This design comes from an exercise in tuning for small area on the open sky130 flow, not from production work.
The RTL was checked by simulation tests, not by an equivalence proof against the original design.
Not every run is shown, and edits may drop behaviour that the tests do not exercise.
No activity file was given, so power comes from the tool's default toggle rates.

run_1/final_placement.png
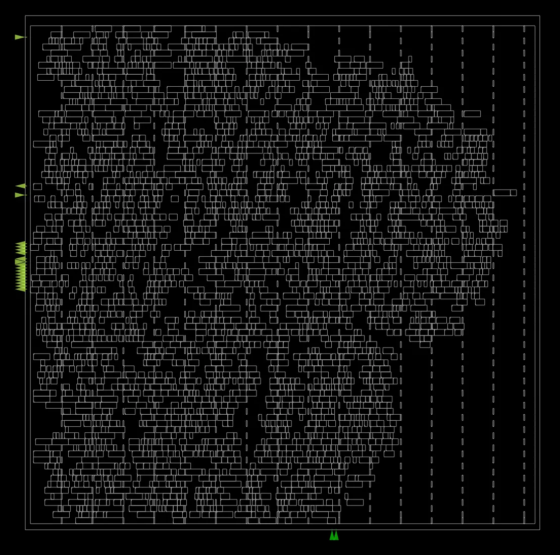
run_1/pdn.png
Pins as bars on the die edge.
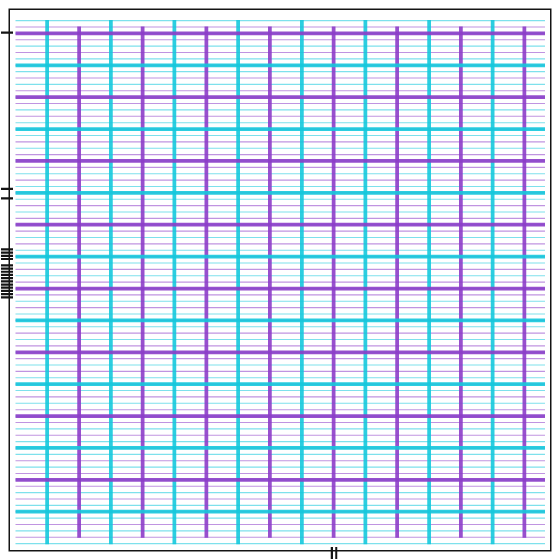
run_1/cell_classes.png
Scale bar: 50 um. Fill, decap, tap and diode cells in gray.
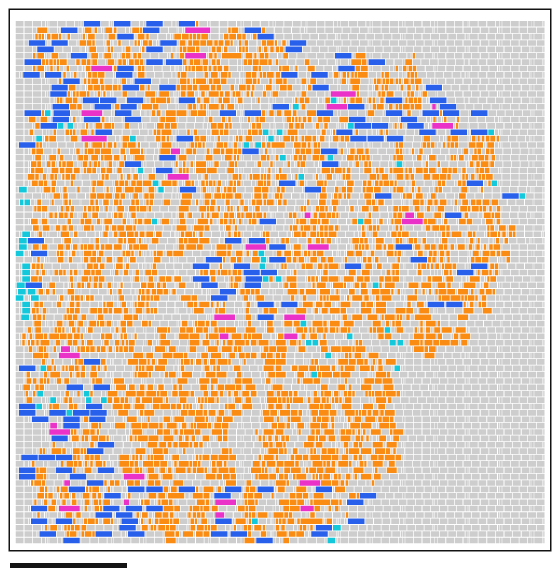
<file path="config.mk">
export PLATFORM = sky130hd
export DESIGN_NAME = pong
export DESIGN_NICKNAME = pong
export VERILOG_FILES = /design/flow/design.v
export SDC_FILE = /design/flow/constraint.sdc
export NUM_CORES = 4
export LEC_CHECK = 0
export CAP_MARGIN = 20
export CORE_MARGIN = 2
export CORE_UTILIZATION = 40
export SLEW_MARGIN = 20
</file>
<file path="constraint.sdc">
create_clock -name core_clock -period 10.0 [get_ports {clock}]
set_input_delay 2.0000 -clock core_clock [delete_from_list [all_inputs] [get_ports {clock}]]
set_output_delay 2.0000 -clock core_clock [all_outputs]
set_load 0.01 [all_outputs]
</file>
<file path="design.v">
module XYCounter #(
	parameter width=4, height=10
	)(
	input clock,   
	input reset,
	input enable,  
	output reg [$clog2(width)-1:0] x,
	output reg [$clog2(height)-1:0] y
	);
always @(posedge clock) begin
	   if(~reset) begin
		x <= 0;
		y <= 0;
	   end
	   else if(enable)
	   begin
			if(x != width-1)
			x <= x + 1'b1;
			else
			if (y != height-1) begin
				y <= y + 1'b1;
				x <= {width{1'b0}};
			end
			else begin
				x <= {width{1'b0}};
				y <= {height{1'b0}};
			end
	   end		
	end
endmodule
`timescale 1ns / 1ps
module VGASyncTimer (
	input clock, 
	input reset,
	output hsync,
	output vsync,
	output activevideo,
	output [$clog2(800)-1:0] x,
	output [$clog2(525)-1:0] y
	);
	reg [1:0] clock_count;
	always @(posedge clock) begin : proc_clock_count
		if (~reset) clock_count <= 2'b00;
		else clock_count <= clock_count + 2'b01;
	end
	wire Every2ndTick;
	wire Every4thTick;
	assign Every2ndTick = (clock_count[0] == 1'b1);
	assign Every4thTick = (clock_count == 2'b11);
	XYCounter #(800, 525) xy (clock, reset, Every2ndTick, x, y);  
   assign activevideo 		= (x > (800  - 16 - 96 - 48)-1) || (y > (525 - 10 - 2 - 33)-1) ? 1'b0 : 1'b1;
   assign hsync 			= (x > (800 - 48 - 96) - 1) && (x < ((800 - 48 - 96) + 96 - 1) + 1)? 1'b0 : 1'b1;  
   assign vsync 			= (y > (525 - 33 - 2) - 1) && (y < ((525 - 33 - 2) + 2 - 1) + 1) ? 1'b0 : 1'b1;  
endmodule
`timescale 1ns / 1ps
module	delay_1s(
	output reg delay,
	input	CLOCK_50,
	input	reset
);
	reg	[25:0] count;
	always @(posedge CLOCK_50) begin
		if(~reset) begin
			count<=26'd0;
			delay<=0;
		end
		else if(count==26'd1_499) begin
			count<=26'd0;
			delay<=1;
		end
		else begin
			count<=count+1;
			delay<=0;
		end
	end
endmodule
`timescale 1ns / 1ps
module	delay_4s(
	output reg delay,
	input	CLOCK_50,
	input	reset
);
	reg	[25:0] count;
	always @(posedge CLOCK_50) begin
		if(~reset) begin
			count<=26'd0;
			delay<=0;
		end
		else if(count==26'd5_499) begin
			count<=26'd0;
			delay<=1;
		end
		else begin
			count<=count+1;
			delay<=0;
		end
	end
endmodule
`timescale 1ns / 1ps
module MOVBarra(
    input clock,
    input reset,
    input Up,
    input Down,
    output reg [9:0] y_S_Barra,
    output reg [9:0] y_I_Barra,
    input count2
    );
	reg count;
	delay_4s c1s
	(
		.CLOCK_50(clock),
		.reset(reset),
		.delay(return_barra)
	);
	always @(posedge clock) begin	
		if(~reset) begin
			y_S_Barra <= 220;
			y_I_Barra <= 260;
			count <= 0;
		end
		else if(count == 0 || count2 == 1) begin
			y_S_Barra <= 220;
			y_I_Barra <= 260;
			count <= count+1;
		end
		else if(Up == 0 && return_barra == 1) begin
			if(y_S_Barra > 28) begin
				y_S_Barra <= y_S_Barra - 10'b0000000011;
				y_I_Barra <= y_I_Barra - 10'b0000000011;
			end
			else begin
				y_S_Barra <= y_S_Barra;
				y_I_Barra <= y_I_Barra;
			end
		end
		else if(Down == 0 && return_barra == 1) begin
			if(y_I_Barra < 473) begin
				y_S_Barra <= y_S_Barra + 10'b0000000011;
				y_I_Barra <= y_I_Barra + 10'b0000000011;
			end
			else begin
				y_S_Barra <= y_S_Barra;
				y_I_Barra <= y_I_Barra;
			end
		end
		else begin
			y_S_Barra <= y_S_Barra;
			y_I_Barra <= y_I_Barra;
		end
	end
endmodule
module impact(
	input clock,
	input reset,
	input [9:0] Pos_barra_y_S,
	input [9:0] Pos_barra_y_I,
	input [9:0] Pos_bola_I_x,
	input [9:0] Pos_bola_F_x,
	input [9:0] Pos_bola_S_y,
	input [9:0] Pos_bola_I_y,
	output reg [1:0] sentido_x,
	output reg [1:0] ponto,
	output reg setor1,
	output reg setor2,
	output reg setor3,
	output reg setor4,
	output reg setor5,
	output reg setor6
);
	parameter INITIAL = 3'b001; 
	parameter DIREITA = 3'b010;
	parameter ESQUERDA = 3'b101;
	reg [2:0] state, next_state;
	reg [2:0] aux2;
	reg aux;
	always @(posedge clock)
		if (~reset) state <= INITIAL;
		else state <= next_state;
	always @(posedge clock) begin
		if (~reset) begin
			next_state <= INITIAL;
			sentido_x <= 2'b00;
			ponto <= 2'b00;
			setor1 <= 0;
			setor2 <= 0;
			setor3 <= 0;
			setor4 <= 0;
			setor5 <= 0;
			setor6 <= 0;
		end
		else
		case(state)
			INITIAL : begin
				if(Pos_bola_I_x == 33 && (Pos_barra_y_S <= ((Pos_bola_S_y + Pos_bola_I_y)/2)) && (Pos_barra_y_I >= ((Pos_bola_S_y + Pos_bola_I_y)/2))) begin
					ponto <= 2'b10;
					if((((Pos_bola_S_y + Pos_bola_I_y)/2) >= Pos_barra_y_S) && (((Pos_bola_S_y + Pos_bola_I_y)/2) <= Pos_barra_y_S+5))begin
						setor1 <= 1;
						setor2 <= 0;
						setor3 <= 0;
						setor4 <= 0;
						setor5 <= 0;
						setor6 <= 0;
					end
					else if((((Pos_bola_S_y + Pos_bola_I_y)/2) >= Pos_barra_y_S+6) && (((Pos_bola_S_y + Pos_bola_I_y)/2) <= Pos_barra_y_S+11))begin
						setor2 <= 1;
						setor1 <= 0;
						setor3 <= 0;
						setor4 <= 0;
						setor5 <= 0;
						setor6 <= 0;
					end
					else if((((Pos_bola_S_y + Pos_bola_I_y)/2) >= Pos_barra_y_S+12) && (((Pos_bola_S_y + Pos_bola_I_y)/2) <= Pos_barra_y_S+16))begin
						setor3 <= 1;
						setor1 <= 0;
						setor2 <= 0;
						setor4 <= 0;
						setor5 <= 0;
						setor6 <= 0;
					end
					else if((((Pos_bola_S_y + Pos_bola_I_y)/2) <= Pos_barra_y_I-12) && (((Pos_bola_S_y + Pos_bola_I_y)/2) >= Pos_barra_y_I-17))begin
						setor4 <= 1;
						setor1 <= 0;
						setor3 <= 0;
						setor2 <= 0;
						setor5 <= 0;
						setor6 <= 0;
					end
					else if((((Pos_bola_S_y + Pos_bola_I_y)/2) <= Pos_barra_y_I-6) && (((Pos_bola_S_y + Pos_bola_I_y)/2) >= Pos_barra_y_I-11))begin
						setor5 <= 1;
						setor1 <= 0;
						setor3 <= 0;
						setor4 <= 0;
						setor2 <= 0;
						setor6 <= 0;
					end
					else if((((Pos_bola_S_y + Pos_bola_I_y)/2) <= Pos_barra_y_I) && (((Pos_bola_S_y + Pos_bola_I_y)/2) >= Pos_barra_y_I-5))begin
						setor6 <= 1;
						setor1 <= 0;
						setor3 <= 0;
						setor4 <= 0;
						setor5 <= 0;
						setor2 <= 0;
					end
					else begin
						setor1 <= 0;
						setor2 <= 0;
						setor3 <= 0;
						setor4 <= 0;
						setor5 <= 0;
						setor6 <= 0;
					end
					next_state <= DIREITA;
				end
				else if(Pos_bola_I_x < 10 && ((((Pos_bola_S_y + Pos_bola_I_y)/2) > Pos_barra_y_I) || (((Pos_bola_S_y + Pos_bola_I_y)/2) < Pos_barra_y_S))) begin
					ponto <= 2'b01;
					next_state <= INITIAL;
				end
				else begin
					ponto <= 2'b10;
					sentido_x <= 2'b01;
					next_state <= INITIAL;
				end
			end
			DIREITA: begin
				if(Pos_bola_F_x == 634) begin
					next_state <= INITIAL;
				end
				else begin
					sentido_x <= 2'b10;
					next_state <= DIREITA;
				end
			end
		endcase
	end
endmodule
`timescale 1ns / 1ps
module MOVBola(
    input clock,
    input reset,
    input [1:0] sentido,
    output reg [9:0] x_F_Bola,
    output reg [9:0] x_I_Bola,
    output reg [9:0] y_S_Bola,
    output reg [9:0] y_I_Bola, 
    input [9:0] Pos_barra_y_I,
    input [9:0] Pos_barra_y_S,
    input [1:0] ponto,
    input setor1,
    input setor2,
    input setor3,
    input setor4,
    input setor5,
    input setor6,
    input count4
);
	reg ponto2;
	reg count;
	reg [3:0] random;
	reg [9:0] y_S_random;
    reg [9:0] y_I_random;
    reg sentido2;
    reg sentido3;
	delay_1s c1s
	(
		.CLOCK_50(clock), 
		.reset(reset),
		.delay(ret_bola)
	);
	always @(posedge clock) begin
		if (random == 4'b0001) begin
			y_S_random <= 100;
			y_I_random <= 106;
		end
		else if (random == 4'b0010) begin
			y_S_random <= 400;
			y_I_random <= 406;
		end
		else if (random == 4'b0011) begin
			y_S_random <= 270;
			y_I_random <= 276;
		end
		else if (random == 4'b0100) begin
			y_S_random <= 133;
			y_I_random <= 139;
		end
		else if (random == 4'b0101) begin
			y_S_random <= 450;
			y_I_random <= 456;
		end
		else if (random == 4'b0110) begin
			y_S_random <= 310;
			y_I_random <= 316;
		end
		else if (random == 4'b0111) begin
			y_S_random <= 210;
			y_I_random <= 216;
		end
		else if (random == 4'b1000) begin
			y_S_random <= 35;
			y_I_random <= 41;
		end
		else if (random == 4'b1001) begin
			y_S_random <= 335;
			y_I_random <= 341;
		end
		else if (random == 4'b1010) begin
			y_S_random <= 135;
			y_I_random <= 141;
		end
		else begin
			y_S_random <= 227;
			y_I_random <= 233;
		end
	end
	reg aux;
	reg aux2;
	reg aux11;
	reg aux22;
	always @(posedge clock) begin
		if(~reset) begin
			x_I_Bola <= 630;
			x_F_Bola <= 634;
			y_S_Bola <= 237;
			y_I_Bola <= 243;
			sentido2 <= 0;
			sentido3 <= 0;
			aux <= 0;
			aux2 <= 0;
			aux11 <= 0;
			aux22 <= 0;
			count <= 0;
			ponto2 <= 0;
			random <= 4'b0000;
		end
		else if(count == 0) begin
			x_I_Bola <= 630;
			x_F_Bola <= 634;
			y_S_Bola <= 237;
			y_I_Bola <= 243;
			count <= count + 1;
		end
		else if(ret_bola == 1) begin
			if (ponto == 2'b01 || ponto2 == 1 || count4 == 1) begin
				random <= random + 1'b1;
				x_I_Bola <= 630;
				x_F_Bola <= 634;
				y_S_Bola <= y_S_random;
				y_I_Bola <= y_I_random;
				sentido2 <= 0;
				sentido3 <= 0;
				ponto2 <= 0;
				aux <= 0;
				aux2 <= 0;
				aux11 <= 0;
				aux22 <= 0;
			end
			else if(y_S_Bola <= 29)begin
				aux <= 1;
				y_S_Bola <= y_S_Bola + 10'b0000000001;
				y_I_Bola <= y_I_Bola + 10'b0000000001;
				if (x_F_Bola == 636) begin
					aux2 <= 1;
				end
			end
			else if(aux == 1 &&  aux2 == 0)begin
				if (x_F_Bola == 636) begin
						aux2 <= 1;
						sentido2 <= 1;
				end
				else if(y_I_Bola >= 470) begin
						aux2 <= 1;
						sentido2 <= 0;
				end
					else begin
						if (sentido == 2'b01) begin
							if(x_I_Bola <= 10) begin
								ponto2 <= 1;
							end
							else begin
								x_I_Bola <= x_I_Bola - 10'b0000000001;
								x_F_Bola <= x_F_Bola - 10'b0000000001;
								y_S_Bola <= y_S_Bola + 10'b0000000001;
								y_I_Bola <= y_I_Bola + 10'b0000000001;
							end
						end
						else begin
							x_I_Bola <= x_I_Bola + 10'b0000000001;
							x_F_Bola <= x_F_Bola + 10'b0000000001;
							y_S_Bola <= y_S_Bola + 10'b0000000001;
							y_I_Bola <= y_I_Bola + 10'b0000000001;
						end
					end
			end
			else if(aux2 == 1)begin
				aux <= 0;
				aux2 <= 0;
			end
			else if(y_I_Bola >= 470)begin
					aux11 <= 1;
					x_I_Bola <= x_I_Bola + 10'b0000000001;
					x_F_Bola <= x_F_Bola + 10'b0000000001;
					y_S_Bola <= y_S_Bola - 10'b0000000001;
					y_I_Bola <= y_I_Bola - 10'b0000000001;
				if (x_F_Bola == 636) begin
					aux22 <= 1;
				end
			end
			else if(aux11 == 1 &&  aux22 == 0)begin
				if (x_F_Bola == 636 ) begin
					aux22 <= 1;
					sentido3 <= 1;
				end
				else if (y_S_Bola <= 29) begin
					aux22 <= 1;
					sentido3 <= 0;
				end
				else begin
					if (sentido == 2'b01) begin
							if(x_I_Bola <= 10) begin
								ponto2 <= 1;
							end
							else begin
								x_I_Bola <= x_I_Bola - 10'b0000000001;
								x_F_Bola <= x_F_Bola - 10'b0000000001;
								y_S_Bola <= y_S_Bola - 10'b0000000001;
								y_I_Bola <= y_I_Bola - 10'b0000000001;
							end
						end
						else begin
							x_I_Bola <= x_I_Bola + 10'b0000000001;
							x_F_Bola <= x_F_Bola + 10'b0000000001;
							y_S_Bola <= y_S_Bola - 10'b0000000001;
							y_I_Bola <= y_I_Bola - 10'b0000000001;
						end
				end
			end
			else if(aux22 == 1)begin
				aux11 <= 0;
				aux22 <= 0;
			end
			else if(sentido == 2'b01 && sentido2 == 1) begin
				x_I_Bola <= x_I_Bola - 10'b0000000001;
				x_F_Bola <= x_F_Bola - 10'b0000000001;
				y_S_Bola <= y_S_Bola + 10'b0000000001;
				y_I_Bola <= y_I_Bola + 10'b0000000001;
			end
			else if(sentido == 2'b01 && sentido3 == 1) begin
				x_I_Bola <= x_I_Bola - 10'b0000000001;
				x_F_Bola <= x_F_Bola - 10'b0000000001;
				y_S_Bola <= y_S_Bola - 10'b0000000001;
				y_I_Bola <= y_I_Bola - 10'b0000000001;
			end
			else if(sentido == 2'b01) begin
				x_I_Bola <= x_I_Bola - 10'b0000000001;
				x_F_Bola <= x_F_Bola - 10'b0000000001;
			end
			else begin
				if(setor1 == 1)begin
					x_I_Bola <= x_I_Bola + 10'b0000000001;
					x_F_Bola <= x_F_Bola + 10'b0000000001;
					y_S_Bola <= y_S_Bola - 10'b0000000011;
					y_I_Bola <= y_I_Bola - 10'b0000000011;
				end
				else if(setor2 == 1)begin
					x_I_Bola <= x_I_Bola + 10'b0000000001;
					x_F_Bola <= x_F_Bola + 10'b0000000001;
					y_S_Bola <= y_S_Bola - 10'b0000000010;
					y_I_Bola <= y_I_Bola - 10'b0000000010;
				end
				else if(setor3 == 1)begin
					x_I_Bola <= x_I_Bola + 10'b0000000001;
					x_F_Bola <= x_F_Bola + 10'b0000000001;
					y_S_Bola <= y_S_Bola - 10'b0000000001;
					y_I_Bola <= y_I_Bola - 10'b0000000001;
				end
				else if(setor4 == 1)begin
					x_I_Bola <= x_I_Bola + 10'b0000000001;
					x_F_Bola <= x_F_Bola + 10'b0000000001;
					y_S_Bola <= y_S_Bola + 10'b0000000001;
					y_I_Bola <= y_I_Bola + 10'b0000000001;
				end
				else if(setor5 == 1)begin
					x_I_Bola <= x_I_Bola + 10'b0000000001;
					x_F_Bola <= x_F_Bola + 10'b0000000001;
					y_S_Bola <= y_S_Bola + 10'b0000000010;
					y_I_Bola <= y_I_Bola + 10'b0000000010;
				end
				else if(setor6 == 1)begin
					x_I_Bola <= x_I_Bola + 10'b0000000001;
					x_F_Bola <= x_F_Bola + 10'b0000000001;
					y_S_Bola <= y_S_Bola + 10'b0000000011;
					y_I_Bola <= y_I_Bola + 10'b0000000011;
				end
				else begin
					x_I_Bola <= x_I_Bola + 10'b0000000001;
					x_F_Bola <= x_F_Bola + 10'b0000000001;
				end
			end
		end
		else begin
			x_I_Bola <= x_I_Bola;
			x_F_Bola <= x_F_Bola;
		end
	end
endmodule
`timescale 1ns / 1ps
module pong(
    input clock,
    output reg [3:0] red,
    output reg [3:0] green,
    output reg [3:0] blue,
    output hsync, vsync, avideo,
    input switch,
    input reset,
    input pushUp,
    input pushDown
  );
   wire [$clog2(800)-1:0] x;
   wire [$clog2(525)-1:0] y;
   wire [9:0] y_I_Barra;
   wire [9:0] y_S_Barra;
   wire [9:0] x_I_Bola;
   wire [9:0] x_F_Bola;
   wire [9:0] y_S_Bola;
   wire [9:0] y_I_Bola;
   wire activevideo;
   wire sentido;
   reg aux_reset;
   reg aux_reset1;
  assign avideo = activevideo;
  MOVBarra myMov
  (
    clock, 
    reset, 
    pushUp, 
    pushDown, 
    y_S_Barra, 
    y_I_Barra,
    aux_reset
  );
  impact impact
  (
    .clock(clock),
    .reset(reset),
    .Pos_barra_y_S(y_S_Barra),
    .Pos_barra_y_I(y_I_Barra),
    .Pos_bola_I_x(x_I_Bola),
    .Pos_bola_F_x(x_F_Bola),
    .Pos_bola_S_y(y_S_Bola),
    .Pos_bola_I_y(y_I_Bola),
    .sentido_x(sentido),
    .ponto(ponto),
    .setor1(setor1),
    .setor2(setor2),
    .setor3(setor3),
    .setor4(setor4),
    .setor5(setor5),
    .setor6(setor6)
  );
  MOVBola myMovBola
  (
    clock, 
    reset,
    sentido,
    x_F_Bola, 
    x_I_Bola,
    y_S_Bola,
    y_I_Bola,
    Pos_barra_y_S,
    Pos_barra_y_I,
    ponto, 
    setor1,
    setor2,
    setor3,
    setor4,
    setor5,
    setor6,
    aux_reset
  );
  VGASyncTimer myVGATimer
  (
    clock, 
    reset,
    hsync, 
    vsync, 
    activevideo, 
    x, 
    y
  );
  always @(posedge clock) begin
    if (switch == 0) begin
      aux_reset <= 0;
      aux_reset1 <= 0;
      red[3:0] <= (activevideo == 1) ? (  
                                        ((x>=200 && x<=204) && (y>=80 && y<=135)) || ((y>=80 && y<=84) && (x>=204 && x<=232)) || ((y>=80 && y<=109) && (x>=232 && x<=236)) || ((y>=105 && y<=109) && (x>=204 && x<=232)) ||
                                        ((x>=256 && x<=260) && (y>=80 && y<=135)) || ((y>=80 && y<=84) && (x>=260 && x<=288)) || ((y>=80 && y<=135) && (x>=288 && x<=292)) || ((y>=131 && y<=135) && (x>=260 && x<=288)) ||
                                        ((x>=308 && x<=312) && (y>=80 && y<=135)) || ((y>=80 && y<=135) && (x>=340 && x<=344))|| ((y>=80 && y<=84) && (x>=312 && x<=316)) || ((y>=84 && y<=88) && (x>=316 && x<=320))  || ((y>=88 && y<=92) && (x>=320 && x<=324)) || ((y>=92 && y<=96) && (x>=324 && x<=328)) || ((y>=96 && y<=100) && (x>=328 && x<=332)) || ((y>=100 && y<=104) && (x>=332 && x<=336)) || ((y>=104 && y<=108) && (x>=336 && x<=340)) ||
                                        ((x>=364 && x<=368) && (y>=80 && y<=135)) || ((y>=80 && y<=84) && (x>=368 && x<=394)) || ((y>=106 && y<=135) && (x>=392 && x<=396)) || ((y>=131 && y<=135) && (x>=368 && x<=394)) || ((y>=106 && y<=110) && (x>=380 && x<=394)) ||
                                        ((x>=30 && x<=33) && (y>=210 && y<=250)) || ((x>=100 && x<=104) && (y>=210 && y<=216)) || ((x>=200 && x<=204) && (y>=310 && y<=316)) || ((x>=300 && x<=304) && (y>=250 && y<=256)) ||
                                        ((x>=318 && x<=322) && (y>=420 && y<=450)) || ((y>=446 && y<=450) && (x>=322 && x<=342)) || ((x>=342 && x<=346) && (y>=420 && y<=450)) || ((y>=430 && y<=433) && (x>=327 && x<=337)) || ((x>=331 && x<=333) && (y>=410 && y<=433)) || ((x>=310 && x<=311) && (y>=410 && y<=423)) || ((x>=307 && x<=311) && (y>=444 && y<=450))
      ? 4'b1111 : 4'b0000) : (4'b0);
      blue[3:0] <= (activevideo == 1) ? (((x>=394 && x<=398) && (y>=150 && y<=180)) || ((y>=150 && y<=154) && (x>=398 && x<=413)) || ((y>=160 && y<=164) && (x>=398 && x<=413)) ||
                                        ((x>=423 && x<=427) && (y>=150 && y<=180)) || ((y>=150 && y<=154) && (x>=427 && x<=442)) ||  ((x>=438 && x<=442) && (y>=150 && y<=164)) || ((y>=165 && y<=169) && (x>=427 && x<=442)) ||                                               
                                        ((x>=452 && x<=456) && (y>=150 && y<=180)) || ((y>=150 && y<=154) && (x>=456 && x<=471)) ||  ((x>=467 && x<=471) && (y>=170 && y<=180)) || ((y>=166 && y<=170) && (x>=465 && x<=471)) || ((y>=176 && y<=180) && (x>=456 && x<=471)) ||
                                        ((x>=481 && x<=485) && (y>=150 && y<=180)) || ((y>=150 && y<=154) && (x>=485 && x<=500)) ||  ((x>=496 && x<=500) && (y>=150 && y<=180)) || ((y>=165 && y<=169) && (x>=485 && x<=500)) ||
                                        ((x>=30 && x<=33) && (y>=210 && y<=250)) || ((x>=100 && x<=104) && (y>=210 && y<=216)) || ((x>=200 && x<=204) && (y>=310 && y<=316)) || ((x>=300 && x<=304) && (y>=250 && y<=256)) ||
                                        ((x>=318 && x<=322) && (y>=420 && y<=450)) || ((y>=446 && y<=450) && (x>=322 && x<=342)) || ((x>=342 && x<=346) && (y>=420 && y<=450)) || ((y>=430 && y<=433) && (x>=327 && x<=337)) || ((x>=331 && x<=333) && (y>=410 && y<=433)) || ((x>=310 && x<=311) && (y>=410 && y<=423)) || ((x>=307 && x<=311) && (y>=444 && y<=450))
       ? 4'b1111 : 4'b0000) : (4'b0);
      green[3:0] <= (activevideo == 1) ?  (
                                          ((x>=30 && x<=33) && (y>=210 && y<=250)) || ((x>=100 && x<=104) && (y>=210 && y<=216)) || ((x>=200 && x<=204) && (y>=310 && y<=316)) || ((x>=300 && x<=304) && (y>=250 && y<=256)) ||
                                          ((x>=318 && x<=322) && (y>=420 && y<=450)) || ((y>=446 && y<=450) && (x>=322 && x<=342)) || ((x>=342 && x<=346) && (y>=420 && y<=450)) || ((y>=430 && y<=433) && (x>=327 && x<=337)) || ((x>=331 && x<=333) && (y>=410 && y<=433)) || ((x>=310 && x<=311) && (y>=410 && y<=423)) || ((x>=307 && x<=311) && (y>=444 && y<=450))
     ? 4'b1111 : 4'b0000) : (4'b0);
    end
    else begin
      if (aux_reset == 0 && aux_reset1 == 0)
        aux_reset <= 1;
      if(aux_reset == 1 && aux_reset1 == 0) begin
        aux_reset1 <= 1;
        aux_reset <= 0;
      end
      red[3:0] <= (activevideo == 1) ?  (
                                        ((y>=4 && y<=20) && (x>=15 && x<=16)) || ((y>=4 && y<=5) && (x>=17 && x<=21)) || ((y>=4 && y<=8) && (x>=21 && x<=22)) || ((y>=9 && y<=10) && (x>=17 && x<=22)) ||
                                        ((x>=318 && x<=322) && (y>=0 && y<=25)) ||
                                        ((y>=25 && y<=28) || y>=476 || (x>=636 && y>=25)) || ((x>=30 && x<=33) && (y>=y_S_Barra && y<=y_I_Barra)) || ( (x>=x_I_Bola && x<=x_F_Bola) && (y>=y_S_Bola && y<=y_I_Bola)) ? 4'b1111 : 4'b0000) : (4'b0);
      blue[3:0] <= (activevideo == 1) ? (
                                        ((x>=318 && x<=322) && (y>=0 && y<=25)) ||
                                        ((y>=25 && y<=28) || y>=476 || (x>=636 && y>=25)) || ((x>=30 && x<=33) && (y>=y_S_Barra && y<=y_I_Barra)) || ((x>=x_I_Bola && x<=x_F_Bola) && (y>=y_S_Bola && y<=y_I_Bola)) ? 4'b1111 : 4'b0000) : (4'b0);
      green[3:0] <= (activevideo == 1) ?  (
                                          ((x>=318 && x<=322) && (y>=0 && y<=25)) ||
                                          ((y>=4 && y<=20) && (x>=336 && x<=337)) || ((y>=4 && y<=5) && (x>=337 && x<=347)) || ((y>=19 && y<=20) && (x>=337 && x<=347)) ||
                                          ((y>=25 && y<=28) || y>=476 || (x>=636 && y>=25)) || ((x>=30 && x<=33) && (y>=y_S_Barra && y<=y_I_Barra)) || ((x>=x_I_Bola && x<=x_F_Bola) && (y>=y_S_Bola && y<=y_I_Bola)) ? 4'b1111 : 4'b0000) : (4'b0);
    end
    if (~reset) begin
      aux_reset <= 0;
      aux_reset1 <= 0;
    end
  end
endmodule
</file>
<file path="run.sh">
#!/bin/bash
# synth_recipe.tcl (not shown) runs the flow's synth.tcl, then flattens the netlist and writes it again
# the make line also repeats each setting of config.mk as NAME=value (left out here)
make -C /OpenROAD-flow-scripts/flow DESIGN_CONFIG=/design/flow/config.mk WORK_HOME=/design/flow/orfs CLKGATE_MAP_FILE= SYNTH_SCRIPT=/design/flow/synth_recipe.tcl finish
</file>
==> run notes, run 1 <==
Status: no timing/DRC/antenna violations
Critical path depth: 19
Via/cell ratio: 6.29
Area used by multi-input combinational logic: 0.0157 mm2
DR vias: 21400
Hold_sp: impact.next_state[0]
Sequential Power Share: 0.460
GR met1 Demand/Resource: 0.347
Die W: 230 um
Worst Path Max Fanout: 13
Top Usage Layer GRT: met2
Final worst path period need: 5.34 ns
R2r worst-path depth: 19
Internal: 1150 uW
Ys flop type: dfxtp_1
Final hold slack: 0.426 ns
Final Hold Vio Count: 0
Largest registers: myMov.c1s.count: 26 flops, myMovBola.c1s.count: 26 flops
Fin Setup TNS: 0 ns
Synth Warn #: 25
Buf/Inv on CP: 1
Clk_buf instances: 17
WHS Endpoint: impact.state[0]
Critical path origin: myMovBola.y_I_Bola[1]
Commonest non-fill, non-tap cells in the layout: nor2_1 (267), ha_1 (259), nand2_1 (230), a21oi_1 (193), o21ai_0 (182)
Number of setup violations in the final report: 0
Cells along the critical path: ha_1, a31o_2, a21oi_1, o21bai_1, a21oi_1, o21ba_2, nor2_1, o41ai_1, xnor2_1, buf_4, ha_1, and3_1, a221oi_1, o211ai_1, a22oi_1, nand4_1, nor3_1, and3b_1, a32o_1
Combinational power: 89.9 uW
Fin. max-slew vios: 0
Clock power share: 0.483
WHS Path Cells: 2
Top pwr grp: the clock network
Post-synth top cells: nor2_1 (267), ha_1 (259), nand2_1 (230)
Most frequent cell after synthesis: nor2_1
Pwr per Cell Area: 71.8 mW/mm2
Hold-fix buffers, CTS: 0
Global Route met3 Usage: 0.0430
TritonCTS Sinks: 178
Flop-to-flop setup slack: 4.66 ns
Sequential share of the synthesized area: 0.174
Count of different cell masters after synthesis: 94
CP Launch Type: flip-flop
Post-synthesis cell count: 2793
Sequential power: 720 uW
WL/cell: 20.6 um
Final ANT Viol Nets: 0
PnR worst setup slack: 4.66 ns
Async S/R FF share, synth: 0
Initial antenna violation count: 0
-- final_placement.png (at the start) --
core area: 0.0504 mm2
post-layout util: 0.433
Seq Cell Count: 178
post-route insts no fill: 3395

-- pdn.png (at the start) --
legend:
  purple:
    net: VDD
  cyan:
    net: VSS
rows: 82
met1 rails: 83
signal pins: 20
met5 straps: 16
Worst VDD drop: 0.000131 V
die height: 230 um

-- cell_classes.png (at the start) --
legend:
  cyan:
    class: other buffers and delay cells
    cells: 70
    share_of_their_area: 2.7%
  magenta:
    class: clock drivers and dummy loads
    cells: 32
    share_of_their_area: 3.1%
  orange:
    class: all other logic
    cells: 2443
    share_of_their_area: 77%
  blue:
    class: flops
    cells: 178
    share_of_their_area: 17%
sequential cell area share: 0.163
FP Rows: 82
Post-Layout Inst Area: 0.0218 mm2

## Run 2: files that changed since run 1, shown whole
==> design.v <==
`timescale 1ns / 1ps
module pong(
    input clock,
    output [3:0] red,
    output [3:0] green,
    output [3:0] blue,
    output hsync, vsync, avideo,
    input switch,
    input reset,
    input pushUp,
    input pushDown
  );
  function ge;
    input [9:0] v;
    input [9:0] k;
    integer i;
    begin
      ge = 1'b1;
      for (i = 0; i < 10; i = i + 1)
        ge = k[i] ? (v[i] & ge) : (v[i] | ge);
    end
  endfunction
  function le;
    input [9:0] v;
    input [9:0] k;
    integer i;
    begin
      le = 1'b1;
      for (i = 0; i < 10; i = i + 1)
        le = k[i] ? (~v[i] | le) : (~v[i] & le);
    end
  endfunction
  reg [8:0] cnt;
  reg [1:0] m3;
  reg [3:0] m11;
  wire wrap  = &cnt[8:4] & ~cnt[2] & cnt[1] & cnt[0];    
  wire btick = wrap & m3[1];                             
  wire ptick = wrap & m11[3] & m11[1];                   
  wire en    = ~cnt[0];
  always @(posedge clock) begin
    if (~reset) begin
      cnt <= 9'h1ff;
      m3  <= 2'd0;
      m11 <= 4'd0;
    end else begin
      cnt <= wrap ? 9'd0 : cnt + 9'd1;
      if (wrap) begin
        m3  <= m3[1] ? 2'd0 : m3 + 2'd1;
        m11 <= (m11[3] & m11[1]) ? 4'd0 : m11 + 4'd1;
      end
    end
  end
  reg [9:0] x, y;
  always @(posedge clock) begin
    if (~reset) begin
      x <= 10'd0;
      y <= 10'd0;
    end else if (en) begin
      if (x != 10'd799) x <= x + 10'd1;
      else begin
        x <= 10'd0;
        y <= (y != 10'd524) ? y + 10'd1 : 10'd0;
      end
    end
  end
  wire act = (~ge(x,640)) & (~ge(y,480));
  assign avideo = act;
  assign hsync  = ~((ge(x,656)) & (le(x,751)));
  assign vsync  = ~((ge(y,490)) & (le(y,491)));
  reg ar, ar1;
  always @(posedge clock) begin
    if (~reset | ~switch) begin
      ar  <= 1'b0;
      ar1 <= 1'b0;
    end else begin
      if (~ar & ~ar1) ar <= 1'b1;
      if (ar & ~ar1) begin
        ar1 <= 1'b1;
        ar  <= 1'b0;
      end
    end
  end
  reg [9:0] pad;
  wire pad_top = ~(|pad[9:5] | pad[0]);                 
  wire pad_bot = pad[8] & pad[7] & pad[5] & pad[4];      
  always @(posedge clock) begin
    if (~reset | ar)
      pad <= 10'd220;
    else if (ptick & ((~pushUp & ~pad_top) | (pushUp & ~pushDown & ~pad_bot)))
      pad <= pad + (pushUp ? 10'd3 : 10'h3fd);
  end
  reg [9:0] bx, by;
  reg st, nst, sent, pt;
  reg [2:0] sec;    
  wire [10:0] d = {1'b0, by} + 11'd3 - {1'b0, pad};   
  wire onpad = ~d[10] & (d[9:0] <= 10'd40);
  reg [2:0] sec_code;
  always @(*) begin
    if (d[5:0] <= 6'd5)       sec_code = 3'b101;   
    else if (d[5:0] <= 6'd11) sec_code = 3'b110;   
    else if (d[5:0] <= 6'd16) sec_code = 3'b111;   
    else if (d[5:0] <= 6'd22) sec_code = 3'b000;
    else if (d[5:0] <= 6'd28) sec_code = 3'b001;   
    else if (d[5:0] <= 6'd34) sec_code = 3'b010;   
    else                      sec_code = 3'b011;   
  end
  wire bx33   = (bx == 10'd33);
  wire bxlt10 = (bx < 10'd10);
  wire bx630  = (bx == 10'd630);
  wire bx632  = (bx == 10'd632);
  always @(posedge clock) begin
    if (~reset) begin
      st <= 1'b0;
      nst <= 1'b0;
      sent <= 1'b0;
      pt <= 1'b0;
      sec <= 3'b000;
    end else begin
      st <= nst;
      if (~st) begin
        if (bx33 & onpad) begin
          pt <= 1'b0;
          sec <= sec_code;
          nst <= 1'b1;
        end else if (bxlt10 & ~onpad) begin
          pt <= 1'b1;
          nst <= 1'b0;
        end else begin
          pt <= 1'b0;
          sent <= 1'b1;
          nst <= 1'b0;
        end
      end else begin
        if (bx630) nst <= 1'b0;
        else begin
          sent <= 1'b0;
          nst <= 1'b1;
        end
      end
    end
  end
  reg [3:0] rnd;
  reg ponto2, s2, s3, a1, a2, a11, a22;
  wire [9:0] yr = (rnd == 4'd1)  ? 10'd100 :
                  (rnd == 4'd2)  ? 10'd400 :
                  (rnd == 4'd3)  ? 10'd270 :
                  (rnd == 4'd4)  ? 10'd133 :
                  (rnd == 4'd5)  ? 10'd450 :
                  (rnd == 4'd6)  ? 10'd310 :
                  (rnd == 4'd7)  ? 10'd210 :
                  (rnd == 4'd8)  ? 10'd35  :
                  (rnd == 4'd9)  ? 10'd335 :
                  (rnd == 4'd10) ? 10'd135 : 10'd227;
  wire top  = le(by, 29);
  wire bot  = ge(by, 464);
  wire xl10 = le(bx, 10);
  wire restart = pt | ponto2 | ar;
  reg [1:0] dx;      
  reg [2:0] dy;      
  reg n_ponto2, n_s2, n_s3, n_a1, n_a2, n_a11, n_a22;
  always @(*) begin
    dx = 2'b00;
    dy = 3'b000;
    {n_ponto2, n_s2, n_s3, n_a1, n_a2, n_a11, n_a22} = {ponto2, s2, s3, a1, a2, a11, a22};
    if (top) begin
      n_a1 = 1'b1;
      dy = 3'b001;
      if (bx632) n_a2 = 1'b1;
    end else if (a1 & ~a2) begin
      if (bx632) begin
        n_a2 = 1'b1;
        n_s2 = 1'b1;
      end else if (bot) begin
        n_a2 = 1'b1;
        n_s2 = 1'b0;
      end else if (sent & xl10) begin
        n_ponto2 = 1'b1;
      end else begin
        dx = sent ? 2'b11 : 2'b01;
        dy = 3'b001;
      end
    end else if (a2) begin
      n_a1 = 1'b0;
      n_a2 = 1'b0;
    end else if (bot) begin
      n_a11 = 1'b1;
      dx = 2'b01;
      dy = 3'b111;
      if (bx632) n_a22 = 1'b1;
    end else if (a11 & ~a22) begin
      if (bx632) begin
        n_a22 = 1'b1;
        n_s3 = 1'b1;
      end else if (sent & xl10) begin
        n_ponto2 = 1'b1;
      end else begin
        dx = sent ? 2'b11 : 2'b01;
        dy = 3'b111;
      end
    end else if (a22) begin
      n_a11 = 1'b0;
      n_a22 = 1'b0;
    end else if (sent) begin
      dx = 2'b11;
      dy = s2 ? 3'b001 : s3 ? 3'b111 : 3'b000;
    end else begin
      dx = 2'b01;
      dy = sec;
    end
  end
  wire [9:0] bx_step = bx + {{8{dx[1]}}, dx};
  wire [9:0] by_step = by + {{7{dy[2]}}, dy};
  always @(posedge clock) begin
    if (~reset) begin
      bx <= 10'd630;
      by <= 10'd237;
      rnd <= 4'd0;
      {ponto2, s2, s3, a1, a2, a11, a22} <= 7'd0;
    end else if (btick) begin
      if (restart) begin
        rnd <= rnd + 4'd1;
        bx <= 10'd630;
        by <= yr;
        {ponto2, s2, s3, a1, a2, a11, a22} <= 7'd0;
      end else begin
        bx <= bx_step;
        by <= by_step;
        {ponto2, s2, s3, a1, a2, a11, a22} <= {n_ponto2, n_s2, n_s3, n_a1, n_a2, n_a11, n_a22};
      end
    end
  end
  wire [10:0] py = {1'b0, y} - {1'b0, pad};
  wire [10:0] qy = {1'b0, y} - {1'b0, by};
  wire [10:0] qx = {1'b0, x} - {1'b0, bx};
  wire paddle = (ge(x,30)) & (le(x,33)) & ~py[10] & (py[9:0] <= 10'd40);
  wire ball   = ~qx[10] & (qx[9:0] <= 10'd4) & ~qy[10] & (qy[9:0] <= 10'd6);
  wire gc = ((ge(x,318) && le(x,322)) && (ge(y,0) && le(y,25))) ||
            ((ge(y,25) && le(y,28)) || ge(y,476) || (ge(x,636) && ge(y,25))) || paddle || ball;
  wire gr = ((ge(y,4) && le(y,20)) && (ge(x,15) && le(x,16))) || ((ge(y,4) && le(y,5)) && (ge(x,17) && le(x,21))) ||
            ((ge(y,4) && le(y,8)) && (ge(x,21) && le(x,22))) || ((ge(y,9) && le(y,10)) && (ge(x,17) && le(x,22)));
  wire gg = ((ge(y,4) && le(y,20)) && (ge(x,336) && le(x,337))) || ((ge(y,4) && le(y,5)) && (ge(x,337) && le(x,347))) ||
            ((ge(y,19) && le(y,20)) && (ge(x,337) && le(x,347)));
  wire mc = ((ge(x,30) && le(x,33)) && (ge(y,210) && le(y,250))) || ((ge(x,100) && le(x,104)) && (ge(y,210) && le(y,216))) ||
            ((ge(x,200) && le(x,204)) && (ge(y,310) && le(y,316))) || ((ge(x,300) && le(x,304)) && (ge(y,250) && le(y,256))) ||
            ((ge(x,318) && le(x,322)) && (ge(y,420) && le(y,450))) || ((ge(y,446) && le(y,450)) && (ge(x,322) && le(x,342))) ||
            ((ge(x,342) && le(x,346)) && (ge(y,420) && le(y,450))) || ((ge(y,430) && le(y,433)) && (ge(x,327) && le(x,337))) ||
            ((ge(x,331) && le(x,333)) && (ge(y,410) && le(y,433))) || ((ge(x,310) && le(x,311)) && (ge(y,410) && le(y,423))) ||
            ((ge(x,307) && le(x,311)) && (ge(y,444) && le(y,450)));
  wire mr = ((ge(x,200) && le(x,204)) && (ge(y,80) && le(y,135))) || ((ge(y,80) && le(y,84)) && (ge(x,204) && le(x,232))) ||
            ((ge(y,80) && le(y,109)) && (ge(x,232) && le(x,236))) || ((ge(y,105) && le(y,109)) && (ge(x,204) && le(x,232))) ||
            ((ge(x,256) && le(x,260)) && (ge(y,80) && le(y,135))) || ((ge(y,80) && le(y,84)) && (ge(x,260) && le(x,288))) ||
            ((ge(y,80) && le(y,135)) && (ge(x,288) && le(x,292))) || ((ge(y,131) && le(y,135)) && (ge(x,260) && le(x,288))) ||
            ((ge(x,308) && le(x,312)) && (ge(y,80) && le(y,135))) || ((ge(y,80) && le(y,135)) && (ge(x,340) && le(x,344))) ||
            ((ge(y,80) && le(y,84)) && (ge(x,312) && le(x,316))) || ((ge(y,84) && le(y,88)) && (ge(x,316) && le(x,320))) ||
            ((ge(y,88) && le(y,92)) && (ge(x,320) && le(x,324))) || ((ge(y,92) && le(y,96)) && (ge(x,324) && le(x,328))) ||
            ((ge(y,96) && le(y,100)) && (ge(x,328) && le(x,332))) || ((ge(y,100) && le(y,104)) && (ge(x,332) && le(x,336))) ||
            ((ge(y,104) && le(y,108)) && (ge(x,336) && le(x,340))) ||
            ((ge(x,364) && le(x,368)) && (ge(y,80) && le(y,135))) || ((ge(y,80) && le(y,84)) && (ge(x,368) && le(x,394))) ||
            ((ge(y,106) && le(y,135)) && (ge(x,392) && le(x,396))) || ((ge(y,131) && le(y,135)) && (ge(x,368) && le(x,394))) ||
            ((ge(y,106) && le(y,110)) && (ge(x,380) && le(x,394)));
  wire mb = ((ge(x,394) && le(x,398)) && (ge(y,150) && le(y,180))) || ((ge(y,150) && le(y,154)) && (ge(x,398) && le(x,413))) ||
            ((ge(y,160) && le(y,164)) && (ge(x,398) && le(x,413))) ||
            ((ge(x,423) && le(x,427)) && (ge(y,150) && le(y,180))) || ((ge(y,150) && le(y,154)) && (ge(x,427) && le(x,442))) ||
            ((ge(x,438) && le(x,442)) && (ge(y,150) && le(y,164))) || ((ge(y,165) && le(y,169)) && (ge(x,427) && le(x,442))) ||
            ((ge(x,452) && le(x,456)) && (ge(y,150) && le(y,180))) || ((ge(y,150) && le(y,154)) && (ge(x,456) && le(x,471))) ||
            ((ge(x,467) && le(x,471)) && (ge(y,170) && le(y,180))) || ((ge(y,166) && le(y,170)) && (ge(x,465) && le(x,471))) ||
            ((ge(y,176) && le(y,180)) && (ge(x,456) && le(x,471))) ||
            ((ge(x,481) && le(x,485)) && (ge(y,150) && le(y,180))) || ((ge(y,150) && le(y,154)) && (ge(x,485) && le(x,500))) ||
            ((ge(x,496) && le(x,500)) && (ge(y,150) && le(y,180))) || ((ge(y,165) && le(y,169)) && (ge(x,485) && le(x,500)));
  reg r, g, b;
  always @(posedge clock) begin
    if (~switch) begin
      r <= act & (mc | mr);
      b <= act & (mc | mb);
      g <= act & mc;
    end else begin
      r <= act & (gc | gr);
      b <= act & gc;
      g <= act & (gc | gg);
    end
  end
  assign red   = {4{r}};
  assign green = {4{g}};
  assign blue  = {4{b}};
endmodule
==> run notes, run 2 <==
Status: no timing/DRC/antenna violations
Pwr per Cell Area: 90.5 mW/mm2 (+26%)
Die W: 155 um (-33%)
Worst VDD drop: 0.0000963 V (-26%)
Fin. max-slew vios: 0 (unchanged)
Die height: 155 um (-33%)
Post-synthesis simple-gate area fraction: 0.282
WHS Path Cells: 1 (-1)
Clock power share: 0.416 (-0.067)
Synth Warn #: 1 (-96%)
Seq Cell Count: 88 (-51%)
Critical path endpoint: hsync
Final worst path period need: 4.43 ns (-0.908 ns)
Count of different cell masters after synthesis: 83 (-12%)
Internal: 646 uW (-44%)
Final Hold Vio Count: 0 (unchanged)
Final hold slack: 0.438 ns (+0.0118 ns)
Fin Setup TNS: 0 ns (unchanged)
Global Route met3 Usage: 0.0348 (-0.00821)
Hold_sp: nst
Core area: 0.0226 mm2 (-55%)
Commonest non-fill, non-tap cells in the layout: nor2_1 (118), nand2_1 (110), a21oi_1 (92), ha_1 (90), dfxtp_1 (88)
GR met1 Demand/Resource: 0.310 (-0.0372)
Via/cell ratio: 6.01 (-4.4%)
PnR worst setup slack: 5.57 ns (+0.908 ns)
Clk buf depth: 2
Ys flop type: dfxtp_1
Final ANT Viol Nets: 0 (unchanged)
Sequential power: 384 uW (-47%)
Combinational power: 136 uW (+51%)
Sequential Power Share: 0.431 (-0.029)
Critical path origin: x[5]
Leading cell kind: multi-input combinational cells
Async S/R FF share, synth: 0 (unchanged)
Flop-to-flop setup slack: 6.02 ns (+1.36 ns)
Post-synthesis cell count: 1262 (-55%)
Most frequent cell after synthesis: nor2_1
R2r worst-path depth: 15 (-4)
Number of setup violations in the final report: 0 (unchanged)
Clk_buf instances: 9 (-8)
Worst Path Max Fanout: 26 (+13)
Hold-fix buffers, CTS: 0 (unchanged)
Area used by multi-input combinational logic: 0.00679 mm2 (-57%)
Sequential share of the synthesized area: 0.192 (+0.0181)
Buf/Inv on CP: 1 (unchanged)
WHS Endpoint: st
TritonCTS Sinks: 88 (-51%)
Top Usage Layer GRT: met2
R2r startpoint: bx[4]
Post-Layout Inst Area: 0.00983 mm2 (-55%)
Cells along the critical path: nand3_1, nor2b_1, nand4_1, clkdlybuf4s50_1
WL met1: 12600 um
Critical path depth: 4 (-15)
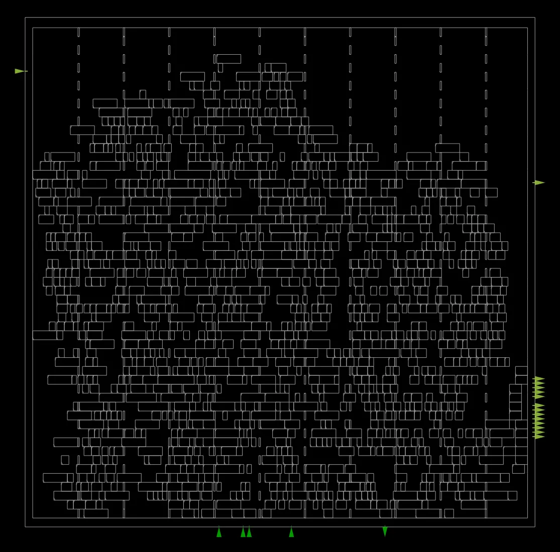
run_2/final_placement.png
TAP cells: 285
post-route insts no fill: 1522
sequential cell area share: 0.179
post-layout util: 0.435
FP Rows: 55

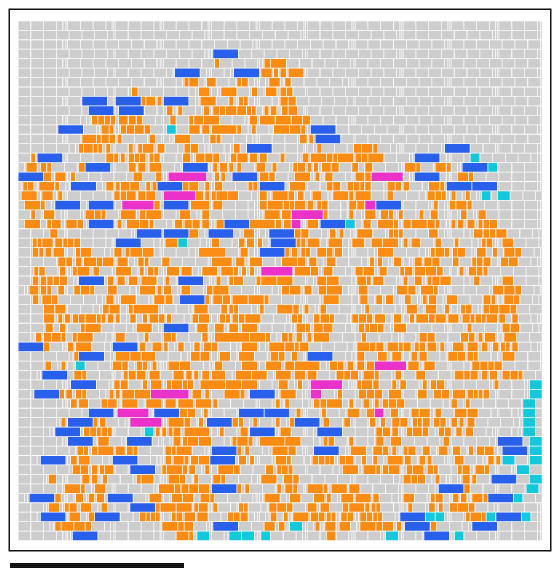
run_2/cell_classes.png
Scale bar: 50 um. Fill, decap, tap and diode cells in gray.
legend:
  magenta:
    class: clock drivers and dummy loads
    cells: 15
    share_of_their_area: 3.4%
  blue:
    class: flops
    cells: 88
    share_of_their_area: 19%
  orange:
    class: all other logic
    cells: 1100
    share_of_their_area: 75%
  cyan:
    class: other buffers and delay cells
    cells: 34
    share_of_their_area: 3.2%

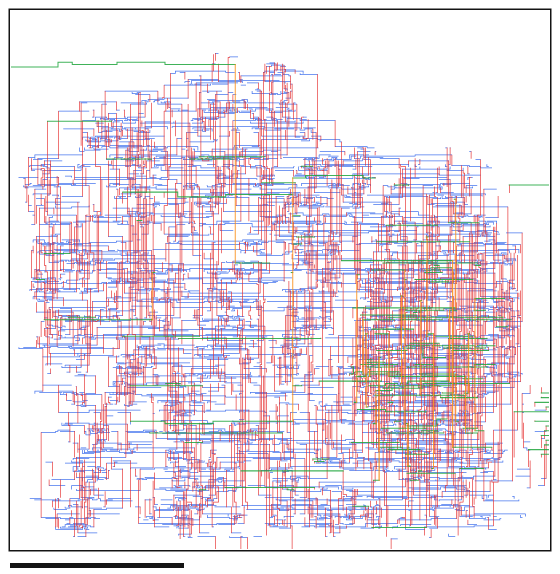
run_2/metal_stack.png
Scale bar: 50 um.
legend:
  green:
    layer: met3
    wire_length: 1450 um
  orange:
    layer: met4
    wire_length: 641 um
  blue:
    layer: met1
    wire_length: 12600 um
  red:
    layer: met2
    wire_length: 12400 um
DR vias: 9149
WL/cell: 17.8 um
GRT Overall Usage: 0.225

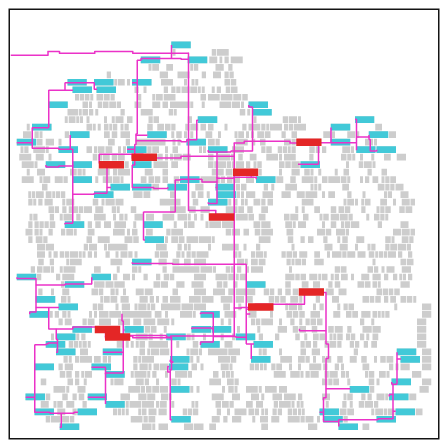
run_2/clock_map.png
legend:
  red:
    item: cells driving clock nets
    count: 9
  magenta:
    item: clock wires
    length: 1370 um
  cyan:
    item: flip-flops
    count: 88
routed clock nets: 10
flops lie: widely spread

## Run 3: files that changed since run 2, shown whole
==> design.v <==
function ge;
  input [9:0] v;
  input [9:0] k;
  integer i;
  begin
    ge = 1'b1;
    for (i = 0; i < 10; i = i + 1)
      ge = k[i] ? (v[i] & ge) : (v[i] | ge);
  end
endfunction
function le;
  input [9:0] v;
  input [9:0] k;
  integer i;
  begin
    le = 1'b1;
    for (i = 0; i < 10; i = i + 1)
      le = k[i] ? (~v[i] | le) : (~v[i] & le);
  end
endfunction
function [10:0] sub10;
  input [9:0] a;
  input [9:0] b;
  integer i;
  reg c;
  begin
    c = 1'b0;
    for (i = 0; i < 10; i = i + 1) begin
      sub10[i] = a[i] ^ b[i] ^ c;
      c = (~a[i] & b[i]) | (~(a[i] ^ b[i]) & c);
    end
    sub10[10] = c;
  end
endfunction
function [9:0] add10;
  input [9:0] a;
  input [9:0] b;
  integer i;
  reg c;
  begin
    c = 1'b0;
    for (i = 0; i < 10; i = i + 1) begin
      add10[i] = a[i] ^ b[i] ^ c;
      c = (a[i] & b[i]) | ((a[i] ^ b[i]) & c);
    end
  end
endfunction
function [9:0] inc10;
  input [9:0] v;
  input en;
  integer i;
  reg c;
  begin
    c = en;
    for (i = 0; i < 10; i = i + 1) begin
      inc10[i] = v[i] ^ c;
      c = c & v[i];
    end
  end
endfunction
function [9:0] step10;
  input [9:0] v;
  input en;
  input dn;
  integer i;
  reg c;
  begin
    c = en;
    for (i = 0; i < 10; i = i + 1) begin
      step10[i] = v[i] ^ c;
      c = c & (v[i] ^ dn);
    end
  end
endfunction
`timescale 1ns / 1ps
module pong_timer(
    input clock,
    input reset,
    output btick,
    output ptick,
    output reg [9:0] x,
    output reg [9:0] y,
    output act,
    output hsync,
    output vsync
  );
function ge;
  input [9:0] v;
  input [9:0] k;
  integer i;
  begin
    ge = 1'b1;
    for (i = 0; i < 10; i = i + 1)
      ge = k[i] ? (v[i] & ge) : (v[i] | ge);
  end
endfunction
function le;
  input [9:0] v;
  input [9:0] k;
  integer i;
  begin
    le = 1'b1;
    for (i = 0; i < 10; i = i + 1)
      le = k[i] ? (~v[i] | le) : (~v[i] & le);
  end
endfunction
function [10:0] sub10;
  input [9:0] a;
  input [9:0] b;
  integer i;
  reg c;
  begin
    c = 1'b0;
    for (i = 0; i < 10; i = i + 1) begin
      sub10[i] = a[i] ^ b[i] ^ c;
      c = (~a[i] & b[i]) | (~(a[i] ^ b[i]) & c);
    end
    sub10[10] = c;
  end
endfunction
function [9:0] add10;
  input [9:0] a;
  input [9:0] b;
  integer i;
  reg c;
  begin
    c = 1'b0;
    for (i = 0; i < 10; i = i + 1) begin
      add10[i] = a[i] ^ b[i] ^ c;
      c = (a[i] & b[i]) | ((a[i] ^ b[i]) & c);
    end
  end
endfunction
function [9:0] inc10;
  input [9:0] v;
  input en;
  integer i;
  reg c;
  begin
    c = en;
    for (i = 0; i < 10; i = i + 1) begin
      inc10[i] = v[i] ^ c;
      c = c & v[i];
    end
  end
endfunction
function [9:0] step10;
  input [9:0] v;
  input en;
  input dn;
  integer i;
  reg c;
  begin
    c = en;
    for (i = 0; i < 10; i = i + 1) begin
      step10[i] = v[i] ^ c;
      c = c & (v[i] ^ dn);
    end
  end
endfunction
  reg [8:0] cnt;
  reg [1:0] m3;
  reg [3:0] m11;
  wire wrap = &cnt[8:4] & ~cnt[2] & cnt[1] & cnt[0];    
  assign btick = wrap & m3[1];                          
  assign ptick = wrap & m11[3] & m11[1];                
  wire [9:0] cnt_inc = inc10({1'b0, cnt}, 1'b1);
  always @(posedge clock) begin
    if (~reset) begin
      cnt <= 9'h1ff;
      m3  <= 2'd0;
      m11 <= 4'd0;
    end else begin
      cnt <= wrap ? 9'd0 : cnt_inc[8:0];
      if (wrap) begin
        m3  <= {m3[0], ~m3[1] & ~m3[0]};
        m11 <= (m11[3] & m11[1]) ? 4'd0 : m11 + 4'd1;
      end
    end
  end
  wire xend = x[9] & x[8] & (&x[4:0]);    
  wire yend = y[9] & y[3] & y[2];         
  wire [9:0] x_inc = inc10(x, 1'b1);
  wire [9:0] y_inc = inc10(y, 1'b1);
  always @(posedge clock) begin
    if (~reset) begin
      x <= 10'd0;
      y <= 10'd0;
    end else if (~cnt[0]) begin
      if (~xend) x <= x_inc;
      else begin
        x <= 10'd0;
        y <= yend ? 10'd0 : y_inc;
      end
    end
  end
  assign act   = ~(x[9] & (x[8] | x[7])) & ~(y[9] | (&y[8:5]));    
  assign hsync = ~(ge(x, 656) & le(x, 751));
  assign vsync = ~(y[9:1] == 9'd245);                             
endmodule
module pong_restart(
    input clock,
    input reset,
    input switch,
    output reg ar
  );
  reg ar1;
  always @(posedge clock) begin
    if (~reset | ~switch) begin
      ar  <= 1'b0;
      ar1 <= 1'b0;
    end else begin
      if (~ar & ~ar1) ar <= 1'b1;
      if (ar & ~ar1) begin
        ar1 <= 1'b1;
        ar  <= 1'b0;
      end
    end
  end
endmodule
module pong_paddle(
    input clock,
    input reset,
    input ar,
    input ptick,
    input pushUp,
    input pushDown,
    output reg [9:0] pad
  );
function ge;
  input [9:0] v;
  input [9:0] k;
  integer i;
  begin
    ge = 1'b1;
    for (i = 0; i < 10; i = i + 1)
      ge = k[i] ? (v[i] & ge) : (v[i] | ge);
  end
endfunction
function le;
  input [9:0] v;
  input [9:0] k;
  integer i;
  begin
    le = 1'b1;
    for (i = 0; i < 10; i = i + 1)
      le = k[i] ? (~v[i] | le) : (~v[i] & le);
  end
endfunction
function [10:0] sub10;
  input [9:0] a;
  input [9:0] b;
  integer i;
  reg c;
  begin
    c = 1'b0;
    for (i = 0; i < 10; i = i + 1) begin
      sub10[i] = a[i] ^ b[i] ^ c;
      c = (~a[i] & b[i]) | (~(a[i] ^ b[i]) & c);
    end
    sub10[10] = c;
  end
endfunction
function [9:0] add10;
  input [9:0] a;
  input [9:0] b;
  integer i;
  reg c;
  begin
    c = 1'b0;
    for (i = 0; i < 10; i = i + 1) begin
      add10[i] = a[i] ^ b[i] ^ c;
      c = (a[i] & b[i]) | ((a[i] ^ b[i]) & c);
    end
  end
endfunction
function [9:0] inc10;
  input [9:0] v;
  input en;
  integer i;
  reg c;
  begin
    c = en;
    for (i = 0; i < 10; i = i + 1) begin
      inc10[i] = v[i] ^ c;
      c = c & v[i];
    end
  end
endfunction
function [9:0] step10;
  input [9:0] v;
  input en;
  input dn;
  integer i;
  reg c;
  begin
    c = en;
    for (i = 0; i < 10; i = i + 1) begin
      step10[i] = v[i] ^ c;
      c = c & (v[i] ^ dn);
    end
  end
endfunction
  wire pad_top = ~(|pad[9:5] | pad[0]);                 
  wire pad_bot = pad[8] & pad[7] & pad[5] & pad[4];      
  wire [9:0] pad_mv = add10(pad, pushUp ? 10'd3 : 10'h3fd);
  always @(posedge clock) begin
    if (~reset | ar)
      pad <= 10'd220;
    else if (ptick & ((~pushUp & ~pad_top) | (pushUp & ~pushDown & ~pad_bot)))
      pad <= pad_mv;
  end
endmodule
module pong_impact(
    input clock,
    input reset,
    input [9:0] bx,
    input [9:0] by,
    input [9:0] pad,
    output reg sent,        
    output reg pt,          
    output reg [2:0] sec    
  );
function ge;
  input [9:0] v;
  input [9:0] k;
  integer i;
  begin
    ge = 1'b1;
    for (i = 0; i < 10; i = i + 1)
      ge = k[i] ? (v[i] & ge) : (v[i] | ge);
  end
endfunction
function le;
  input [9:0] v;
  input [9:0] k;
  integer i;
  begin
    le = 1'b1;
    for (i = 0; i < 10; i = i + 1)
      le = k[i] ? (~v[i] | le) : (~v[i] & le);
  end
endfunction
function [10:0] sub10;
  input [9:0] a;
  input [9:0] b;
  integer i;
  reg c;
  begin
    c = 1'b0;
    for (i = 0; i < 10; i = i + 1) begin
      sub10[i] = a[i] ^ b[i] ^ c;
      c = (~a[i] & b[i]) | (~(a[i] ^ b[i]) & c);
    end
    sub10[10] = c;
  end
endfunction
function [9:0] add10;
  input [9:0] a;
  input [9:0] b;
  integer i;
  reg c;
  begin
    c = 1'b0;
    for (i = 0; i < 10; i = i + 1) begin
      add10[i] = a[i] ^ b[i] ^ c;
      c = (a[i] & b[i]) | ((a[i] ^ b[i]) & c);
    end
  end
endfunction
function [9:0] inc10;
  input [9:0] v;
  input en;
  integer i;
  reg c;
  begin
    c = en;
    for (i = 0; i < 10; i = i + 1) begin
      inc10[i] = v[i] ^ c;
      c = c & v[i];
    end
  end
endfunction
function [9:0] step10;
  input [9:0] v;
  input en;
  input dn;
  integer i;
  reg c;
  begin
    c = en;
    for (i = 0; i < 10; i = i + 1) begin
      step10[i] = v[i] ^ c;
      c = c & (v[i] ^ dn);
    end
  end
endfunction
  reg st, nst;
  wire [10:0] d = sub10(add10(by, 10'd3), pad);
  wire onpad = ~d[10] & le(d[9:0], 40);
  wire [5:0] dl = d[5:0];
  wire [2:0] sec_code = le(dl, 5)  ? 3'b101 :    
                        le(dl, 11) ? 3'b110 :    
                        le(dl, 16) ? 3'b111 :    
                        le(dl, 22) ? 3'b000 :
                        le(dl, 28) ? 3'b001 :    
                        le(dl, 34) ? 3'b010 :    
                                     3'b011;     
  always @(posedge clock) begin
    if (~reset) begin
      st <= 1'b0;
      nst <= 1'b0;
      sent <= 1'b0;
      pt <= 1'b0;
      sec <= 3'b000;
    end else begin
      st <= nst;
      if (~st) begin
        if ((bx == 10'd33) & onpad) begin
          pt <= 1'b0;
          sec <= sec_code;
          nst <= 1'b1;
        end else if (~ge(bx, 10) & ~onpad) begin
          pt <= 1'b1;
          nst <= 1'b0;
        end else begin
          pt <= 1'b0;
          sent <= 1'b1;
          nst <= 1'b0;
        end
      end else begin
        if (bx == 10'd630) nst <= 1'b0;
        else begin
          sent <= 1'b0;
          nst <= 1'b1;
        end
      end
    end
  end
endmodule
module pong_ball(
    input clock,
    input reset,
    input btick,
    input ar,
    input sent,
    input pt,
    input [2:0] sec,
    output reg [9:0] bx,
    output reg [9:0] by
  );
function ge;
  input [9:0] v;
  input [9:0] k;
  integer i;
  begin
    ge = 1'b1;
    for (i = 0; i < 10; i = i + 1)
      ge = k[i] ? (v[i] & ge) : (v[i] | ge);
  end
endfunction
function le;
  input [9:0] v;
  input [9:0] k;
  integer i;
  begin
    le = 1'b1;
    for (i = 0; i < 10; i = i + 1)
      le = k[i] ? (~v[i] | le) : (~v[i] & le);
  end
endfunction
function [10:0] sub10;
  input [9:0] a;
  input [9:0] b;
  integer i;
  reg c;
  begin
    c = 1'b0;
    for (i = 0; i < 10; i = i + 1) begin
      sub10[i] = a[i] ^ b[i] ^ c;
      c = (~a[i] & b[i]) | (~(a[i] ^ b[i]) & c);
    end
    sub10[10] = c;
  end
endfunction
function [9:0] add10;
  input [9:0] a;
  input [9:0] b;
  integer i;
  reg c;
  begin
    c = 1'b0;
    for (i = 0; i < 10; i = i + 1) begin
      add10[i] = a[i] ^ b[i] ^ c;
      c = (a[i] & b[i]) | ((a[i] ^ b[i]) & c);
    end
  end
endfunction
function [9:0] inc10;
  input [9:0] v;
  input en;
  integer i;
  reg c;
  begin
    c = en;
    for (i = 0; i < 10; i = i + 1) begin
      inc10[i] = v[i] ^ c;
      c = c & v[i];
    end
  end
endfunction
function [9:0] step10;
  input [9:0] v;
  input en;
  input dn;
  integer i;
  reg c;
  begin
    c = en;
    for (i = 0; i < 10; i = i + 1) begin
      step10[i] = v[i] ^ c;
      c = c & (v[i] ^ dn);
    end
  end
endfunction
  reg [3:0] rnd;
  reg ponto2, s2, s3, a1, a2, a11, a22;
  wire [9:0] yr = (rnd == 4'd1)  ? 10'd100 :
                  (rnd == 4'd2)  ? 10'd400 :
                  (rnd == 4'd3)  ? 10'd270 :
                  (rnd == 4'd4)  ? 10'd133 :
                  (rnd == 4'd5)  ? 10'd450 :
                  (rnd == 4'd6)  ? 10'd310 :
                  (rnd == 4'd7)  ? 10'd210 :
                  (rnd == 4'd8)  ? 10'd35  :
                  (rnd == 4'd9)  ? 10'd335 :
                  (rnd == 4'd10) ? 10'd135 : 10'd227;
  wire bx632 = (bx == 10'd632);
  wire top  = le(by, 29);
  wire bot  = ge(by, 464);
  wire xl10 = le(bx, 10);
  wire restart = pt | ponto2 | ar;
  reg [1:0] dx;      
  reg [2:0] dy;      
  reg n_ponto2, n_s2, n_s3, n_a1, n_a2, n_a11, n_a22;
  always @(*) begin
    dx = 2'b00;
    dy = 3'b000;
    {n_ponto2, n_s2, n_s3, n_a1, n_a2, n_a11, n_a22} = {ponto2, s2, s3, a1, a2, a11, a22};
    if (top) begin
      n_a1 = 1'b1;
      dy = 3'b001;
      if (bx632) n_a2 = 1'b1;
    end else if (a1 & ~a2) begin
      if (bx632) begin
        n_a2 = 1'b1;
        n_s2 = 1'b1;
      end else if (bot) begin
        n_a2 = 1'b1;
        n_s2 = 1'b0;
      end else if (sent & xl10) begin
        n_ponto2 = 1'b1;
      end else begin
        dx = sent ? 2'b11 : 2'b01;
        dy = 3'b001;
      end
    end else if (a2) begin
      n_a1 = 1'b0;
      n_a2 = 1'b0;
    end else if (bot) begin
      n_a11 = 1'b1;
      dx = 2'b01;
      dy = 3'b111;
      if (bx632) n_a22 = 1'b1;
    end else if (a11 & ~a22) begin
      if (bx632) begin
        n_a22 = 1'b1;
        n_s3 = 1'b1;
      end else if (sent & xl10) begin
        n_ponto2 = 1'b1;
      end else begin
        dx = sent ? 2'b11 : 2'b01;
        dy = 3'b111;
      end
    end else if (a22) begin
      n_a11 = 1'b0;
      n_a22 = 1'b0;
    end else if (sent) begin
      dx = 2'b11;
      dy = s2 ? 3'b001 : s3 ? 3'b111 : 3'b000;
    end else begin
      dx = 2'b01;
      dy = sec;
    end
  end
  wire ld = ~reset | (btick & restart);
  wire mv = btick & ~restart;
  wire [9:0] bx_step = step10(bx, mv & dx[0], dx[1]);
  wire [9:0] by_step = add10(by, {{7{mv & dy[2]}}, mv & dy[2], mv & dy[1], mv & dy[0]});
  wire [9:0] by_ld = reset ? yr : 10'd237;
  always @(posedge clock) begin
    bx <= ld ? 10'd630 : bx_step;
    by <= ld ? by_ld : by_step;
    if (~reset)
      rnd <= 4'd0;
    else if (btick & restart)
      rnd <= rnd + 4'd1;
    if (ld)
      {ponto2, s2, s3, a1, a2, a11, a22} <= 7'd0;
    else if (btick)
      {ponto2, s2, s3, a1, a2, a11, a22} <= {n_ponto2, n_s2, n_s3, n_a1, n_a2, n_a11, n_a22};
  end
endmodule
module pong_picture(
    input clock,
    input switch,
    input [9:0] x,
    input [9:0] y,
    input act,
    input [9:0] pad,
    input [9:0] bx,
    input [9:0] by,
    output reg r,
    output reg g,
    output reg b
  );
function ge;
  input [9:0] v;
  input [9:0] k;
  integer i;
  begin
    ge = 1'b1;
    for (i = 0; i < 10; i = i + 1)
      ge = k[i] ? (v[i] & ge) : (v[i] | ge);
  end
endfunction
function le;
  input [9:0] v;
  input [9:0] k;
  integer i;
  begin
    le = 1'b1;
    for (i = 0; i < 10; i = i + 1)
      le = k[i] ? (~v[i] | le) : (~v[i] & le);
  end
endfunction
function [10:0] sub10;
  input [9:0] a;
  input [9:0] b;
  integer i;
  reg c;
  begin
    c = 1'b0;
    for (i = 0; i < 10; i = i + 1) begin
      sub10[i] = a[i] ^ b[i] ^ c;
      c = (~a[i] & b[i]) | (~(a[i] ^ b[i]) & c);
    end
    sub10[10] = c;
  end
endfunction
function [9:0] add10;
  input [9:0] a;
  input [9:0] b;
  integer i;
  reg c;
  begin
    c = 1'b0;
    for (i = 0; i < 10; i = i + 1) begin
      add10[i] = a[i] ^ b[i] ^ c;
      c = (a[i] & b[i]) | ((a[i] ^ b[i]) & c);
    end
  end
endfunction
function [9:0] inc10;
  input [9:0] v;
  input en;
  integer i;
  reg c;
  begin
    c = en;
    for (i = 0; i < 10; i = i + 1) begin
      inc10[i] = v[i] ^ c;
      c = c & v[i];
    end
  end
endfunction
function [9:0] step10;
  input [9:0] v;
  input en;
  input dn;
  integer i;
  reg c;
  begin
    c = en;
    for (i = 0; i < 10; i = i + 1) begin
      step10[i] = v[i] ^ c;
      c = c & (v[i] ^ dn);
    end
  end
endfunction
  wire [10:0] py = sub10(y, pad);
  wire [10:0] qy = sub10(y, by);
  wire [10:0] qx = sub10(x, bx);
  wire paddle = ge(x, 30) & le(x, 33) & ~py[10] & le(py[9:0], 40);
  wire ball   = ~qx[10] & le(qx[9:0], 4) & ~qy[10] & le(qy[9:0], 6);
  wire gc = ((ge(x,318) && le(x,322)) && (ge(y,0) && le(y,25))) ||
            ((ge(y,25) && le(y,28)) || ge(y,476) || (ge(x,636) && ge(y,25))) || paddle || ball;
  wire gr = ((ge(y,4) && le(y,20)) && (ge(x,15) && le(x,16))) || ((ge(y,4) && le(y,5)) && (ge(x,17) && le(x,21))) ||
            ((ge(y,4) && le(y,8)) && (ge(x,21) && le(x,22))) || ((ge(y,9) && le(y,10)) && (ge(x,17) && le(x,22)));
  wire gg = ((ge(y,4) && le(y,20)) && (ge(x,336) && le(x,337))) || ((ge(y,4) && le(y,5)) && (ge(x,337) && le(x,347))) ||
            ((ge(y,19) && le(y,20)) && (ge(x,337) && le(x,347)));
  wire mc = ((ge(x,30) && le(x,33)) && (ge(y,210) && le(y,250))) || ((ge(x,100) && le(x,104)) && (ge(y,210) && le(y,216))) ||
            ((ge(x,200) && le(x,204)) && (ge(y,310) && le(y,316))) || ((ge(x,300) && le(x,304)) && (ge(y,250) && le(y,256))) ||
            ((ge(x,318) && le(x,322)) && (ge(y,420) && le(y,450))) || ((ge(y,446) && le(y,450)) && (ge(x,322) && le(x,342))) ||
            ((ge(x,342) && le(x,346)) && (ge(y,420) && le(y,450))) || ((ge(y,430) && le(y,433)) && (ge(x,327) && le(x,337))) ||
            ((ge(x,331) && le(x,333)) && (ge(y,410) && le(y,433))) || ((ge(x,310) && le(x,311)) && (ge(y,410) && le(y,423))) ||
            ((ge(x,307) && le(x,311)) && (ge(y,444) && le(y,450)));
  wire mr = ((ge(x,200) && le(x,204)) && (ge(y,80) && le(y,135))) || ((ge(y,80) && le(y,84)) && (ge(x,204) && le(x,232))) ||
            ((ge(y,80) && le(y,109)) && (ge(x,232) && le(x,236))) || ((ge(y,105) && le(y,109)) && (ge(x,204) && le(x,232))) ||
            ((ge(x,256) && le(x,260)) && (ge(y,80) && le(y,135))) || ((ge(y,80) && le(y,84)) && (ge(x,260) && le(x,288))) ||
            ((ge(y,80) && le(y,135)) && (ge(x,288) && le(x,292))) || ((ge(y,131) && le(y,135)) && (ge(x,260) && le(x,288))) ||
            ((ge(x,308) && le(x,312)) && (ge(y,80) && le(y,135))) || ((ge(y,80) && le(y,135)) && (ge(x,340) && le(x,344))) ||
            ((ge(y,80) && le(y,84)) && (ge(x,312) && le(x,316))) || ((ge(y,84) && le(y,88)) && (ge(x,316) && le(x,320))) ||
            ((ge(y,88) && le(y,92)) && (ge(x,320) && le(x,324))) || ((ge(y,92) && le(y,96)) && (ge(x,324) && le(x,328))) ||
            ((ge(y,96) && le(y,100)) && (ge(x,328) && le(x,332))) || ((ge(y,100) && le(y,104)) && (ge(x,332) && le(x,336))) ||
            ((ge(y,104) && le(y,108)) && (ge(x,336) && le(x,340))) ||
            ((ge(x,364) && le(x,368)) && (ge(y,80) && le(y,135))) || ((ge(y,80) && le(y,84)) && (ge(x,368) && le(x,394))) ||
            ((ge(y,106) && le(y,135)) && (ge(x,392) && le(x,396))) || ((ge(y,131) && le(y,135)) && (ge(x,368) && le(x,394))) ||
            ((ge(y,106) && le(y,110)) && (ge(x,380) && le(x,394)));
  wire mb = ((ge(x,394) && le(x,398)) && (ge(y,150) && le(y,180))) || ((ge(y,150) && le(y,154)) && (ge(x,398) && le(x,413))) ||
            ((ge(y,160) && le(y,164)) && (ge(x,398) && le(x,413))) ||
            ((ge(x,423) && le(x,427)) && (ge(y,150) && le(y,180))) || ((ge(y,150) && le(y,154)) && (ge(x,427) && le(x,442))) ||
            ((ge(x,438) && le(x,442)) && (ge(y,150) && le(y,164))) || ((ge(y,165) && le(y,169)) && (ge(x,427) && le(x,442))) ||
            ((ge(x,452) && le(x,456)) && (ge(y,150) && le(y,180))) || ((ge(y,150) && le(y,154)) && (ge(x,456) && le(x,471))) ||
            ((ge(x,467) && le(x,471)) && (ge(y,170) && le(y,180))) || ((ge(y,166) && le(y,170)) && (ge(x,465) && le(x,471))) ||
            ((ge(y,176) && le(y,180)) && (ge(x,456) && le(x,471))) ||
            ((ge(x,481) && le(x,485)) && (ge(y,150) && le(y,180))) || ((ge(y,150) && le(y,154)) && (ge(x,485) && le(x,500))) ||
            ((ge(x,496) && le(x,500)) && (ge(y,150) && le(y,180))) || ((ge(y,165) && le(y,169)) && (ge(x,485) && le(x,500)));
  always @(posedge clock) begin
    if (~switch) begin
      r <= act & (mc | mr);
      b <= act & (mc | mb);
      g <= act & mc;
    end else begin
      r <= act & (gc | gr);
      b <= act & gc;
      g <= act & (gc | gg);
    end
  end
endmodule
module pong(
    input clock,
    output [3:0] red,
    output [3:0] green,
    output [3:0] blue,
    output hsync, vsync, avideo,
    input switch,
    input reset,
    input pushUp,
    input pushDown
  );
  wire btick, ptick, act, ar, sent, pt, r, g, b;
  wire [9:0] x, y, pad, bx, by;
  wire [2:0] sec;
  pong_timer   tmr (.clock(clock), .reset(reset), .btick(btick), .ptick(ptick), .x(x), .y(y),
                    .act(act), .hsync(hsync), .vsync(vsync));
  pong_restart rst (.clock(clock), .reset(reset), .switch(switch), .ar(ar));
  pong_paddle  pdl (.clock(clock), .reset(reset), .ar(ar), .ptick(ptick), .pushUp(pushUp),
                    .pushDown(pushDown), .pad(pad));
  pong_impact  imp (.clock(clock), .reset(reset), .bx(bx), .by(by), .pad(pad), .sent(sent),
                    .pt(pt), .sec(sec));
  pong_ball    bal (.clock(clock), .reset(reset), .btick(btick), .ar(ar), .sent(sent), .pt(pt),
                    .sec(sec), .bx(bx), .by(by));
  pong_picture pic (.clock(clock), .switch(switch), .x(x), .y(y), .act(act), .pad(pad), .bx(bx),
                    .by(by), .r(r), .g(g), .b(b));
  assign avideo = act;
  assign red   = {4{r}};
  assign green = {4{g}};
  assign blue  = {4{b}};
endmodule
==> run notes, run 3 <==
Count of different cell masters after synthesis: 81 (-2.4%)
R2r startpoint: bal.bx[0]
Number of setup violations in the final report: 0 (unchanged)
Post-synthesis simple-gate area fraction: 0.277 (-0.00514)
Die W: 147 um (-5.2%)
Slew @ Worst Pin: 0.992 ns
Hold_sp: imp.nst
Yosys top cell by area: dfxtp_1
Leading cell kind: multi-input combinational cells
Final ANT Viol Nets: 0 (unchanged)
Syn avg cell area: 8.06 um2
Buf/Inv on CP: 2 (+1)
Ys flop type: dfxtp_1
Pwr per Cell Area: 91.7 mW/mm2 (+1.3%)
Commonest non-fill, non-tap cells in the layout: nand2_1 (100), nor2_1 (94), dfxtp_1 (88), inv_1 (60), fa_1 (52)
Worst Path Max Fanout: 10 (-62%)
Post-route insts no fill: 1255 (-18%)
Clk buf depth: 2 (unchanged)
Critical path endpoint: pdl.pad[9]
Worst VDD drop: 0.000119 V (+24%)
Final hold slack: 0.434 ns (-0.00329 ns)
Fin Setup TNS: 0 ns (unchanged)
WHS Path Cells: 1 (unchanged)
WHS Endpoint: imp.st
GRT Overall Usage: 0.219 (-0.00662)
Via/cell ratio: 6.00 (-0.11%)
PnR worst setup slack: 3.49 ns (-2.08 ns)
R2r worst-path depth: 16 (+1)
Switching Fraction: 0.274
Critical path origin: pushUp
Async S/R FF share, synth: 0 (unchanged)
GR met1 Demand/Resource: 0.309 (-0.00143)
DIE AREA: 0.0217 mm2
Synth Area in Adders: 0.201
Die height: 147 um (-5.2%)
WL met1: 10400 um (-17%)
Sequential share of the synthesized area: 0.214 (+0.0224)
Fin. max-slew vios: 0 (unchanged)
Post-synthesis cell count: 1019 (-19%)
Final Hold Vio Count: 0 (unchanged)
Seq Cell Count: 88 (unchanged)
Synth Warn #: 6 (+5)
Cells along the critical path: clkdlybuf4s50_1, inv_1, fa_1, fa_1, fa_1, fa_1, fa_1, fa_1, fa_1, fa_1, xnor2_1, or3_1, a21oi_1
Internal: 582 uW (-10%)
Total power: 801 uW
Most frequent cell after synthesis: nand2_1
Final worst path period need: 6.51 ns (+2.08 ns)
Hold-fix buffers, CTS: 0 (unchanged)
Status: no timing/DRC/antenna violations
Top Usage Layer GRT: met2
GRT overflow: 0
Critical path depth: 13 (+9)
Synthesized area: 0.00822 mm2
HPWL after DPL: 16900 um
Sequential Power Share: 0.470 (+0.039)
H-Tree Level Count: 3
Sequential power: 377 uW (-2%)
Combinational power: 81.5 uW (-40%)
TritonCTS Sinks: 88 (unchanged)
Mux contribution to synthesized area: 0.0233
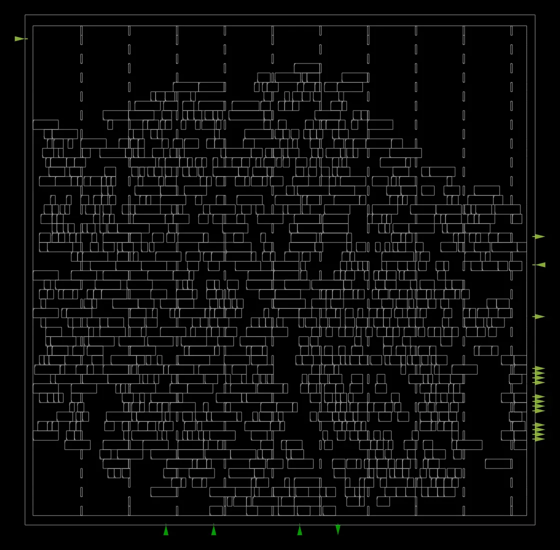
run_3/final_placement.png
FP Rows: 52
TAP cells: 270
sequential cell area share: 0.201

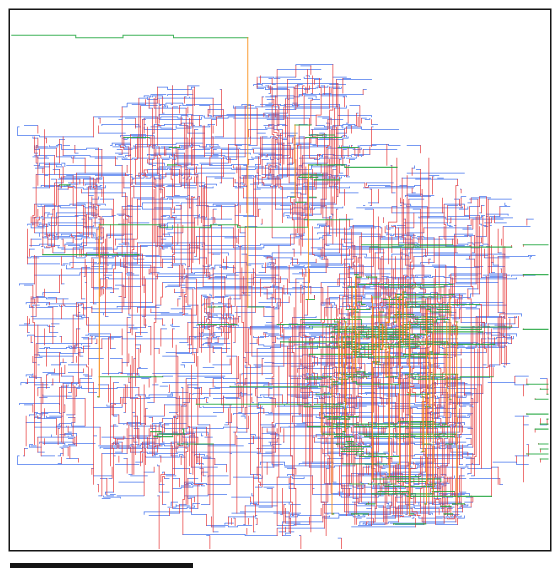
run_3/metal_stack.png
Scale bar: 50 um.
DR vias: 7536
WL/cell: 18.6 um
Total Wirelength: 23400 um

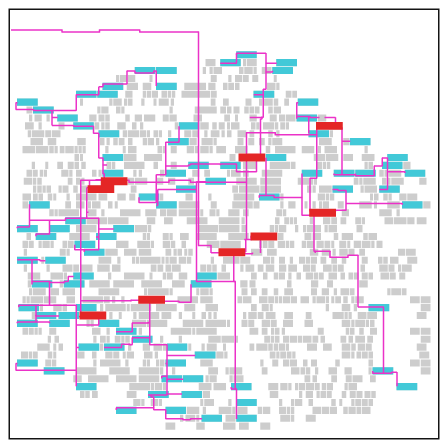
run_3/clock_map.png
Clock group: 343 uW
worst skew pair latency: 0.36 ns
clock skew: 0.0155 ns
clock power share: 0.428

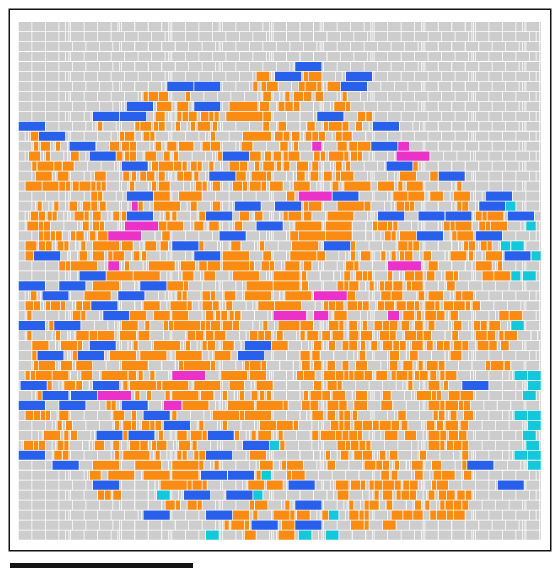
run_3/cell_classes.png
Scale bar: 50 um. Fill, decap, tap and diode cells in gray.
legend:
  blue:
    class: flops
    cells: 88
    share_of_their_area: 21%
  magenta:
    class: clock drivers and dummy loads
    cells: 16
    share_of_their_area: 3.4%
  orange:
    class: all other logic
    cells: 853
    share_of_their_area: 73%
  cyan:
    class: other buffers and delay cells
    cells: 28
    share_of_their_area: 3.1%
core area: 0.0202 mm2
Post-Layout Inst Area: 0.00874 mm2
post-layout util: 0.433

## Run 4: what changed since run 3
==> flow/run.sh (new file) <==
#!/bin/bash
# Own layout flow: the standard synthesis, then the combinational logic is
# mapped again by ABC with an area-oriented script (the flip-flops, their
# names and cell types are kept as the standard synthesis made them), then
# the standard layout from floorplan to finish on that netlist.
set -euo pipefail
W=$(pwd)
PLAT=${FLOW_PLATFORM:-sky130hd}
R=$W/orfs/results/$PLAT/pong/base
L=$W/orfs/logs/$PLAT/pong/base

bash standard.sh synth > "$W/standard_synth.log" 2>&1

YOSYS=$(command -v yosys || true)
[ -n "$YOSYS" ] || YOSYS=$FLOW_HOME/../tools/install/yosys/bin/yosys
LIB=$FLOW_HOME/platforms/$PLAT/lib/sky130_fd_sc_hd__tt_025C_1v80.lib

cp "$R/1_2_yosys.v" "$W/standard_synth.v"
# the same don't-use cells as the standard synthesis gave ABC
DONT_USE=$(grep -m1 -o -- '^abc -script .*' "$L/1_2_yosys.log" | grep -o -- '-dont_use [^ ]*' | tr '\n' ' ')
# the sequential cells stay as they are
SEQ=$(grep -o 'sky130_fd_sc_hd__\(df\|edf\|sdf\|dl\|sdl\)[a-z0-9_]*' "$W/standard_synth.v" | sort -u | tr '\n' ' ')

cat > "$W/remap.ys" <<YS
read_liberty -ignore_miss_func $LIB
read_verilog $W/standard_synth.v
hierarchy -top $FLOW_TOP
setattr -mod -set blackbox 1 $SEQ
flatten
hierarchy -top $FLOW_TOP
opt_clean -purge
tee -o $W/remap_before.txt stat -liberty $LIB
abc -liberty $LIB $DONT_USE -script +strash;&get,-n;&deepsyn,-T,60;&put;dch,-f;amap
opt_clean -purge
setundef -zero
hilomap -singleton -hicell sky130_fd_sc_hd__conb_1 HI -locell sky130_fd_sc_hd__conb_1 LO
insbuf -buf sky130_fd_sc_hd__buf_4 A X
splitnets
opt_clean -purge
read_liberty -lib -ignore_redef $LIB
check -assert
tee -o $W/remap_after.txt stat -liberty $LIB
write_verilog -noattr -nohex -nodec $W/remap.v
YS
"$YOSYS" -s "$W/remap.ys" > "$W/remap.log" 2>&1

cp "$W/remap.v" "$R/1_2_yosys.v"
rm -f "$R/1_synth.odb" "$R/1_synth.sdc"
bash standard.sh > "$W/standard_layout.log" 2>&1
==> standard.sh (new file) <==
#!/bin/bash
# synth_recipe.tcl (not shown) runs the flow's synth.tcl, then flattens the netlist and writes it again
# the make line also repeats each setting of config.mk as NAME=value (left out here)
make -C /OpenROAD-flow-scripts/flow DESIGN_CONFIG=/design/flow/config.mk WORK_HOME=/design/flow/orfs CLKGATE_MAP_FILE= SYNTH_SCRIPT=/design/flow/synth_recipe.tcl "${@:-finish}"
removed: run.sh
==> run notes, run 4 <==
Leading cell kind: multi-input combinational cells
Combinational power: 62.4 uW (-23%)
Final ANT Viol Nets: 0 (unchanged)
DP Cell Count: 1149
Hold-fix buffers, CTS: 0 (unchanged)
Final period util: 0.496
Fmax: 202 MHz
Post-Place Cell Area: 0.00643 mm2
Post-Layout Inst Area: 0.00677 mm2 (-23%)
Multi-input combinational area share: 0.553
Clock buf/inv share: 0.0496
Most numerous cell on the critical path: o21ai_0
GRT overflow: 0 (unchanged)
Largest net degree at the start of global routing: 25
Synthesized area: 0.00609 mm2 (-26%)
Critical path depth: 19 (+6)
Synth Warn #: 6 (unchanged)
Critical path endpoint: bal.by[6]
Final hold slack: 0.443 ns (+0.00903 ns)
Post-CTS setup buffer count: 0
Layout area overhead: 11.2%
R2r worst-path depth: 19 (+3)
Flop-to-flop setup slack: 5.04 ns
Via/cell ratio: 6.02 (+0.23%)
Vias in the first global route: 6372
DIE AREA: 0.0162 mm2 (-25%)
CP top delay family: compound AO/OA/AOI/OAI gates
Commonest non-fill, non-tap cells in the layout: nor2_1 (233), clkinv_1 (132), dfxtp_1 (88), nand2_1 (86), o21ai_0 (77)
Post-synthesis cell count: 953 (-6.5%)
PnR worst setup slack: 5.04 ns (+1.55 ns)
Number of setup violations in the final report: 0 (unchanged)
Syn avg cell area: 6.39 um2 (-21%)
Internal: 614 uW (+5.5%)
Crit-path max cell delay: 0.61 ns
Final worst path period need: 4.96 ns (-1.55 ns)
Critical path type: flip-flop to flip-flop
WL/cell: 17.4 um (-6.3%)
Slew @ Worst Pin: 0.894 ns (-0.0987 ns)
Clock skew: 0.0124 ns (-0.00318 ns)
# DRC: 0
Hold_sp: imp.nst
Top pwr grp: the clock network
Diode count: 0
FP Rows: 45 (-13%)
TritonCTS Sinks: 88 (unchanged)
Critical path origin: bal.by[7]
Switching Fraction: 0.259 (-0.0158)
Clk buf depth: 2 (unchanged)
Final #Nets: 977
Sequential Power Share: 0.455 (-0.015)
Sequential power: 377 uW (about the same)
Clock group: 389 uW (+13%)
Clock power share: 0.469 (+0.041)
Met3 WL: 1770 um
Worst Path Max Fanout: 10 (unchanged)
RSZ-0062 raised after global routing: no
WL met1: 9290 um (-11%)
GR met1 Demand/Resource: 0.357 (+0.0489)
WHS Path Cells: 1 (unchanged)
HPWL after DPL: 15300 um (-9.9%)
Sequential cell area share: 0.260 (+0.0589)
Share of cells above drive strength 1: 0.0174
Clk_buf instances: 9
Top Usage Layer GRT: met2
Fin. max-slew vios: 0 (unchanged)
WHS Endpoint: imp.st
Pwr per Cell Area: 122 mW/mm2 (+33%)
Final Hold Vio Count: 0 (unchanged)
Total Wirelength: 20300 um (-13%)
GRT Overall Usage: 0.255 (+0.0362)
Final GP Congestion: 0.939
Status: no timing/DRC/antenna violations
Worst skew pair latency: 0.36 ns (about the same)
TritonCTS clock tree: yes
MaxCap Viol Count: 0
DR vias: 7012 (-7.0%)
Most common cell after layout, fill and taps aside: nor2_1
Slowest CP cell: o21ai_0
Storage element area: 0.00176 mm2
Total power: 828 uW (+3.3%)
H-Tree Level Count: 3 (unchanged)
Buf/Inv on CP: 3 (+1)
Iter 0 DRT Violations: 906
I/O Buffers: 19
Psw: 214 uW
Initial antenna violation count: 0
Cells along the critical path: clkinv_1, nor2_1, nand2_1, o21ai_0, clkinv_1, o21ai_0, nor3b_1, o21ai_0, clkinv_1, o21ai_0, o21ai_0, o21ai_0, nand2_1, nor2_1, nor2_1, o21ai_0, o21ai_0, nor2b_1, o311a_1
Fin Setup TNS: 0 ns (unchanged)
R2r startpoint: bal.by[7]
Post-route insts no fill: 1165 (-7.2%)
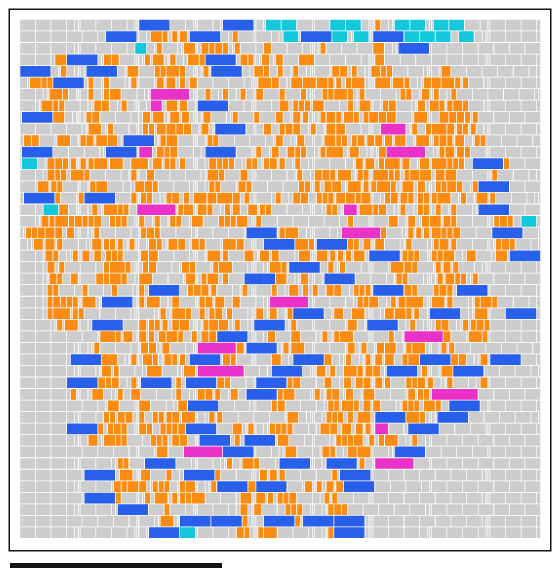
run_4/cell_classes.png
Scale bar: 50 um. Fill, decap, tap and diode cells in gray.
legend:
  cyan:
    class: other buffers and delay cells
    cells: 20
    share_of_their_area: 3.0%
  blue:
    class: flops
    cells: 88
    share_of_their_area: 27%
  orange:
    class: all other logic
    cells: 853
    share_of_their_area: 65%
  magenta:
    class: clock drivers and dummy loads
    cells: 16
    share_of_their_area: 5.1%

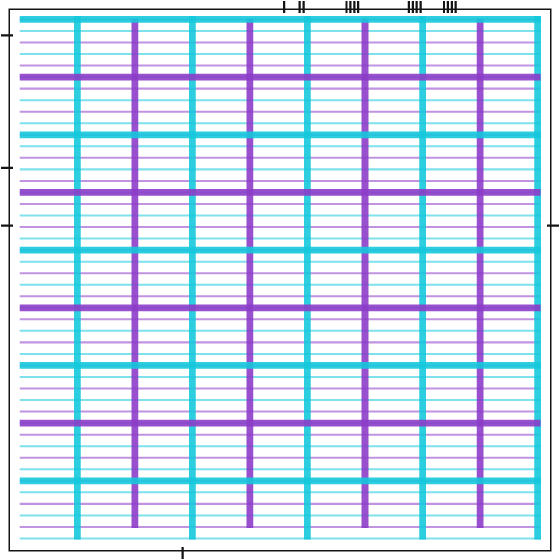
run_4/pdn.png
Pins as bars on the die edge.
legend:
  cyan:
    net: VSS
  purple:
    net: VDD
signal pins: 20
met4 straps: 9
met5 straps: 9
met1 rails: 46
rows: 45
die height: 127 um
Worst VDD drop: 0.0000800 V
Die W: 127 um
core area: 0.0150 mm2

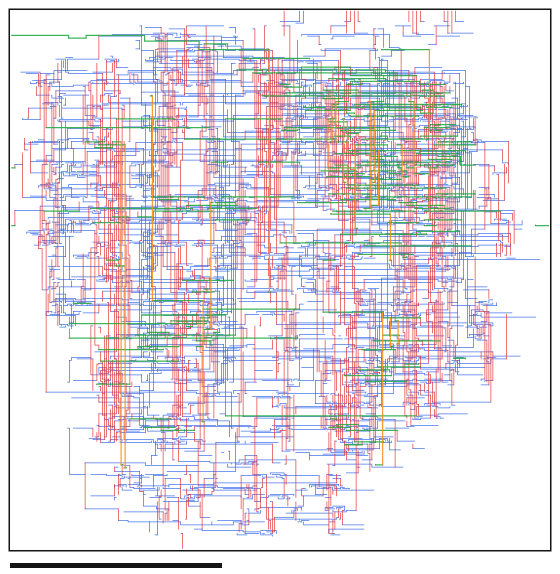
run_4/metal_stack.png
Scale bar: 50 um.
legend:
  blue:
    layer: met1
    wire_length: 9290 um
  red:
    layer: met2
    wire_length: 8690 um
  orange:
    layer: met4
    wire_length: 567 um
  green:
    layer: met3
    wire_length: 1770 um

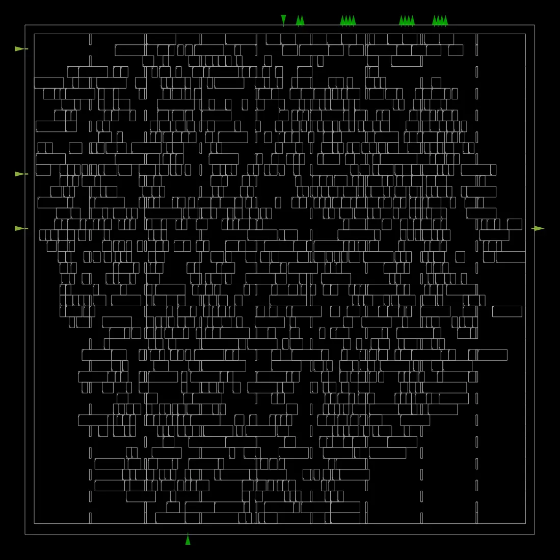
run_4/final_placement.png
Seq Cell Count: 88
TAP cells: 188
Fill cells: 1625
post-layout util: 0.450

## Run 5: what changed since run 4
--- a/design.v
+++ b/design.v
@@ -204,18 +204,10 @@
     input switch,
     output reg ar
   );
-  reg ar1;
+  reg p;
   always @(posedge clock) begin
-    if (~reset | ~switch) begin
-      ar  <= 1'b0;
-      ar1 <= 1'b0;
-    end else begin
-      if (~ar & ~ar1) ar <= 1'b1;
-      if (ar & ~ar1) begin
-        ar1 <= 1'b1;
-        ar  <= 1'b0;
-      end
-    end
+    p  <= reset & switch;
+    ar <= reset & switch & ~p;
   end
 endmodule
 module pong_paddle(
@@ -225,7 +217,7 @@
     input ptick,
     input pushUp,
     input pushDown,
-    output reg [9:0] pad
+    output reg [8:0] pad
   );
 function ge;
   input [9:0] v;
@@ -301,22 +293,22 @@
     end
   end
 endfunction
-  wire pad_top = ~(|pad[9:5] | pad[0]);                 
+  wire pad_top = ~(|pad[8:5] | pad[0]);                 
   wire pad_bot = pad[8] & pad[7] & pad[5] & pad[4];      
-  wire [9:0] pad_mv = add10(pad, pushUp ? 10'd3 : 10'h3fd);
+  wire [9:0] pad_mv = add10({1'b0, pad}, pushUp ? 10'd3 : 10'h3fd);
   always @(posedge clock) begin
     if (~reset | ar)
-      pad <= 10'd220;
+      pad <= 9'd220;
     else if (ptick & ((~pushUp & ~pad_top) | (pushUp & ~pushDown & ~pad_bot)))
-      pad <= pad_mv;
+      pad <= pad_mv[8:0];
   end
 endmodule
 module pong_impact(
     input clock,
     input reset,
     input [9:0] bx,
-    input [9:0] by,
-    input [9:0] pad,
+    input [8:0] by,
+    input [8:0] pad,
     output reg sent,        
     output reg pt,          
     output reg [2:0] sec    
@@ -396,25 +388,22 @@
   end
 endfunction
   reg st, nst;
-  wire [10:0] d = sub10(add10(by, 10'd3), pad);
-  wire onpad = ~d[10] & le(d[9:0], 40);
-  wire [5:0] dl = d[5:0];
-  wire [2:0] sec_code = le(dl, 5)  ? 3'b101 :    
-                        le(dl, 11) ? 3'b110 :    
-                        le(dl, 16) ? 3'b111 :    
-                        le(dl, 22) ? 3'b000 :
-                        le(dl, 28) ? 3'b001 :    
-                        le(dl, 34) ? 3'b010 :    
-                                     3'b011;     
+  wire [10:0] e = sub10({1'b0, by}, {1'b0, pad});
+  wire eneg = e[10] & (&e[9:2]) & (e[1] | e[0]);      
+  wire onpad = (~e[10] & le(e[9:0], 37)) | eneg;
+  wire [5:0] el = e[5:0];
+  wire [2:0] sec_code = (eneg | le(el, 2)) ? 3'b101 :    
+                        le(el, 8)  ? 3'b110 :            
+                        le(el, 13) ? 3'b111 :            
+                        le(el, 19) ? 3'b000 :
+                        le(el, 25) ? 3'b001 :            
+                        le(el, 31) ? 3'b010 :            
+                                     3'b011;             
   always @(posedge clock) begin
+    st <= nst;
     if (~reset) begin
-      st <= 1'b0;
       nst <= 1'b0;
-      sent <= 1'b0;
-      pt <= 1'b0;
-      sec <= 3'b000;
     end else begin
-      st <= nst;
       if (~st) begin
         if ((bx == 10'd33) & onpad) begin
           pt <= 1'b0;
@@ -447,7 +436,7 @@
     input pt,
     input [2:0] sec,
     output reg [9:0] bx,
-    output reg [9:0] by
+    output reg [8:0] by
   );
 function ge;
   input [9:0] v;
@@ -525,19 +514,19 @@
 endfunction
   reg [3:0] rnd;
   reg ponto2, s2, s3, a1, a2, a11, a22;
-  wire [9:0] yr = (rnd == 4'd1)  ? 10'd100 :
-                  (rnd == 4'd2)  ? 10'd400 :
-                  (rnd == 4'd3)  ? 10'd270 :
-                  (rnd == 4'd4)  ? 10'd133 :
-                  (rnd == 4'd5)  ? 10'd450 :
-                  (rnd == 4'd6)  ? 10'd310 :
-                  (rnd == 4'd7)  ? 10'd210 :
-                  (rnd == 4'd8)  ? 10'd35  :
-                  (rnd == 4'd9)  ? 10'd335 :
-                  (rnd == 4'd10) ? 10'd135 : 10'd227;
+  wire [8:0] yr = (rnd == 4'd1)  ? 9'd100 :
+                  (rnd == 4'd2)  ? 9'd400 :
+                  (rnd == 4'd3)  ? 9'd270 :
+                  (rnd == 4'd4)  ? 9'd133 :
+                  (rnd == 4'd5)  ? 9'd450 :
+                  (rnd == 4'd6)  ? 9'd310 :
+                  (rnd == 4'd7)  ? 9'd210 :
+                  (rnd == 4'd8)  ? 9'd35  :
+                  (rnd == 4'd9)  ? 9'd335 :
+                  (rnd == 4'd10) ? 9'd135 : 9'd227;
   wire bx632 = (bx == 10'd632);
-  wire top  = le(by, 29);
-  wire bot  = ge(by, 464);
+  wire top  = le({1'b0, by}, 29);
+  wire bot  = ge({1'b0, by}, 464);
   wire xl10 = le(bx, 10);
   wire restart = pt | ponto2 | ar;
   reg [1:0] dx;      
@@ -596,11 +585,11 @@
   wire ld = ~reset | (btick & restart);
   wire mv = btick & ~restart;
   wire [9:0] bx_step = step10(bx, mv & dx[0], dx[1]);
-  wire [9:0] by_step = add10(by, {{7{mv & dy[2]}}, mv & dy[2], mv & dy[1], mv & dy[0]});
-  wire [9:0] by_ld = reset ? yr : 10'd237;
+  wire [9:0] by_step = add10({1'b0, by}, {{7{mv & dy[2]}}, mv & dy[2], mv & dy[1], mv & dy[0]});
+  wire [8:0] by_ld = reset ? yr : 9'd237;
   always @(posedge clock) begin
     bx <= ld ? 10'd630 : bx_step;
-    by <= ld ? by_ld : by_step;
+    by <= ld ? by_ld : by_step[8:0];
     if (~reset)
       rnd <= 4'd0;
     else if (btick & restart)
@@ -615,11 +604,11 @@
     input clock,
     input switch,
     input [9:0] x,
-    input [9:0] y,
+    input [9:0] yin,
     input act,
-    input [9:0] pad,
+    input [8:0] pad,
     input [9:0] bx,
-    input [9:0] by,
+    input [8:0] by,
     output reg r,
     output reg g,
     output reg b
@@ -698,8 +687,9 @@
     end
   end
 endfunction
-  wire [10:0] py = sub10(y, pad);
-  wire [10:0] qy = sub10(y, by);
+  wire [9:0] y = {1'b0, yin[8:0]};
+  wire [10:0] py = sub10(y, {1'b0, pad});
+  wire [10:0] qy = sub10(y, {1'b0, by});
   wire [10:0] qx = sub10(x, bx);
   wire paddle = ge(x, 30) & le(x, 33) & ~py[10] & le(py[9:0], 40);
   wire ball   = ~qx[10] & le(qx[9:0], 4) & ~qy[10] & le(qy[9:0], 6);
@@ -760,7 +750,8 @@
     input pushDown
   );
   wire btick, ptick, act, ar, sent, pt, r, g, b;
-  wire [9:0] x, y, pad, bx, by;
+  wire [9:0] x, y, bx;
+  wire [8:0] pad, by;
   wire [2:0] sec;
   pong_timer   tmr (.clock(clock), .reset(reset), .btick(btick), .ptick(ptick), .x(x), .y(y),
                     .act(act), .hsync(hsync), .vsync(vsync));
@@ -771,7 +762,7 @@
                     .pt(pt), .sec(sec));
   pong_ball    bal (.clock(clock), .reset(reset), .btick(btick), .ar(ar), .sent(sent), .pt(pt),
                     .sec(sec), .bx(bx), .by(by));
-  pong_picture pic (.clock(clock), .switch(switch), .x(x), .y(y), .act(act), .pad(pad), .bx(bx),
+  pong_picture pic (.clock(clock), .switch(switch), .x(x), .yin(y), .act(act), .pad(pad), .bx(bx),
                     .by(by), .r(r), .g(g), .b(b));
   assign avideo = act;
   assign red   = {4{r}};
--- a/flow/run.sh
+++ b/flow/run.sh
@@ -1,8 +1,12 @@
 #!/bin/bash
-# Own layout flow: the standard synthesis, then the combinational logic is
-# mapped again by ABC with an area-oriented script (the flip-flops, their
-# names and cell types are kept as the standard synthesis made them), then
-# the standard layout from floorplan to finish on that netlist.
+# Own layout flow:
+#  1. the standard synthesis (bash standard.sh synth);
+#  2. the combinational logic mapped again by ABC with an area-oriented
+#     script; the flip-flops, their names and their cells stay as the
+#     standard synthesis made them;
+#  3. the standard layout from floorplan to finish on that netlist, with
+#     the smallest buffer on each port and a clock tree of small buffers.
+# Each tool's output goes to a log file of its own in this folder.
 set -euo pipefail
 W=$(pwd)
 PLAT=${FLOW_PLATFORM:-sky130hd}
@@ -30,11 +34,11 @@
 hierarchy -top $FLOW_TOP
 opt_clean -purge
 tee -o $W/remap_before.txt stat -liberty $LIB
-abc -liberty $LIB $DONT_USE -script +strash;&get,-n;&deepsyn,-T,60;&put;dch,-f;amap
+abc -liberty $LIB $DONT_USE -script +strash;&get,-n;&deepsyn,-T,${DEEPSYN_T:-120};&put;dch,-f;amap
 opt_clean -purge
 setundef -zero
 hilomap -singleton -hicell sky130_fd_sc_hd__conb_1 HI -locell sky130_fd_sc_hd__conb_1 LO
-insbuf -buf sky130_fd_sc_hd__buf_4 A X
+insbuf -buf sky130_fd_sc_hd__buf_1 A X
 splitnets
 opt_clean -purge
 read_liberty -lib -ignore_redef $LIB
@@ -46,4 +50,7 @@
 
 cp "$W/remap.v" "$R/1_2_yosys.v"
 rm -f "$R/1_synth.odb" "$R/1_synth.sdc"
+
+export BUFFER_PORTS_ARGS="-buffer_cell sky130_fd_sc_hd__buf_1"
+export CTS_ARGS="-sink_clustering_enable -repair_clock_nets -dont_use_dummy_load ${CTS_EXTRA:-}"
 bash standard.sh > "$W/standard_layout.log" 2>&1
==> run notes, run 5 <==
Status: no timing/DRC/antenna violations
Sequential power: 362 uW (-4%)
Crit-path max cell delay: 0.65 ns (+0.04 ns)
H-Tree Level Count: 3 (unchanged)
Post-route insts no fill: 1079 (-7.4%)
GRT overflow: 0 (unchanged)
Psw: 164 uW (-23%)
Clock power share: 0.414 (-0.055)
Final hold slack: 0.343 ns (-0.0999 ns)
Iter 0 DRT Violations: 917 (+1.2%)
Buf/Inv on CP: 3 (unchanged)
Cells along the critical path: clkinv_1, o22ai_1, clkinv_1, nand2_1, o21ai_0, nand2_1, o21ai_0, nand2_1, o21ai_0, nand2_1, o21ai_0, nand2_1, o21ai_0, o21ai_0, o22ai_1, nor2b_1, a2111oi_0, a31oi_1, nor3_1, clkinv_1, nor3_1
TritonCTS clock tree: yes
Switching Fraction: 0.237 (-0.0211)
Most common cell after layout, fill and taps aside: nor2_1
WL met1: 8590 um (-7.6%)
Slew @ Worst Pin: 0.923 ns (+0.0297 ns)
Top pwr grp: registers
Final Hold Vio Count: 0 (unchanged)
FP Rows: 43 (-4.4%)
Storage element area: 0.00177 mm2 (+0.57%)
Post-Place Cell Area: 0.00601 mm2 (-6.5%)
Worst skew pair latency: 0.35 ns (about the same)
Hold-fix buffers, CTS: 0 (unchanged)
Clock group: 287 uW (-26%)
Sequential Power Share: 0.523 (+0.068)
Total power: 693 uW (-16%)
Number of setup violations in the final report: 0 (unchanged)
Multi-input combinational area share: 0.554 (+0.00159)
Post-synthesis cell count: 883 (-7.3%)
Critical path depth: 21 (+2)
GRT Overall Usage: 0.249 (-0.00599)
Most numerous cell on the critical path: o21ai_0
Post-CTS setup buffer count: 0 (unchanged)
Synth Warn #: 6 (unchanged)
Post-layout util: 0.446 (-0.00440)
Critical path endpoint: imp.sec[2]
# DRC: 0 (unchanged)
Clk buf depth: 2 (unchanged)
Diode count: 0 (unchanged)
WL/cell: 17.4 um (-0.23%)
Worst Path Max Fanout: 6 (-4)
DP Cell Count: 1070 (-6.9%)
TritonCTS Sinks: 86 (-2.3%)
Final #Nets: 906 (-7.3%)
Clk_buf instances: 9 (unchanged)
Sequential cell area share: 0.284 (+0.0238)
Final period util: 0.443 (-0.0532)
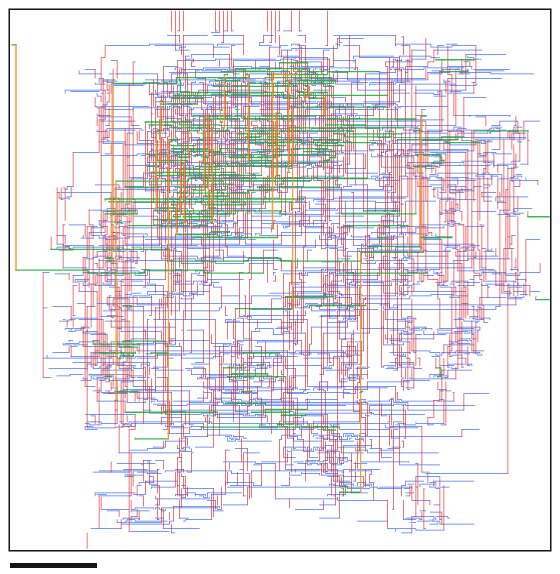
run_5/metal_stack.png
Scale bar: 20 um.
legend:
  orange:
    layer: met4
    wire_length: 596 um
  green:
    layer: met3
    wire_length: 1760 um
  blue:
    layer: met1
    wire_length: 8590 um
  red:
    layer: met2
    wire_length: 7840 um

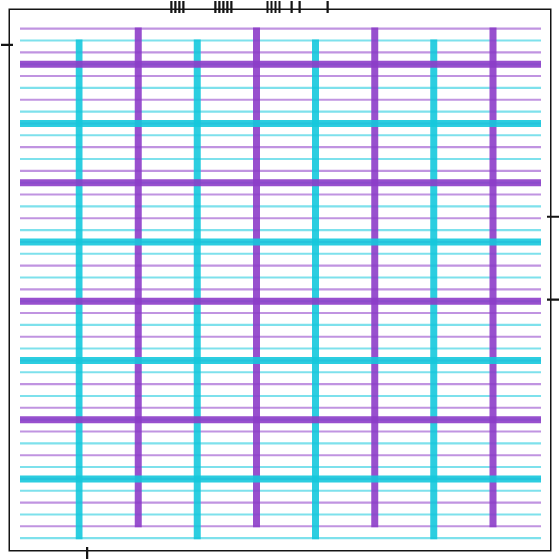
run_5/pdn.png
Pins as bars on the die edge.
legend:
  purple:
    net: VDD
  cyan:
    net: VSS
signal pins: 20
met5 straps: 8
met4 straps: 8
Worst VDD drop: 0.0000924 V
Die W: 124 um
die height: 124 um
core area: 0.0140 mm2

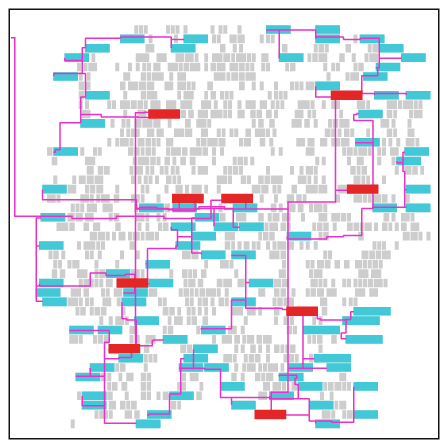
run_5/clock_map.png
legend:
  red:
    item: cells driving clock nets
    count: 9
  cyan:
    item: flip-flops
    count: 86
  magenta:
    item: clock wires
    length: 1260 um
routed clock nets: 10
flops lie: widely spread

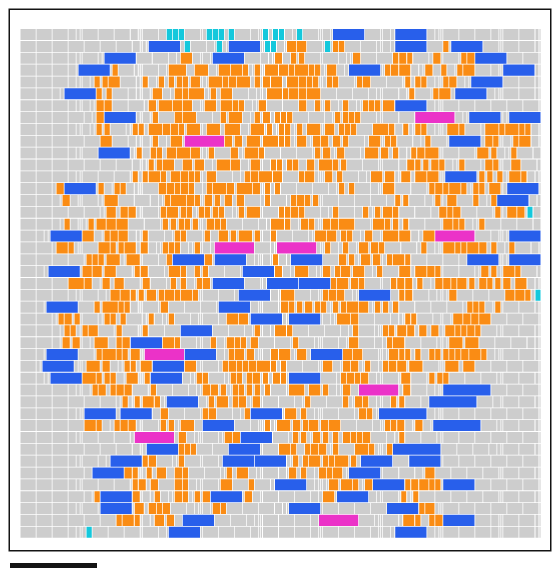
run_5/cell_classes.png
Scale bar: 20 um. Fill, decap, tap and diode cells in gray.
legend:
  magenta:
    class: cells driving clock nets
    cells: 9
    share_of_their_area: 3.7%
  blue:
    class: flops
    cells: 86
    share_of_their_area: 29%
  cyan:
    class: other buffers and delay cells
    cells: 19
    share_of_their_area: 1.2%
  orange:
    class: all other logic
    cells: 785
    share_of_their_area: 66%

## Run 6: what changed since run 5
--- a/design.v
+++ b/design.v
@@ -728,9 +728,9 @@
             ((ge(x,496) && le(x,500)) && (ge(y,150) && le(y,180))) || ((ge(y,165) && le(y,169)) && (ge(x,485) && le(x,500)));
   always @(posedge clock) begin
     if (~switch) begin
-      r <= act & (mc | mr);
-      b <= act & (mc | mb);
-      g <= act & mc;
+      r <= mc | mr;
+      b <= mc | mb;
+      g <= mc;
     end else begin
       r <= act & (gc | gr);
       b <= act & gc;
--- a/flow/run.sh
+++ b/flow/run.sh
@@ -2,7 +2,7 @@
 # Own layout flow:
 #  1. the standard synthesis (bash standard.sh synth);
 #  2. the combinational logic mapped again by ABC with an area-oriented
-#     script; the flip-flops, their names and their cells stay as the
+#     script (deepsyn, best of four seeds); the flip-flops, their names and their cells stay as the
 #     standard synthesis made them;
 #  3. the standard layout from floorplan to finish on that netlist, with
 #     the smallest buffer on each port and a clock tree of small buffers.
@@ -25,7 +25,11 @@
 # the sequential cells stay as they are
 SEQ=$(grep -o 'sky130_fd_sc_hd__\(df\|edf\|sdf\|dl\|sdl\)[a-z0-9_]*' "$W/standard_synth.v" | sort -u | tr '\n' ' ')
 
-cat > "$W/remap.ys" <<YS
+# ABC's deepsyn is run with a few random seeds side by side; the smallest
+# mapped netlist is kept
+remap() {
+  local S=$1
+  cat > "$W/remap_s$S.ys" <<YS
 read_liberty -ignore_miss_func $LIB
 read_verilog $W/standard_synth.v
 hierarchy -top $FLOW_TOP
@@ -34,7 +38,7 @@
 hierarchy -top $FLOW_TOP
 opt_clean -purge
 tee -o $W/remap_before.txt stat -liberty $LIB
-abc -liberty $LIB $DONT_USE -script +strash;&get,-n;&deepsyn,-T,${DEEPSYN_T:-120};&put;dch,-f;amap
+abc -liberty $LIB $DONT_USE -script +strash;&get,-n;&deepsyn,-S,$S,-T,240;&put;dch,-f;amap
 opt_clean -purge
 setundef -zero
 hilomap -singleton -hicell sky130_fd_sc_hd__conb_1 HI -locell sky130_fd_sc_hd__conb_1 LO
@@ -43,14 +47,30 @@
 opt_clean -purge
 read_liberty -lib -ignore_redef $LIB
 check -assert
-tee -o $W/remap_after.txt stat -liberty $LIB
-write_verilog -noattr -nohex -nodec $W/remap.v
+tee -o $W/remap_s$S.txt stat -liberty $LIB
+write_verilog -noattr -nohex -nodec $W/remap_s$S.v
 YS
-"$YOSYS" -s "$W/remap.ys" > "$W/remap.log" 2>&1
+  "$YOSYS" -s "$W/remap_s$S.ys" > "$W/remap_s$S.log" 2>&1
+}
+for S in 0 1 2 3; do remap $S & done
+wait
+BEST=""
+BEST_AREA=""
+for S in 0 1 2 3; do
+  [ -f "$W/remap_s$S.v" ] || continue
+  A=$(grep -m1 'Chip area' "$W/remap_s$S.txt" | awk '{print $NF}')
+  if [ -z "$BEST" ] || awk -v a="$A" -v b="$BEST_AREA" 'BEGIN { exit !(a < b) }'; then
+    BEST=$S
+    BEST_AREA=$A
+  fi
+done
+[ -n "$BEST" ] || { echo "no remapped netlist" >&2; exit 1; }
+echo "remap: seed $BEST, area $BEST_AREA" > "$W/remap_choice.txt"
+cp "$W/remap_s$BEST.v" "$W/remap.v"
 
 cp "$W/remap.v" "$R/1_2_yosys.v"
 rm -f "$R/1_synth.odb" "$R/1_synth.sdc"
 
 export BUFFER_PORTS_ARGS="-buffer_cell sky130_fd_sc_hd__buf_1"
-export CTS_ARGS="-sink_clustering_enable -repair_clock_nets -dont_use_dummy_load ${CTS_EXTRA:-}"
+export CTS_ARGS="-sink_clustering_enable -repair_clock_nets -dont_use_dummy_load -buf_list sky130_fd_sc_hd__clkbuf_8"
 bash standard.sh > "$W/standard_layout.log" 2>&1
==> run notes, run 6 <==
Status: no timing/DRC/antenna violations
Clk_buf instances: 9 (unchanged)
Critical path endpoint: bal.by[7]
Iter 0 DRT Violations: 624 (-32%)
Final Hold Vio Count: 0 (unchanged)
Final hold slack: 0.348 ns (+0.00458 ns)
Total power: 600 uW (-13%)
Top pwr grp: registers
TritonCTS Sinks: 86 (unchanged)
DP Cell Count: 1072 (+0.19%)
Sequential Power Share: 0.602 (+0.079)
Number of setup violations in the final report: 0 (unchanged)
Cell leakage power: 0.00189 uW
Most numerous cell on the critical path: clkinv_1
Clock buf/inv share: 0.0204
WL met1: 8510 um (-0.87%)
Final period util: 0.483 (+0.0401)
Clk buf depth: 2 (unchanged)
Multi-input combinational area share: 0.565 (+0.0106)
Pwr per Cell Area: 98.9 mW/mm2
GRT overflow: 0 (unchanged)
H-Tree Level Count: 3 (unchanged)
Final #Nets: 908 (+0.22%)
Share of cells above drive strength 1: 0.0111
Slew @ Worst Pin: 0.986 ns (+0.0626 ns)
Internal: 449 uW
Inverters: 117
Most common cell after layout, fill and taps aside: nor2_1
TritonCTS clock tree: yes
Sequential power: 361 uW (about the same)
Psw: 151 uW (-8.4%)
Post-Place Cell Area: 0.00594 mm2 (-1.1%)
Switching Fraction: 0.251 (+0.0136)
Synth Warn #: 6 (unchanged)
GRT Overall Usage: 0.251 (+0.00204)
WL/cell: 16.9 um (-2.9%)
Critical path depth: 21 (unchanged)
I/O pin count: 20
Die height: 123 um (-0.62%)
Buffering overhead: 0.0130
Critical path type: flip-flop to flip-flop
Hold-fix buffers, CTS: 0 (unchanged)
Worst Path Max Fanout: 6 (unchanged)
Post-CTS setup buffer count: 0 (unchanged)
Critical path origin: bal.by[6]
Leading cell kind: multi-input combinational cells
Post-route insts no fill: 1081 (+0.19%)
WL met2: 7960 um
Post-synthesis cell count: 884 (+0.11%)
Crit-path max cell delay: 0.88 ns (+0.23 ns)
PnR worst setup slack: 5.17 ns
Storage element area: 0.00177 mm2 (unchanged)
Combinational power: 41.3 uW
Buf/Inv on CP: 5 (+2)
Cells along the critical path: clkinv_1, nor4_1, clkinv_1, o31ai_1, a21oi_1, or3_1, o21ai_0, o21ai_0, nor2_1, clkinv_1, nand2_1, o21ai_0, nor3_1, o22ai_1, nor2_1, clkinv_1, nor2_1, clkinv_1, nor3_1, nor2_1, o22a_1
Die W: 123 um (-0.62%)
Diode count: 0 (unchanged)
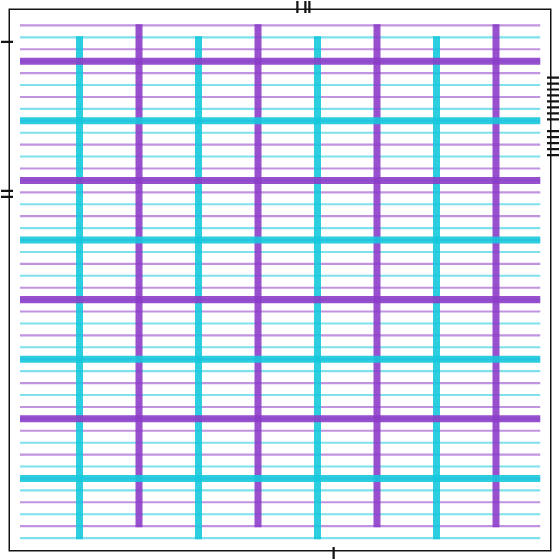
run_6/pdn.png
Pins as bars on the die edge.
legend:
  purple:
    net: VDD
  cyan:
    net: VSS
met1 rails: 44
met5 straps: 8

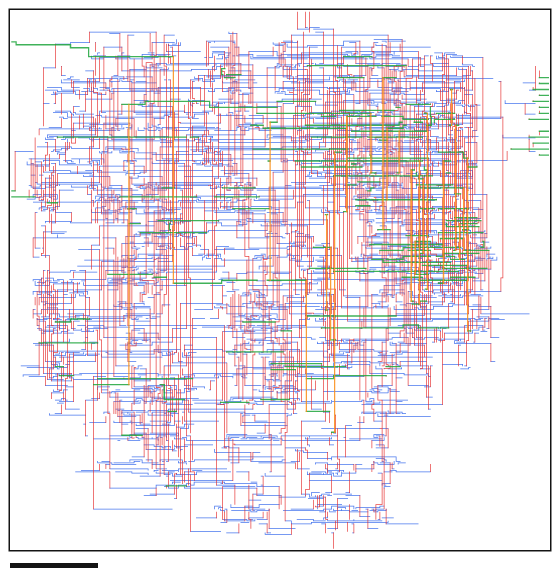
run_6/metal_stack.png
Scale bar: 20 um.
legend:
  orange:
    layer: met4
    wire_length: 638 um
  red:
    layer: met2
    wire_length: 7960 um
  blue:
    layer: met1
    wire_length: 8510 um
  green:
    layer: met3
    wire_length: 1170 um

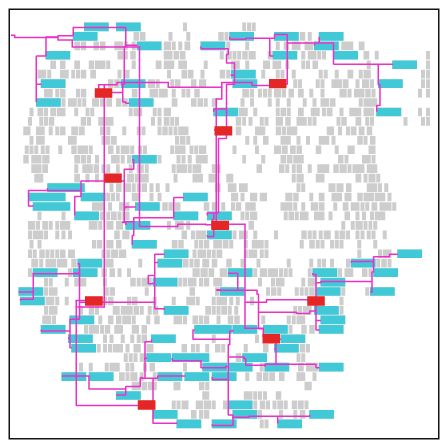
run_6/clock_map.png
legend:
  red:
    item: cells driving clock nets
    count: 9
  cyan:
    item: flip-flops
    count: 86
  magenta:
    item: clock wires
    length: 1220 um
flops lie: widely spread
routed clock nets: 10
Clock group: 198 uW
worst skew pair latency: 0.39 ns
clock skew: 0.0317 ns
clock power share: 0.330

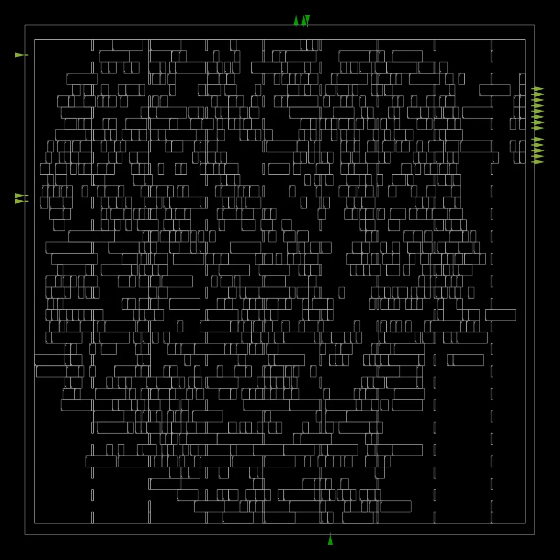
run_6/final_placement.png
post-layout util: 0.437
FP Rows: 43
sequential cell area share: 0.292
core area: 0.0139 mm2

## Run 7: what changed since run 6
--- a/design.v
+++ b/design.v
@@ -403,6 +403,9 @@
     st <= nst;
     if (~reset) begin
       nst <= 1'b0;
+      sent <= 1'b0;
+      pt <= 1'b0;
+      sec <= 3'b000;
     end else begin
       if (~st) begin
         if ((bx == 10'd33) & onpad) begin
==> run notes, run 7 <==
Status: no timing/DRC/antenna violations
Worst setup EP type: flip-flop
GRT Overall Usage: 0.252 (+0.00119)
FP Rows: 43 (unchanged)
Post-synthesis cell count: 875 (-1.0%)
Clock buf/inv share: 0.0203 (-0.000109)
Grt met2 use: 0.393
WL/cell: 17.4 um (+2.7%)
Most common cell after layout, fill and taps aside: nor2_1
Inverters: 116 (-0.85%)
Initial Utilization: 0.411
DR vias: 6523
Buffering overhead: 0.0154 (+0.00239)
Worst-path clk slew: 0.08 ns
WHS Path Cells: 0
Vias in the first global route: 5802
Fin Setup TNS: 0 ns
Pre-CTS WS: 5.47 ns
Multi-input combinational area share: 0.574 (+0.00868)
Buf/Inv on CP: 6 (+1)
Post-route insts no fill: 1074 (-0.65%)
Cell leakage power: 0.00194 uW (+2.5%)
Post-Place Cell Area: 0.00597 mm2 (+0.55%)
TritonCTS Sinks: 86 (unchanged)
Comb power frac: 0.071
Pwr per Cell Area: 99.3 mW/mm2 (+0.40%)
PnR worst setup slack: 5.40 ns (+0.236 ns)
MaxCap Viol Count: 0
Worst skew pair latency: 0.39 ns (about the same)
Top pwr grp: registers
Crit-path max cell delay: 0.38 ns (-0.50 ns)
Final period util: 0.460 (-0.0236)
GRT overflow: 0 (unchanged)
DIE AREA: 0.0152 mm2
Core area: 0.0139 mm2 (unchanged)
Combinational power: 42.7 uW (+3%)
I/O Buffers: 19
Slew @ Worst Pin: 0.819 ns (-0.167 ns)
Leading cell kind: multi-input combinational cells
Die height: 123 um (+0.15%)
Share of cells above drive strength 1: 0.0134 (+0.00232)
Hold-fix buffers, CTS: 0 (unchanged)
Critical path endpoint: bal.by[8]
Diode count: 0 (unchanged)
H-Tree Level Count: 3 (unchanged)
Seq Cell Count: 86
Synth Warn #: 6 (unchanged)
DP Cell Count: 1065 (-0.65%)
Largest net degree at the start of global routing: 19
Storage element area: 0.00172 mm2 (-2.8%)
TritonCTS clock tree: yes
Critical path origin: tmr.cnt[7]
Clk_buf instances: 9 (unchanged)
Final Hold Vio Count: 0 (unchanged)
Iter 0 DRT Violations: 726 (+16%)
Clk buf depth: 2 (unchanged)
Total power: 606 uW (+0.94%)
Sequential Power Share: 0.590 (-0.012)
Worst VDD drop: 0.000103 V
Critical path depth: 26 (+24%)
Worst Path Max Fanout: 9 (+3)
Critical path type: flip-flop to flip-flop
Most numerous cell on the critical path: clkinv_1
Sequential power: 358 uW (about the same)
I/O pin count: 20 (unchanged)
WL met2: 8160 um (+2.5%)
Number of setup violations in the final report: 0 (unchanged)
Top Metal Used: met4
Final worst path period need: 4.60 ns
Clock power share: 0.339 (+0.009)
Switching Fraction: 0.263 (+0.0122)
Die W: 123 um (+0.15%)
WL met1: 8640 um (+1.5%)
Post-CTS setup buffer count: 0 (unchanged)
Psw: 159 uW (+5.9%)
RSZ-0062 raised after global routing: no
Internal: 446 uW (-0.70%)
Commonest non-fill, non-tap cells in the layout: nor2_1 (212), clkinv_1 (116), dfxtp_1 (86), nand2_1 (73), o21ai_0 (63)
Global Route met3 Usage: 0.0470
Final #Nets: 901 (-0.77%)
Fill cells: 1481
Final hold slack: 0.329 ns (-0.0186 ns)
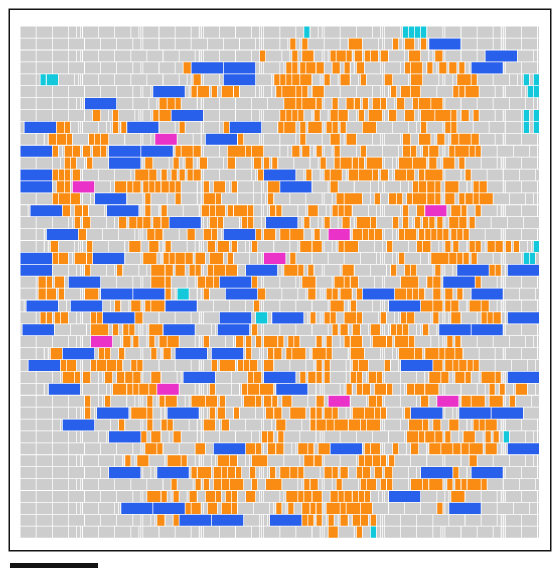
run_7/cell_classes.png
Scale bar: 20 um. Fill, decap, tap and diode cells in gray.
legend:
  magenta:
    class: cells driving clock nets
    cells: 9
    share_of_their_area: 2.1%
  blue:
    class: flops
    cells: 86
    share_of_their_area: 29%
  cyan:
    class: other buffers and delay cells
    cells: 22
    share_of_their_area: 1.6%
  orange:
    class: all other logic
    cells: 777
    share_of_their_area: 67%

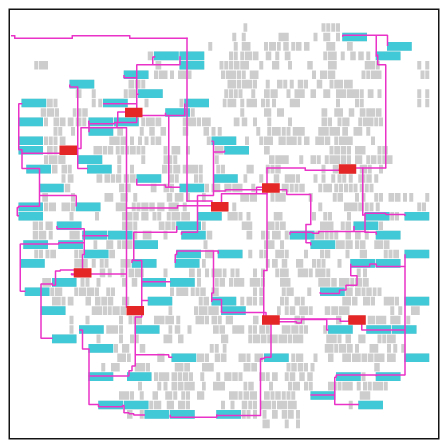
run_7/clock_map.png
Clock group: 205 uW
clock skew: 0.0306 ns

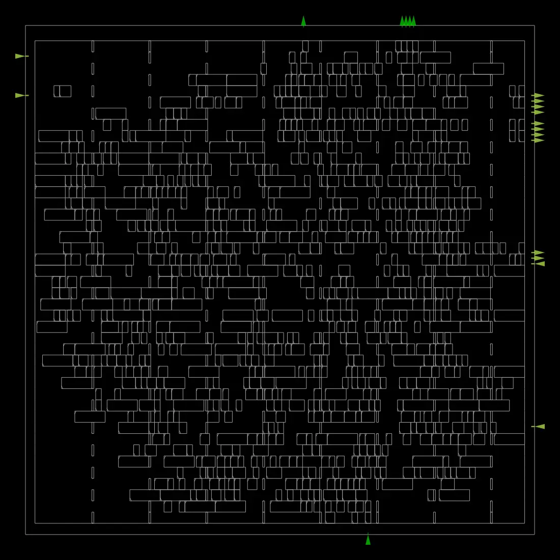
run_7/final_placement.png
sequential cell area share: 0.282
TAP cells: 180
post-layout util: 0.439

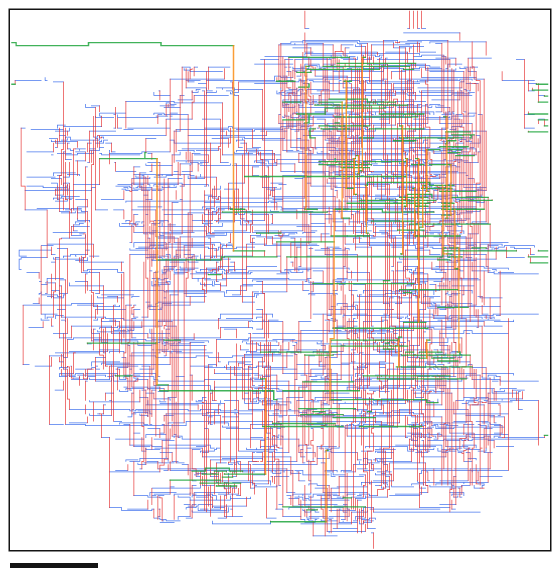
run_7/metal_stack.png
Scale bar: 20 um.
legend:
  blue:
    layer: met1
    wire_length: 8640 um
  green:
    layer: met3
    wire_length: 1330 um
  red:
    layer: met2
    wire_length: 8160 um
  orange:
    layer: met4
    wire_length: 520 um


## Gallery

PDN straps and rails.
Pins as bars on the die edge.
image #1
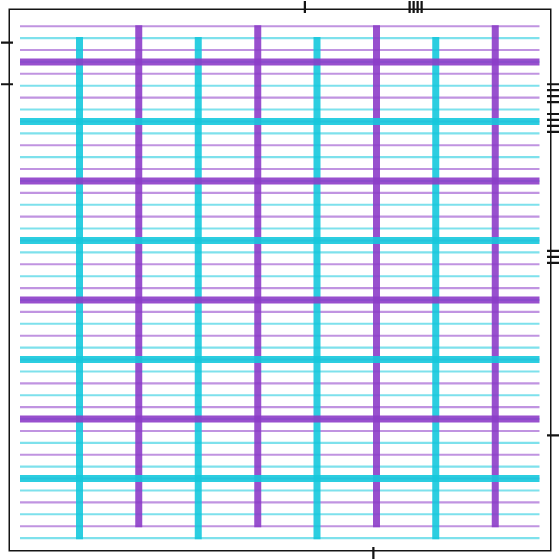
image #2
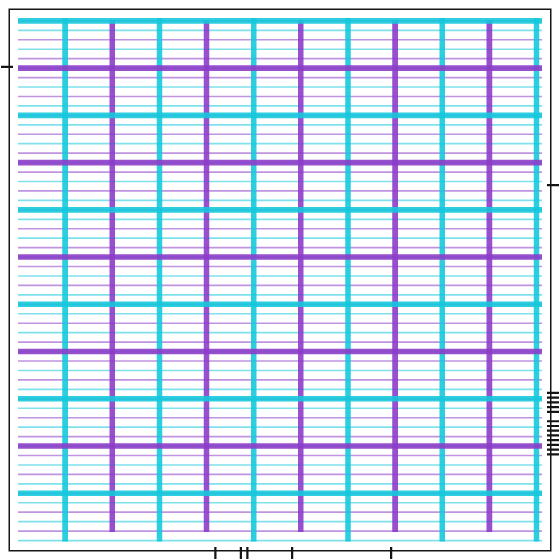
| from | picture |
|---|---|
| run 7 | image #1 |
| run 2 | image #2 |
- largest die: image #2

Key to image #2:
legend:
  cyan:
    net: VSS
  purple:
    net: VDD
signal pins: 20
met1 rails: 56
met5 straps: 11
rows: 55
met4 straps: 11

-- what the ideal ports hide --
The results above use ideal ports. As a check the final layouts listed here were re-extracted and re-timed, cells and wires unchanged.
Step 1: set_driving_cell puts a clkbuf_16 on clock and a buf_2 on each other input, an assumption about the parent block.
Step 2 also shifts input and output timing later by t, the mid clock arrival at the registers, as if the neighbouring blocks saw the same clock.
Three values: no drivers, after step 1, after step 2; two values: the first two.
run | shift t [ns] | setup WS [ns] | worst register clock-pin slew, ns | worst slew at a driven data input, ns
run 1 | 0.546 | 4.660 / 4.660 / 4.540 | 0.08 / 0.08 | 0.03
run 2 | 0.390 | 5.568 / 5.524 / 5.295 | 0.07 / 0.07 | 0.03
run 3 | 0.394 | 3.485 / 3.503 / 3.109 | 0.08 / 0.08 | 0.03
run 4 | 0.401 | 5.038 / 5.038 / 4.669 | 0.08 / 0.08 | 0.03
run 5 | 0.383 | 5.570 / 5.570 / 5.570 | 0.07 / 0.07 | 0.03
run 6 | 0.416 | 5.169 / 5.169 / 5.079 | 0.10 / 0.10 | 0.03
run 7 | 0.410 | 5.405 / 5.405 / 5.405 | 0.10 / 0.10 | 0.03
After both steps every run listed still meets setup and hold. The setup slack of run 3, which loses most, moves by +0.018 ns with the drivers and by -0.376 ns with both steps.
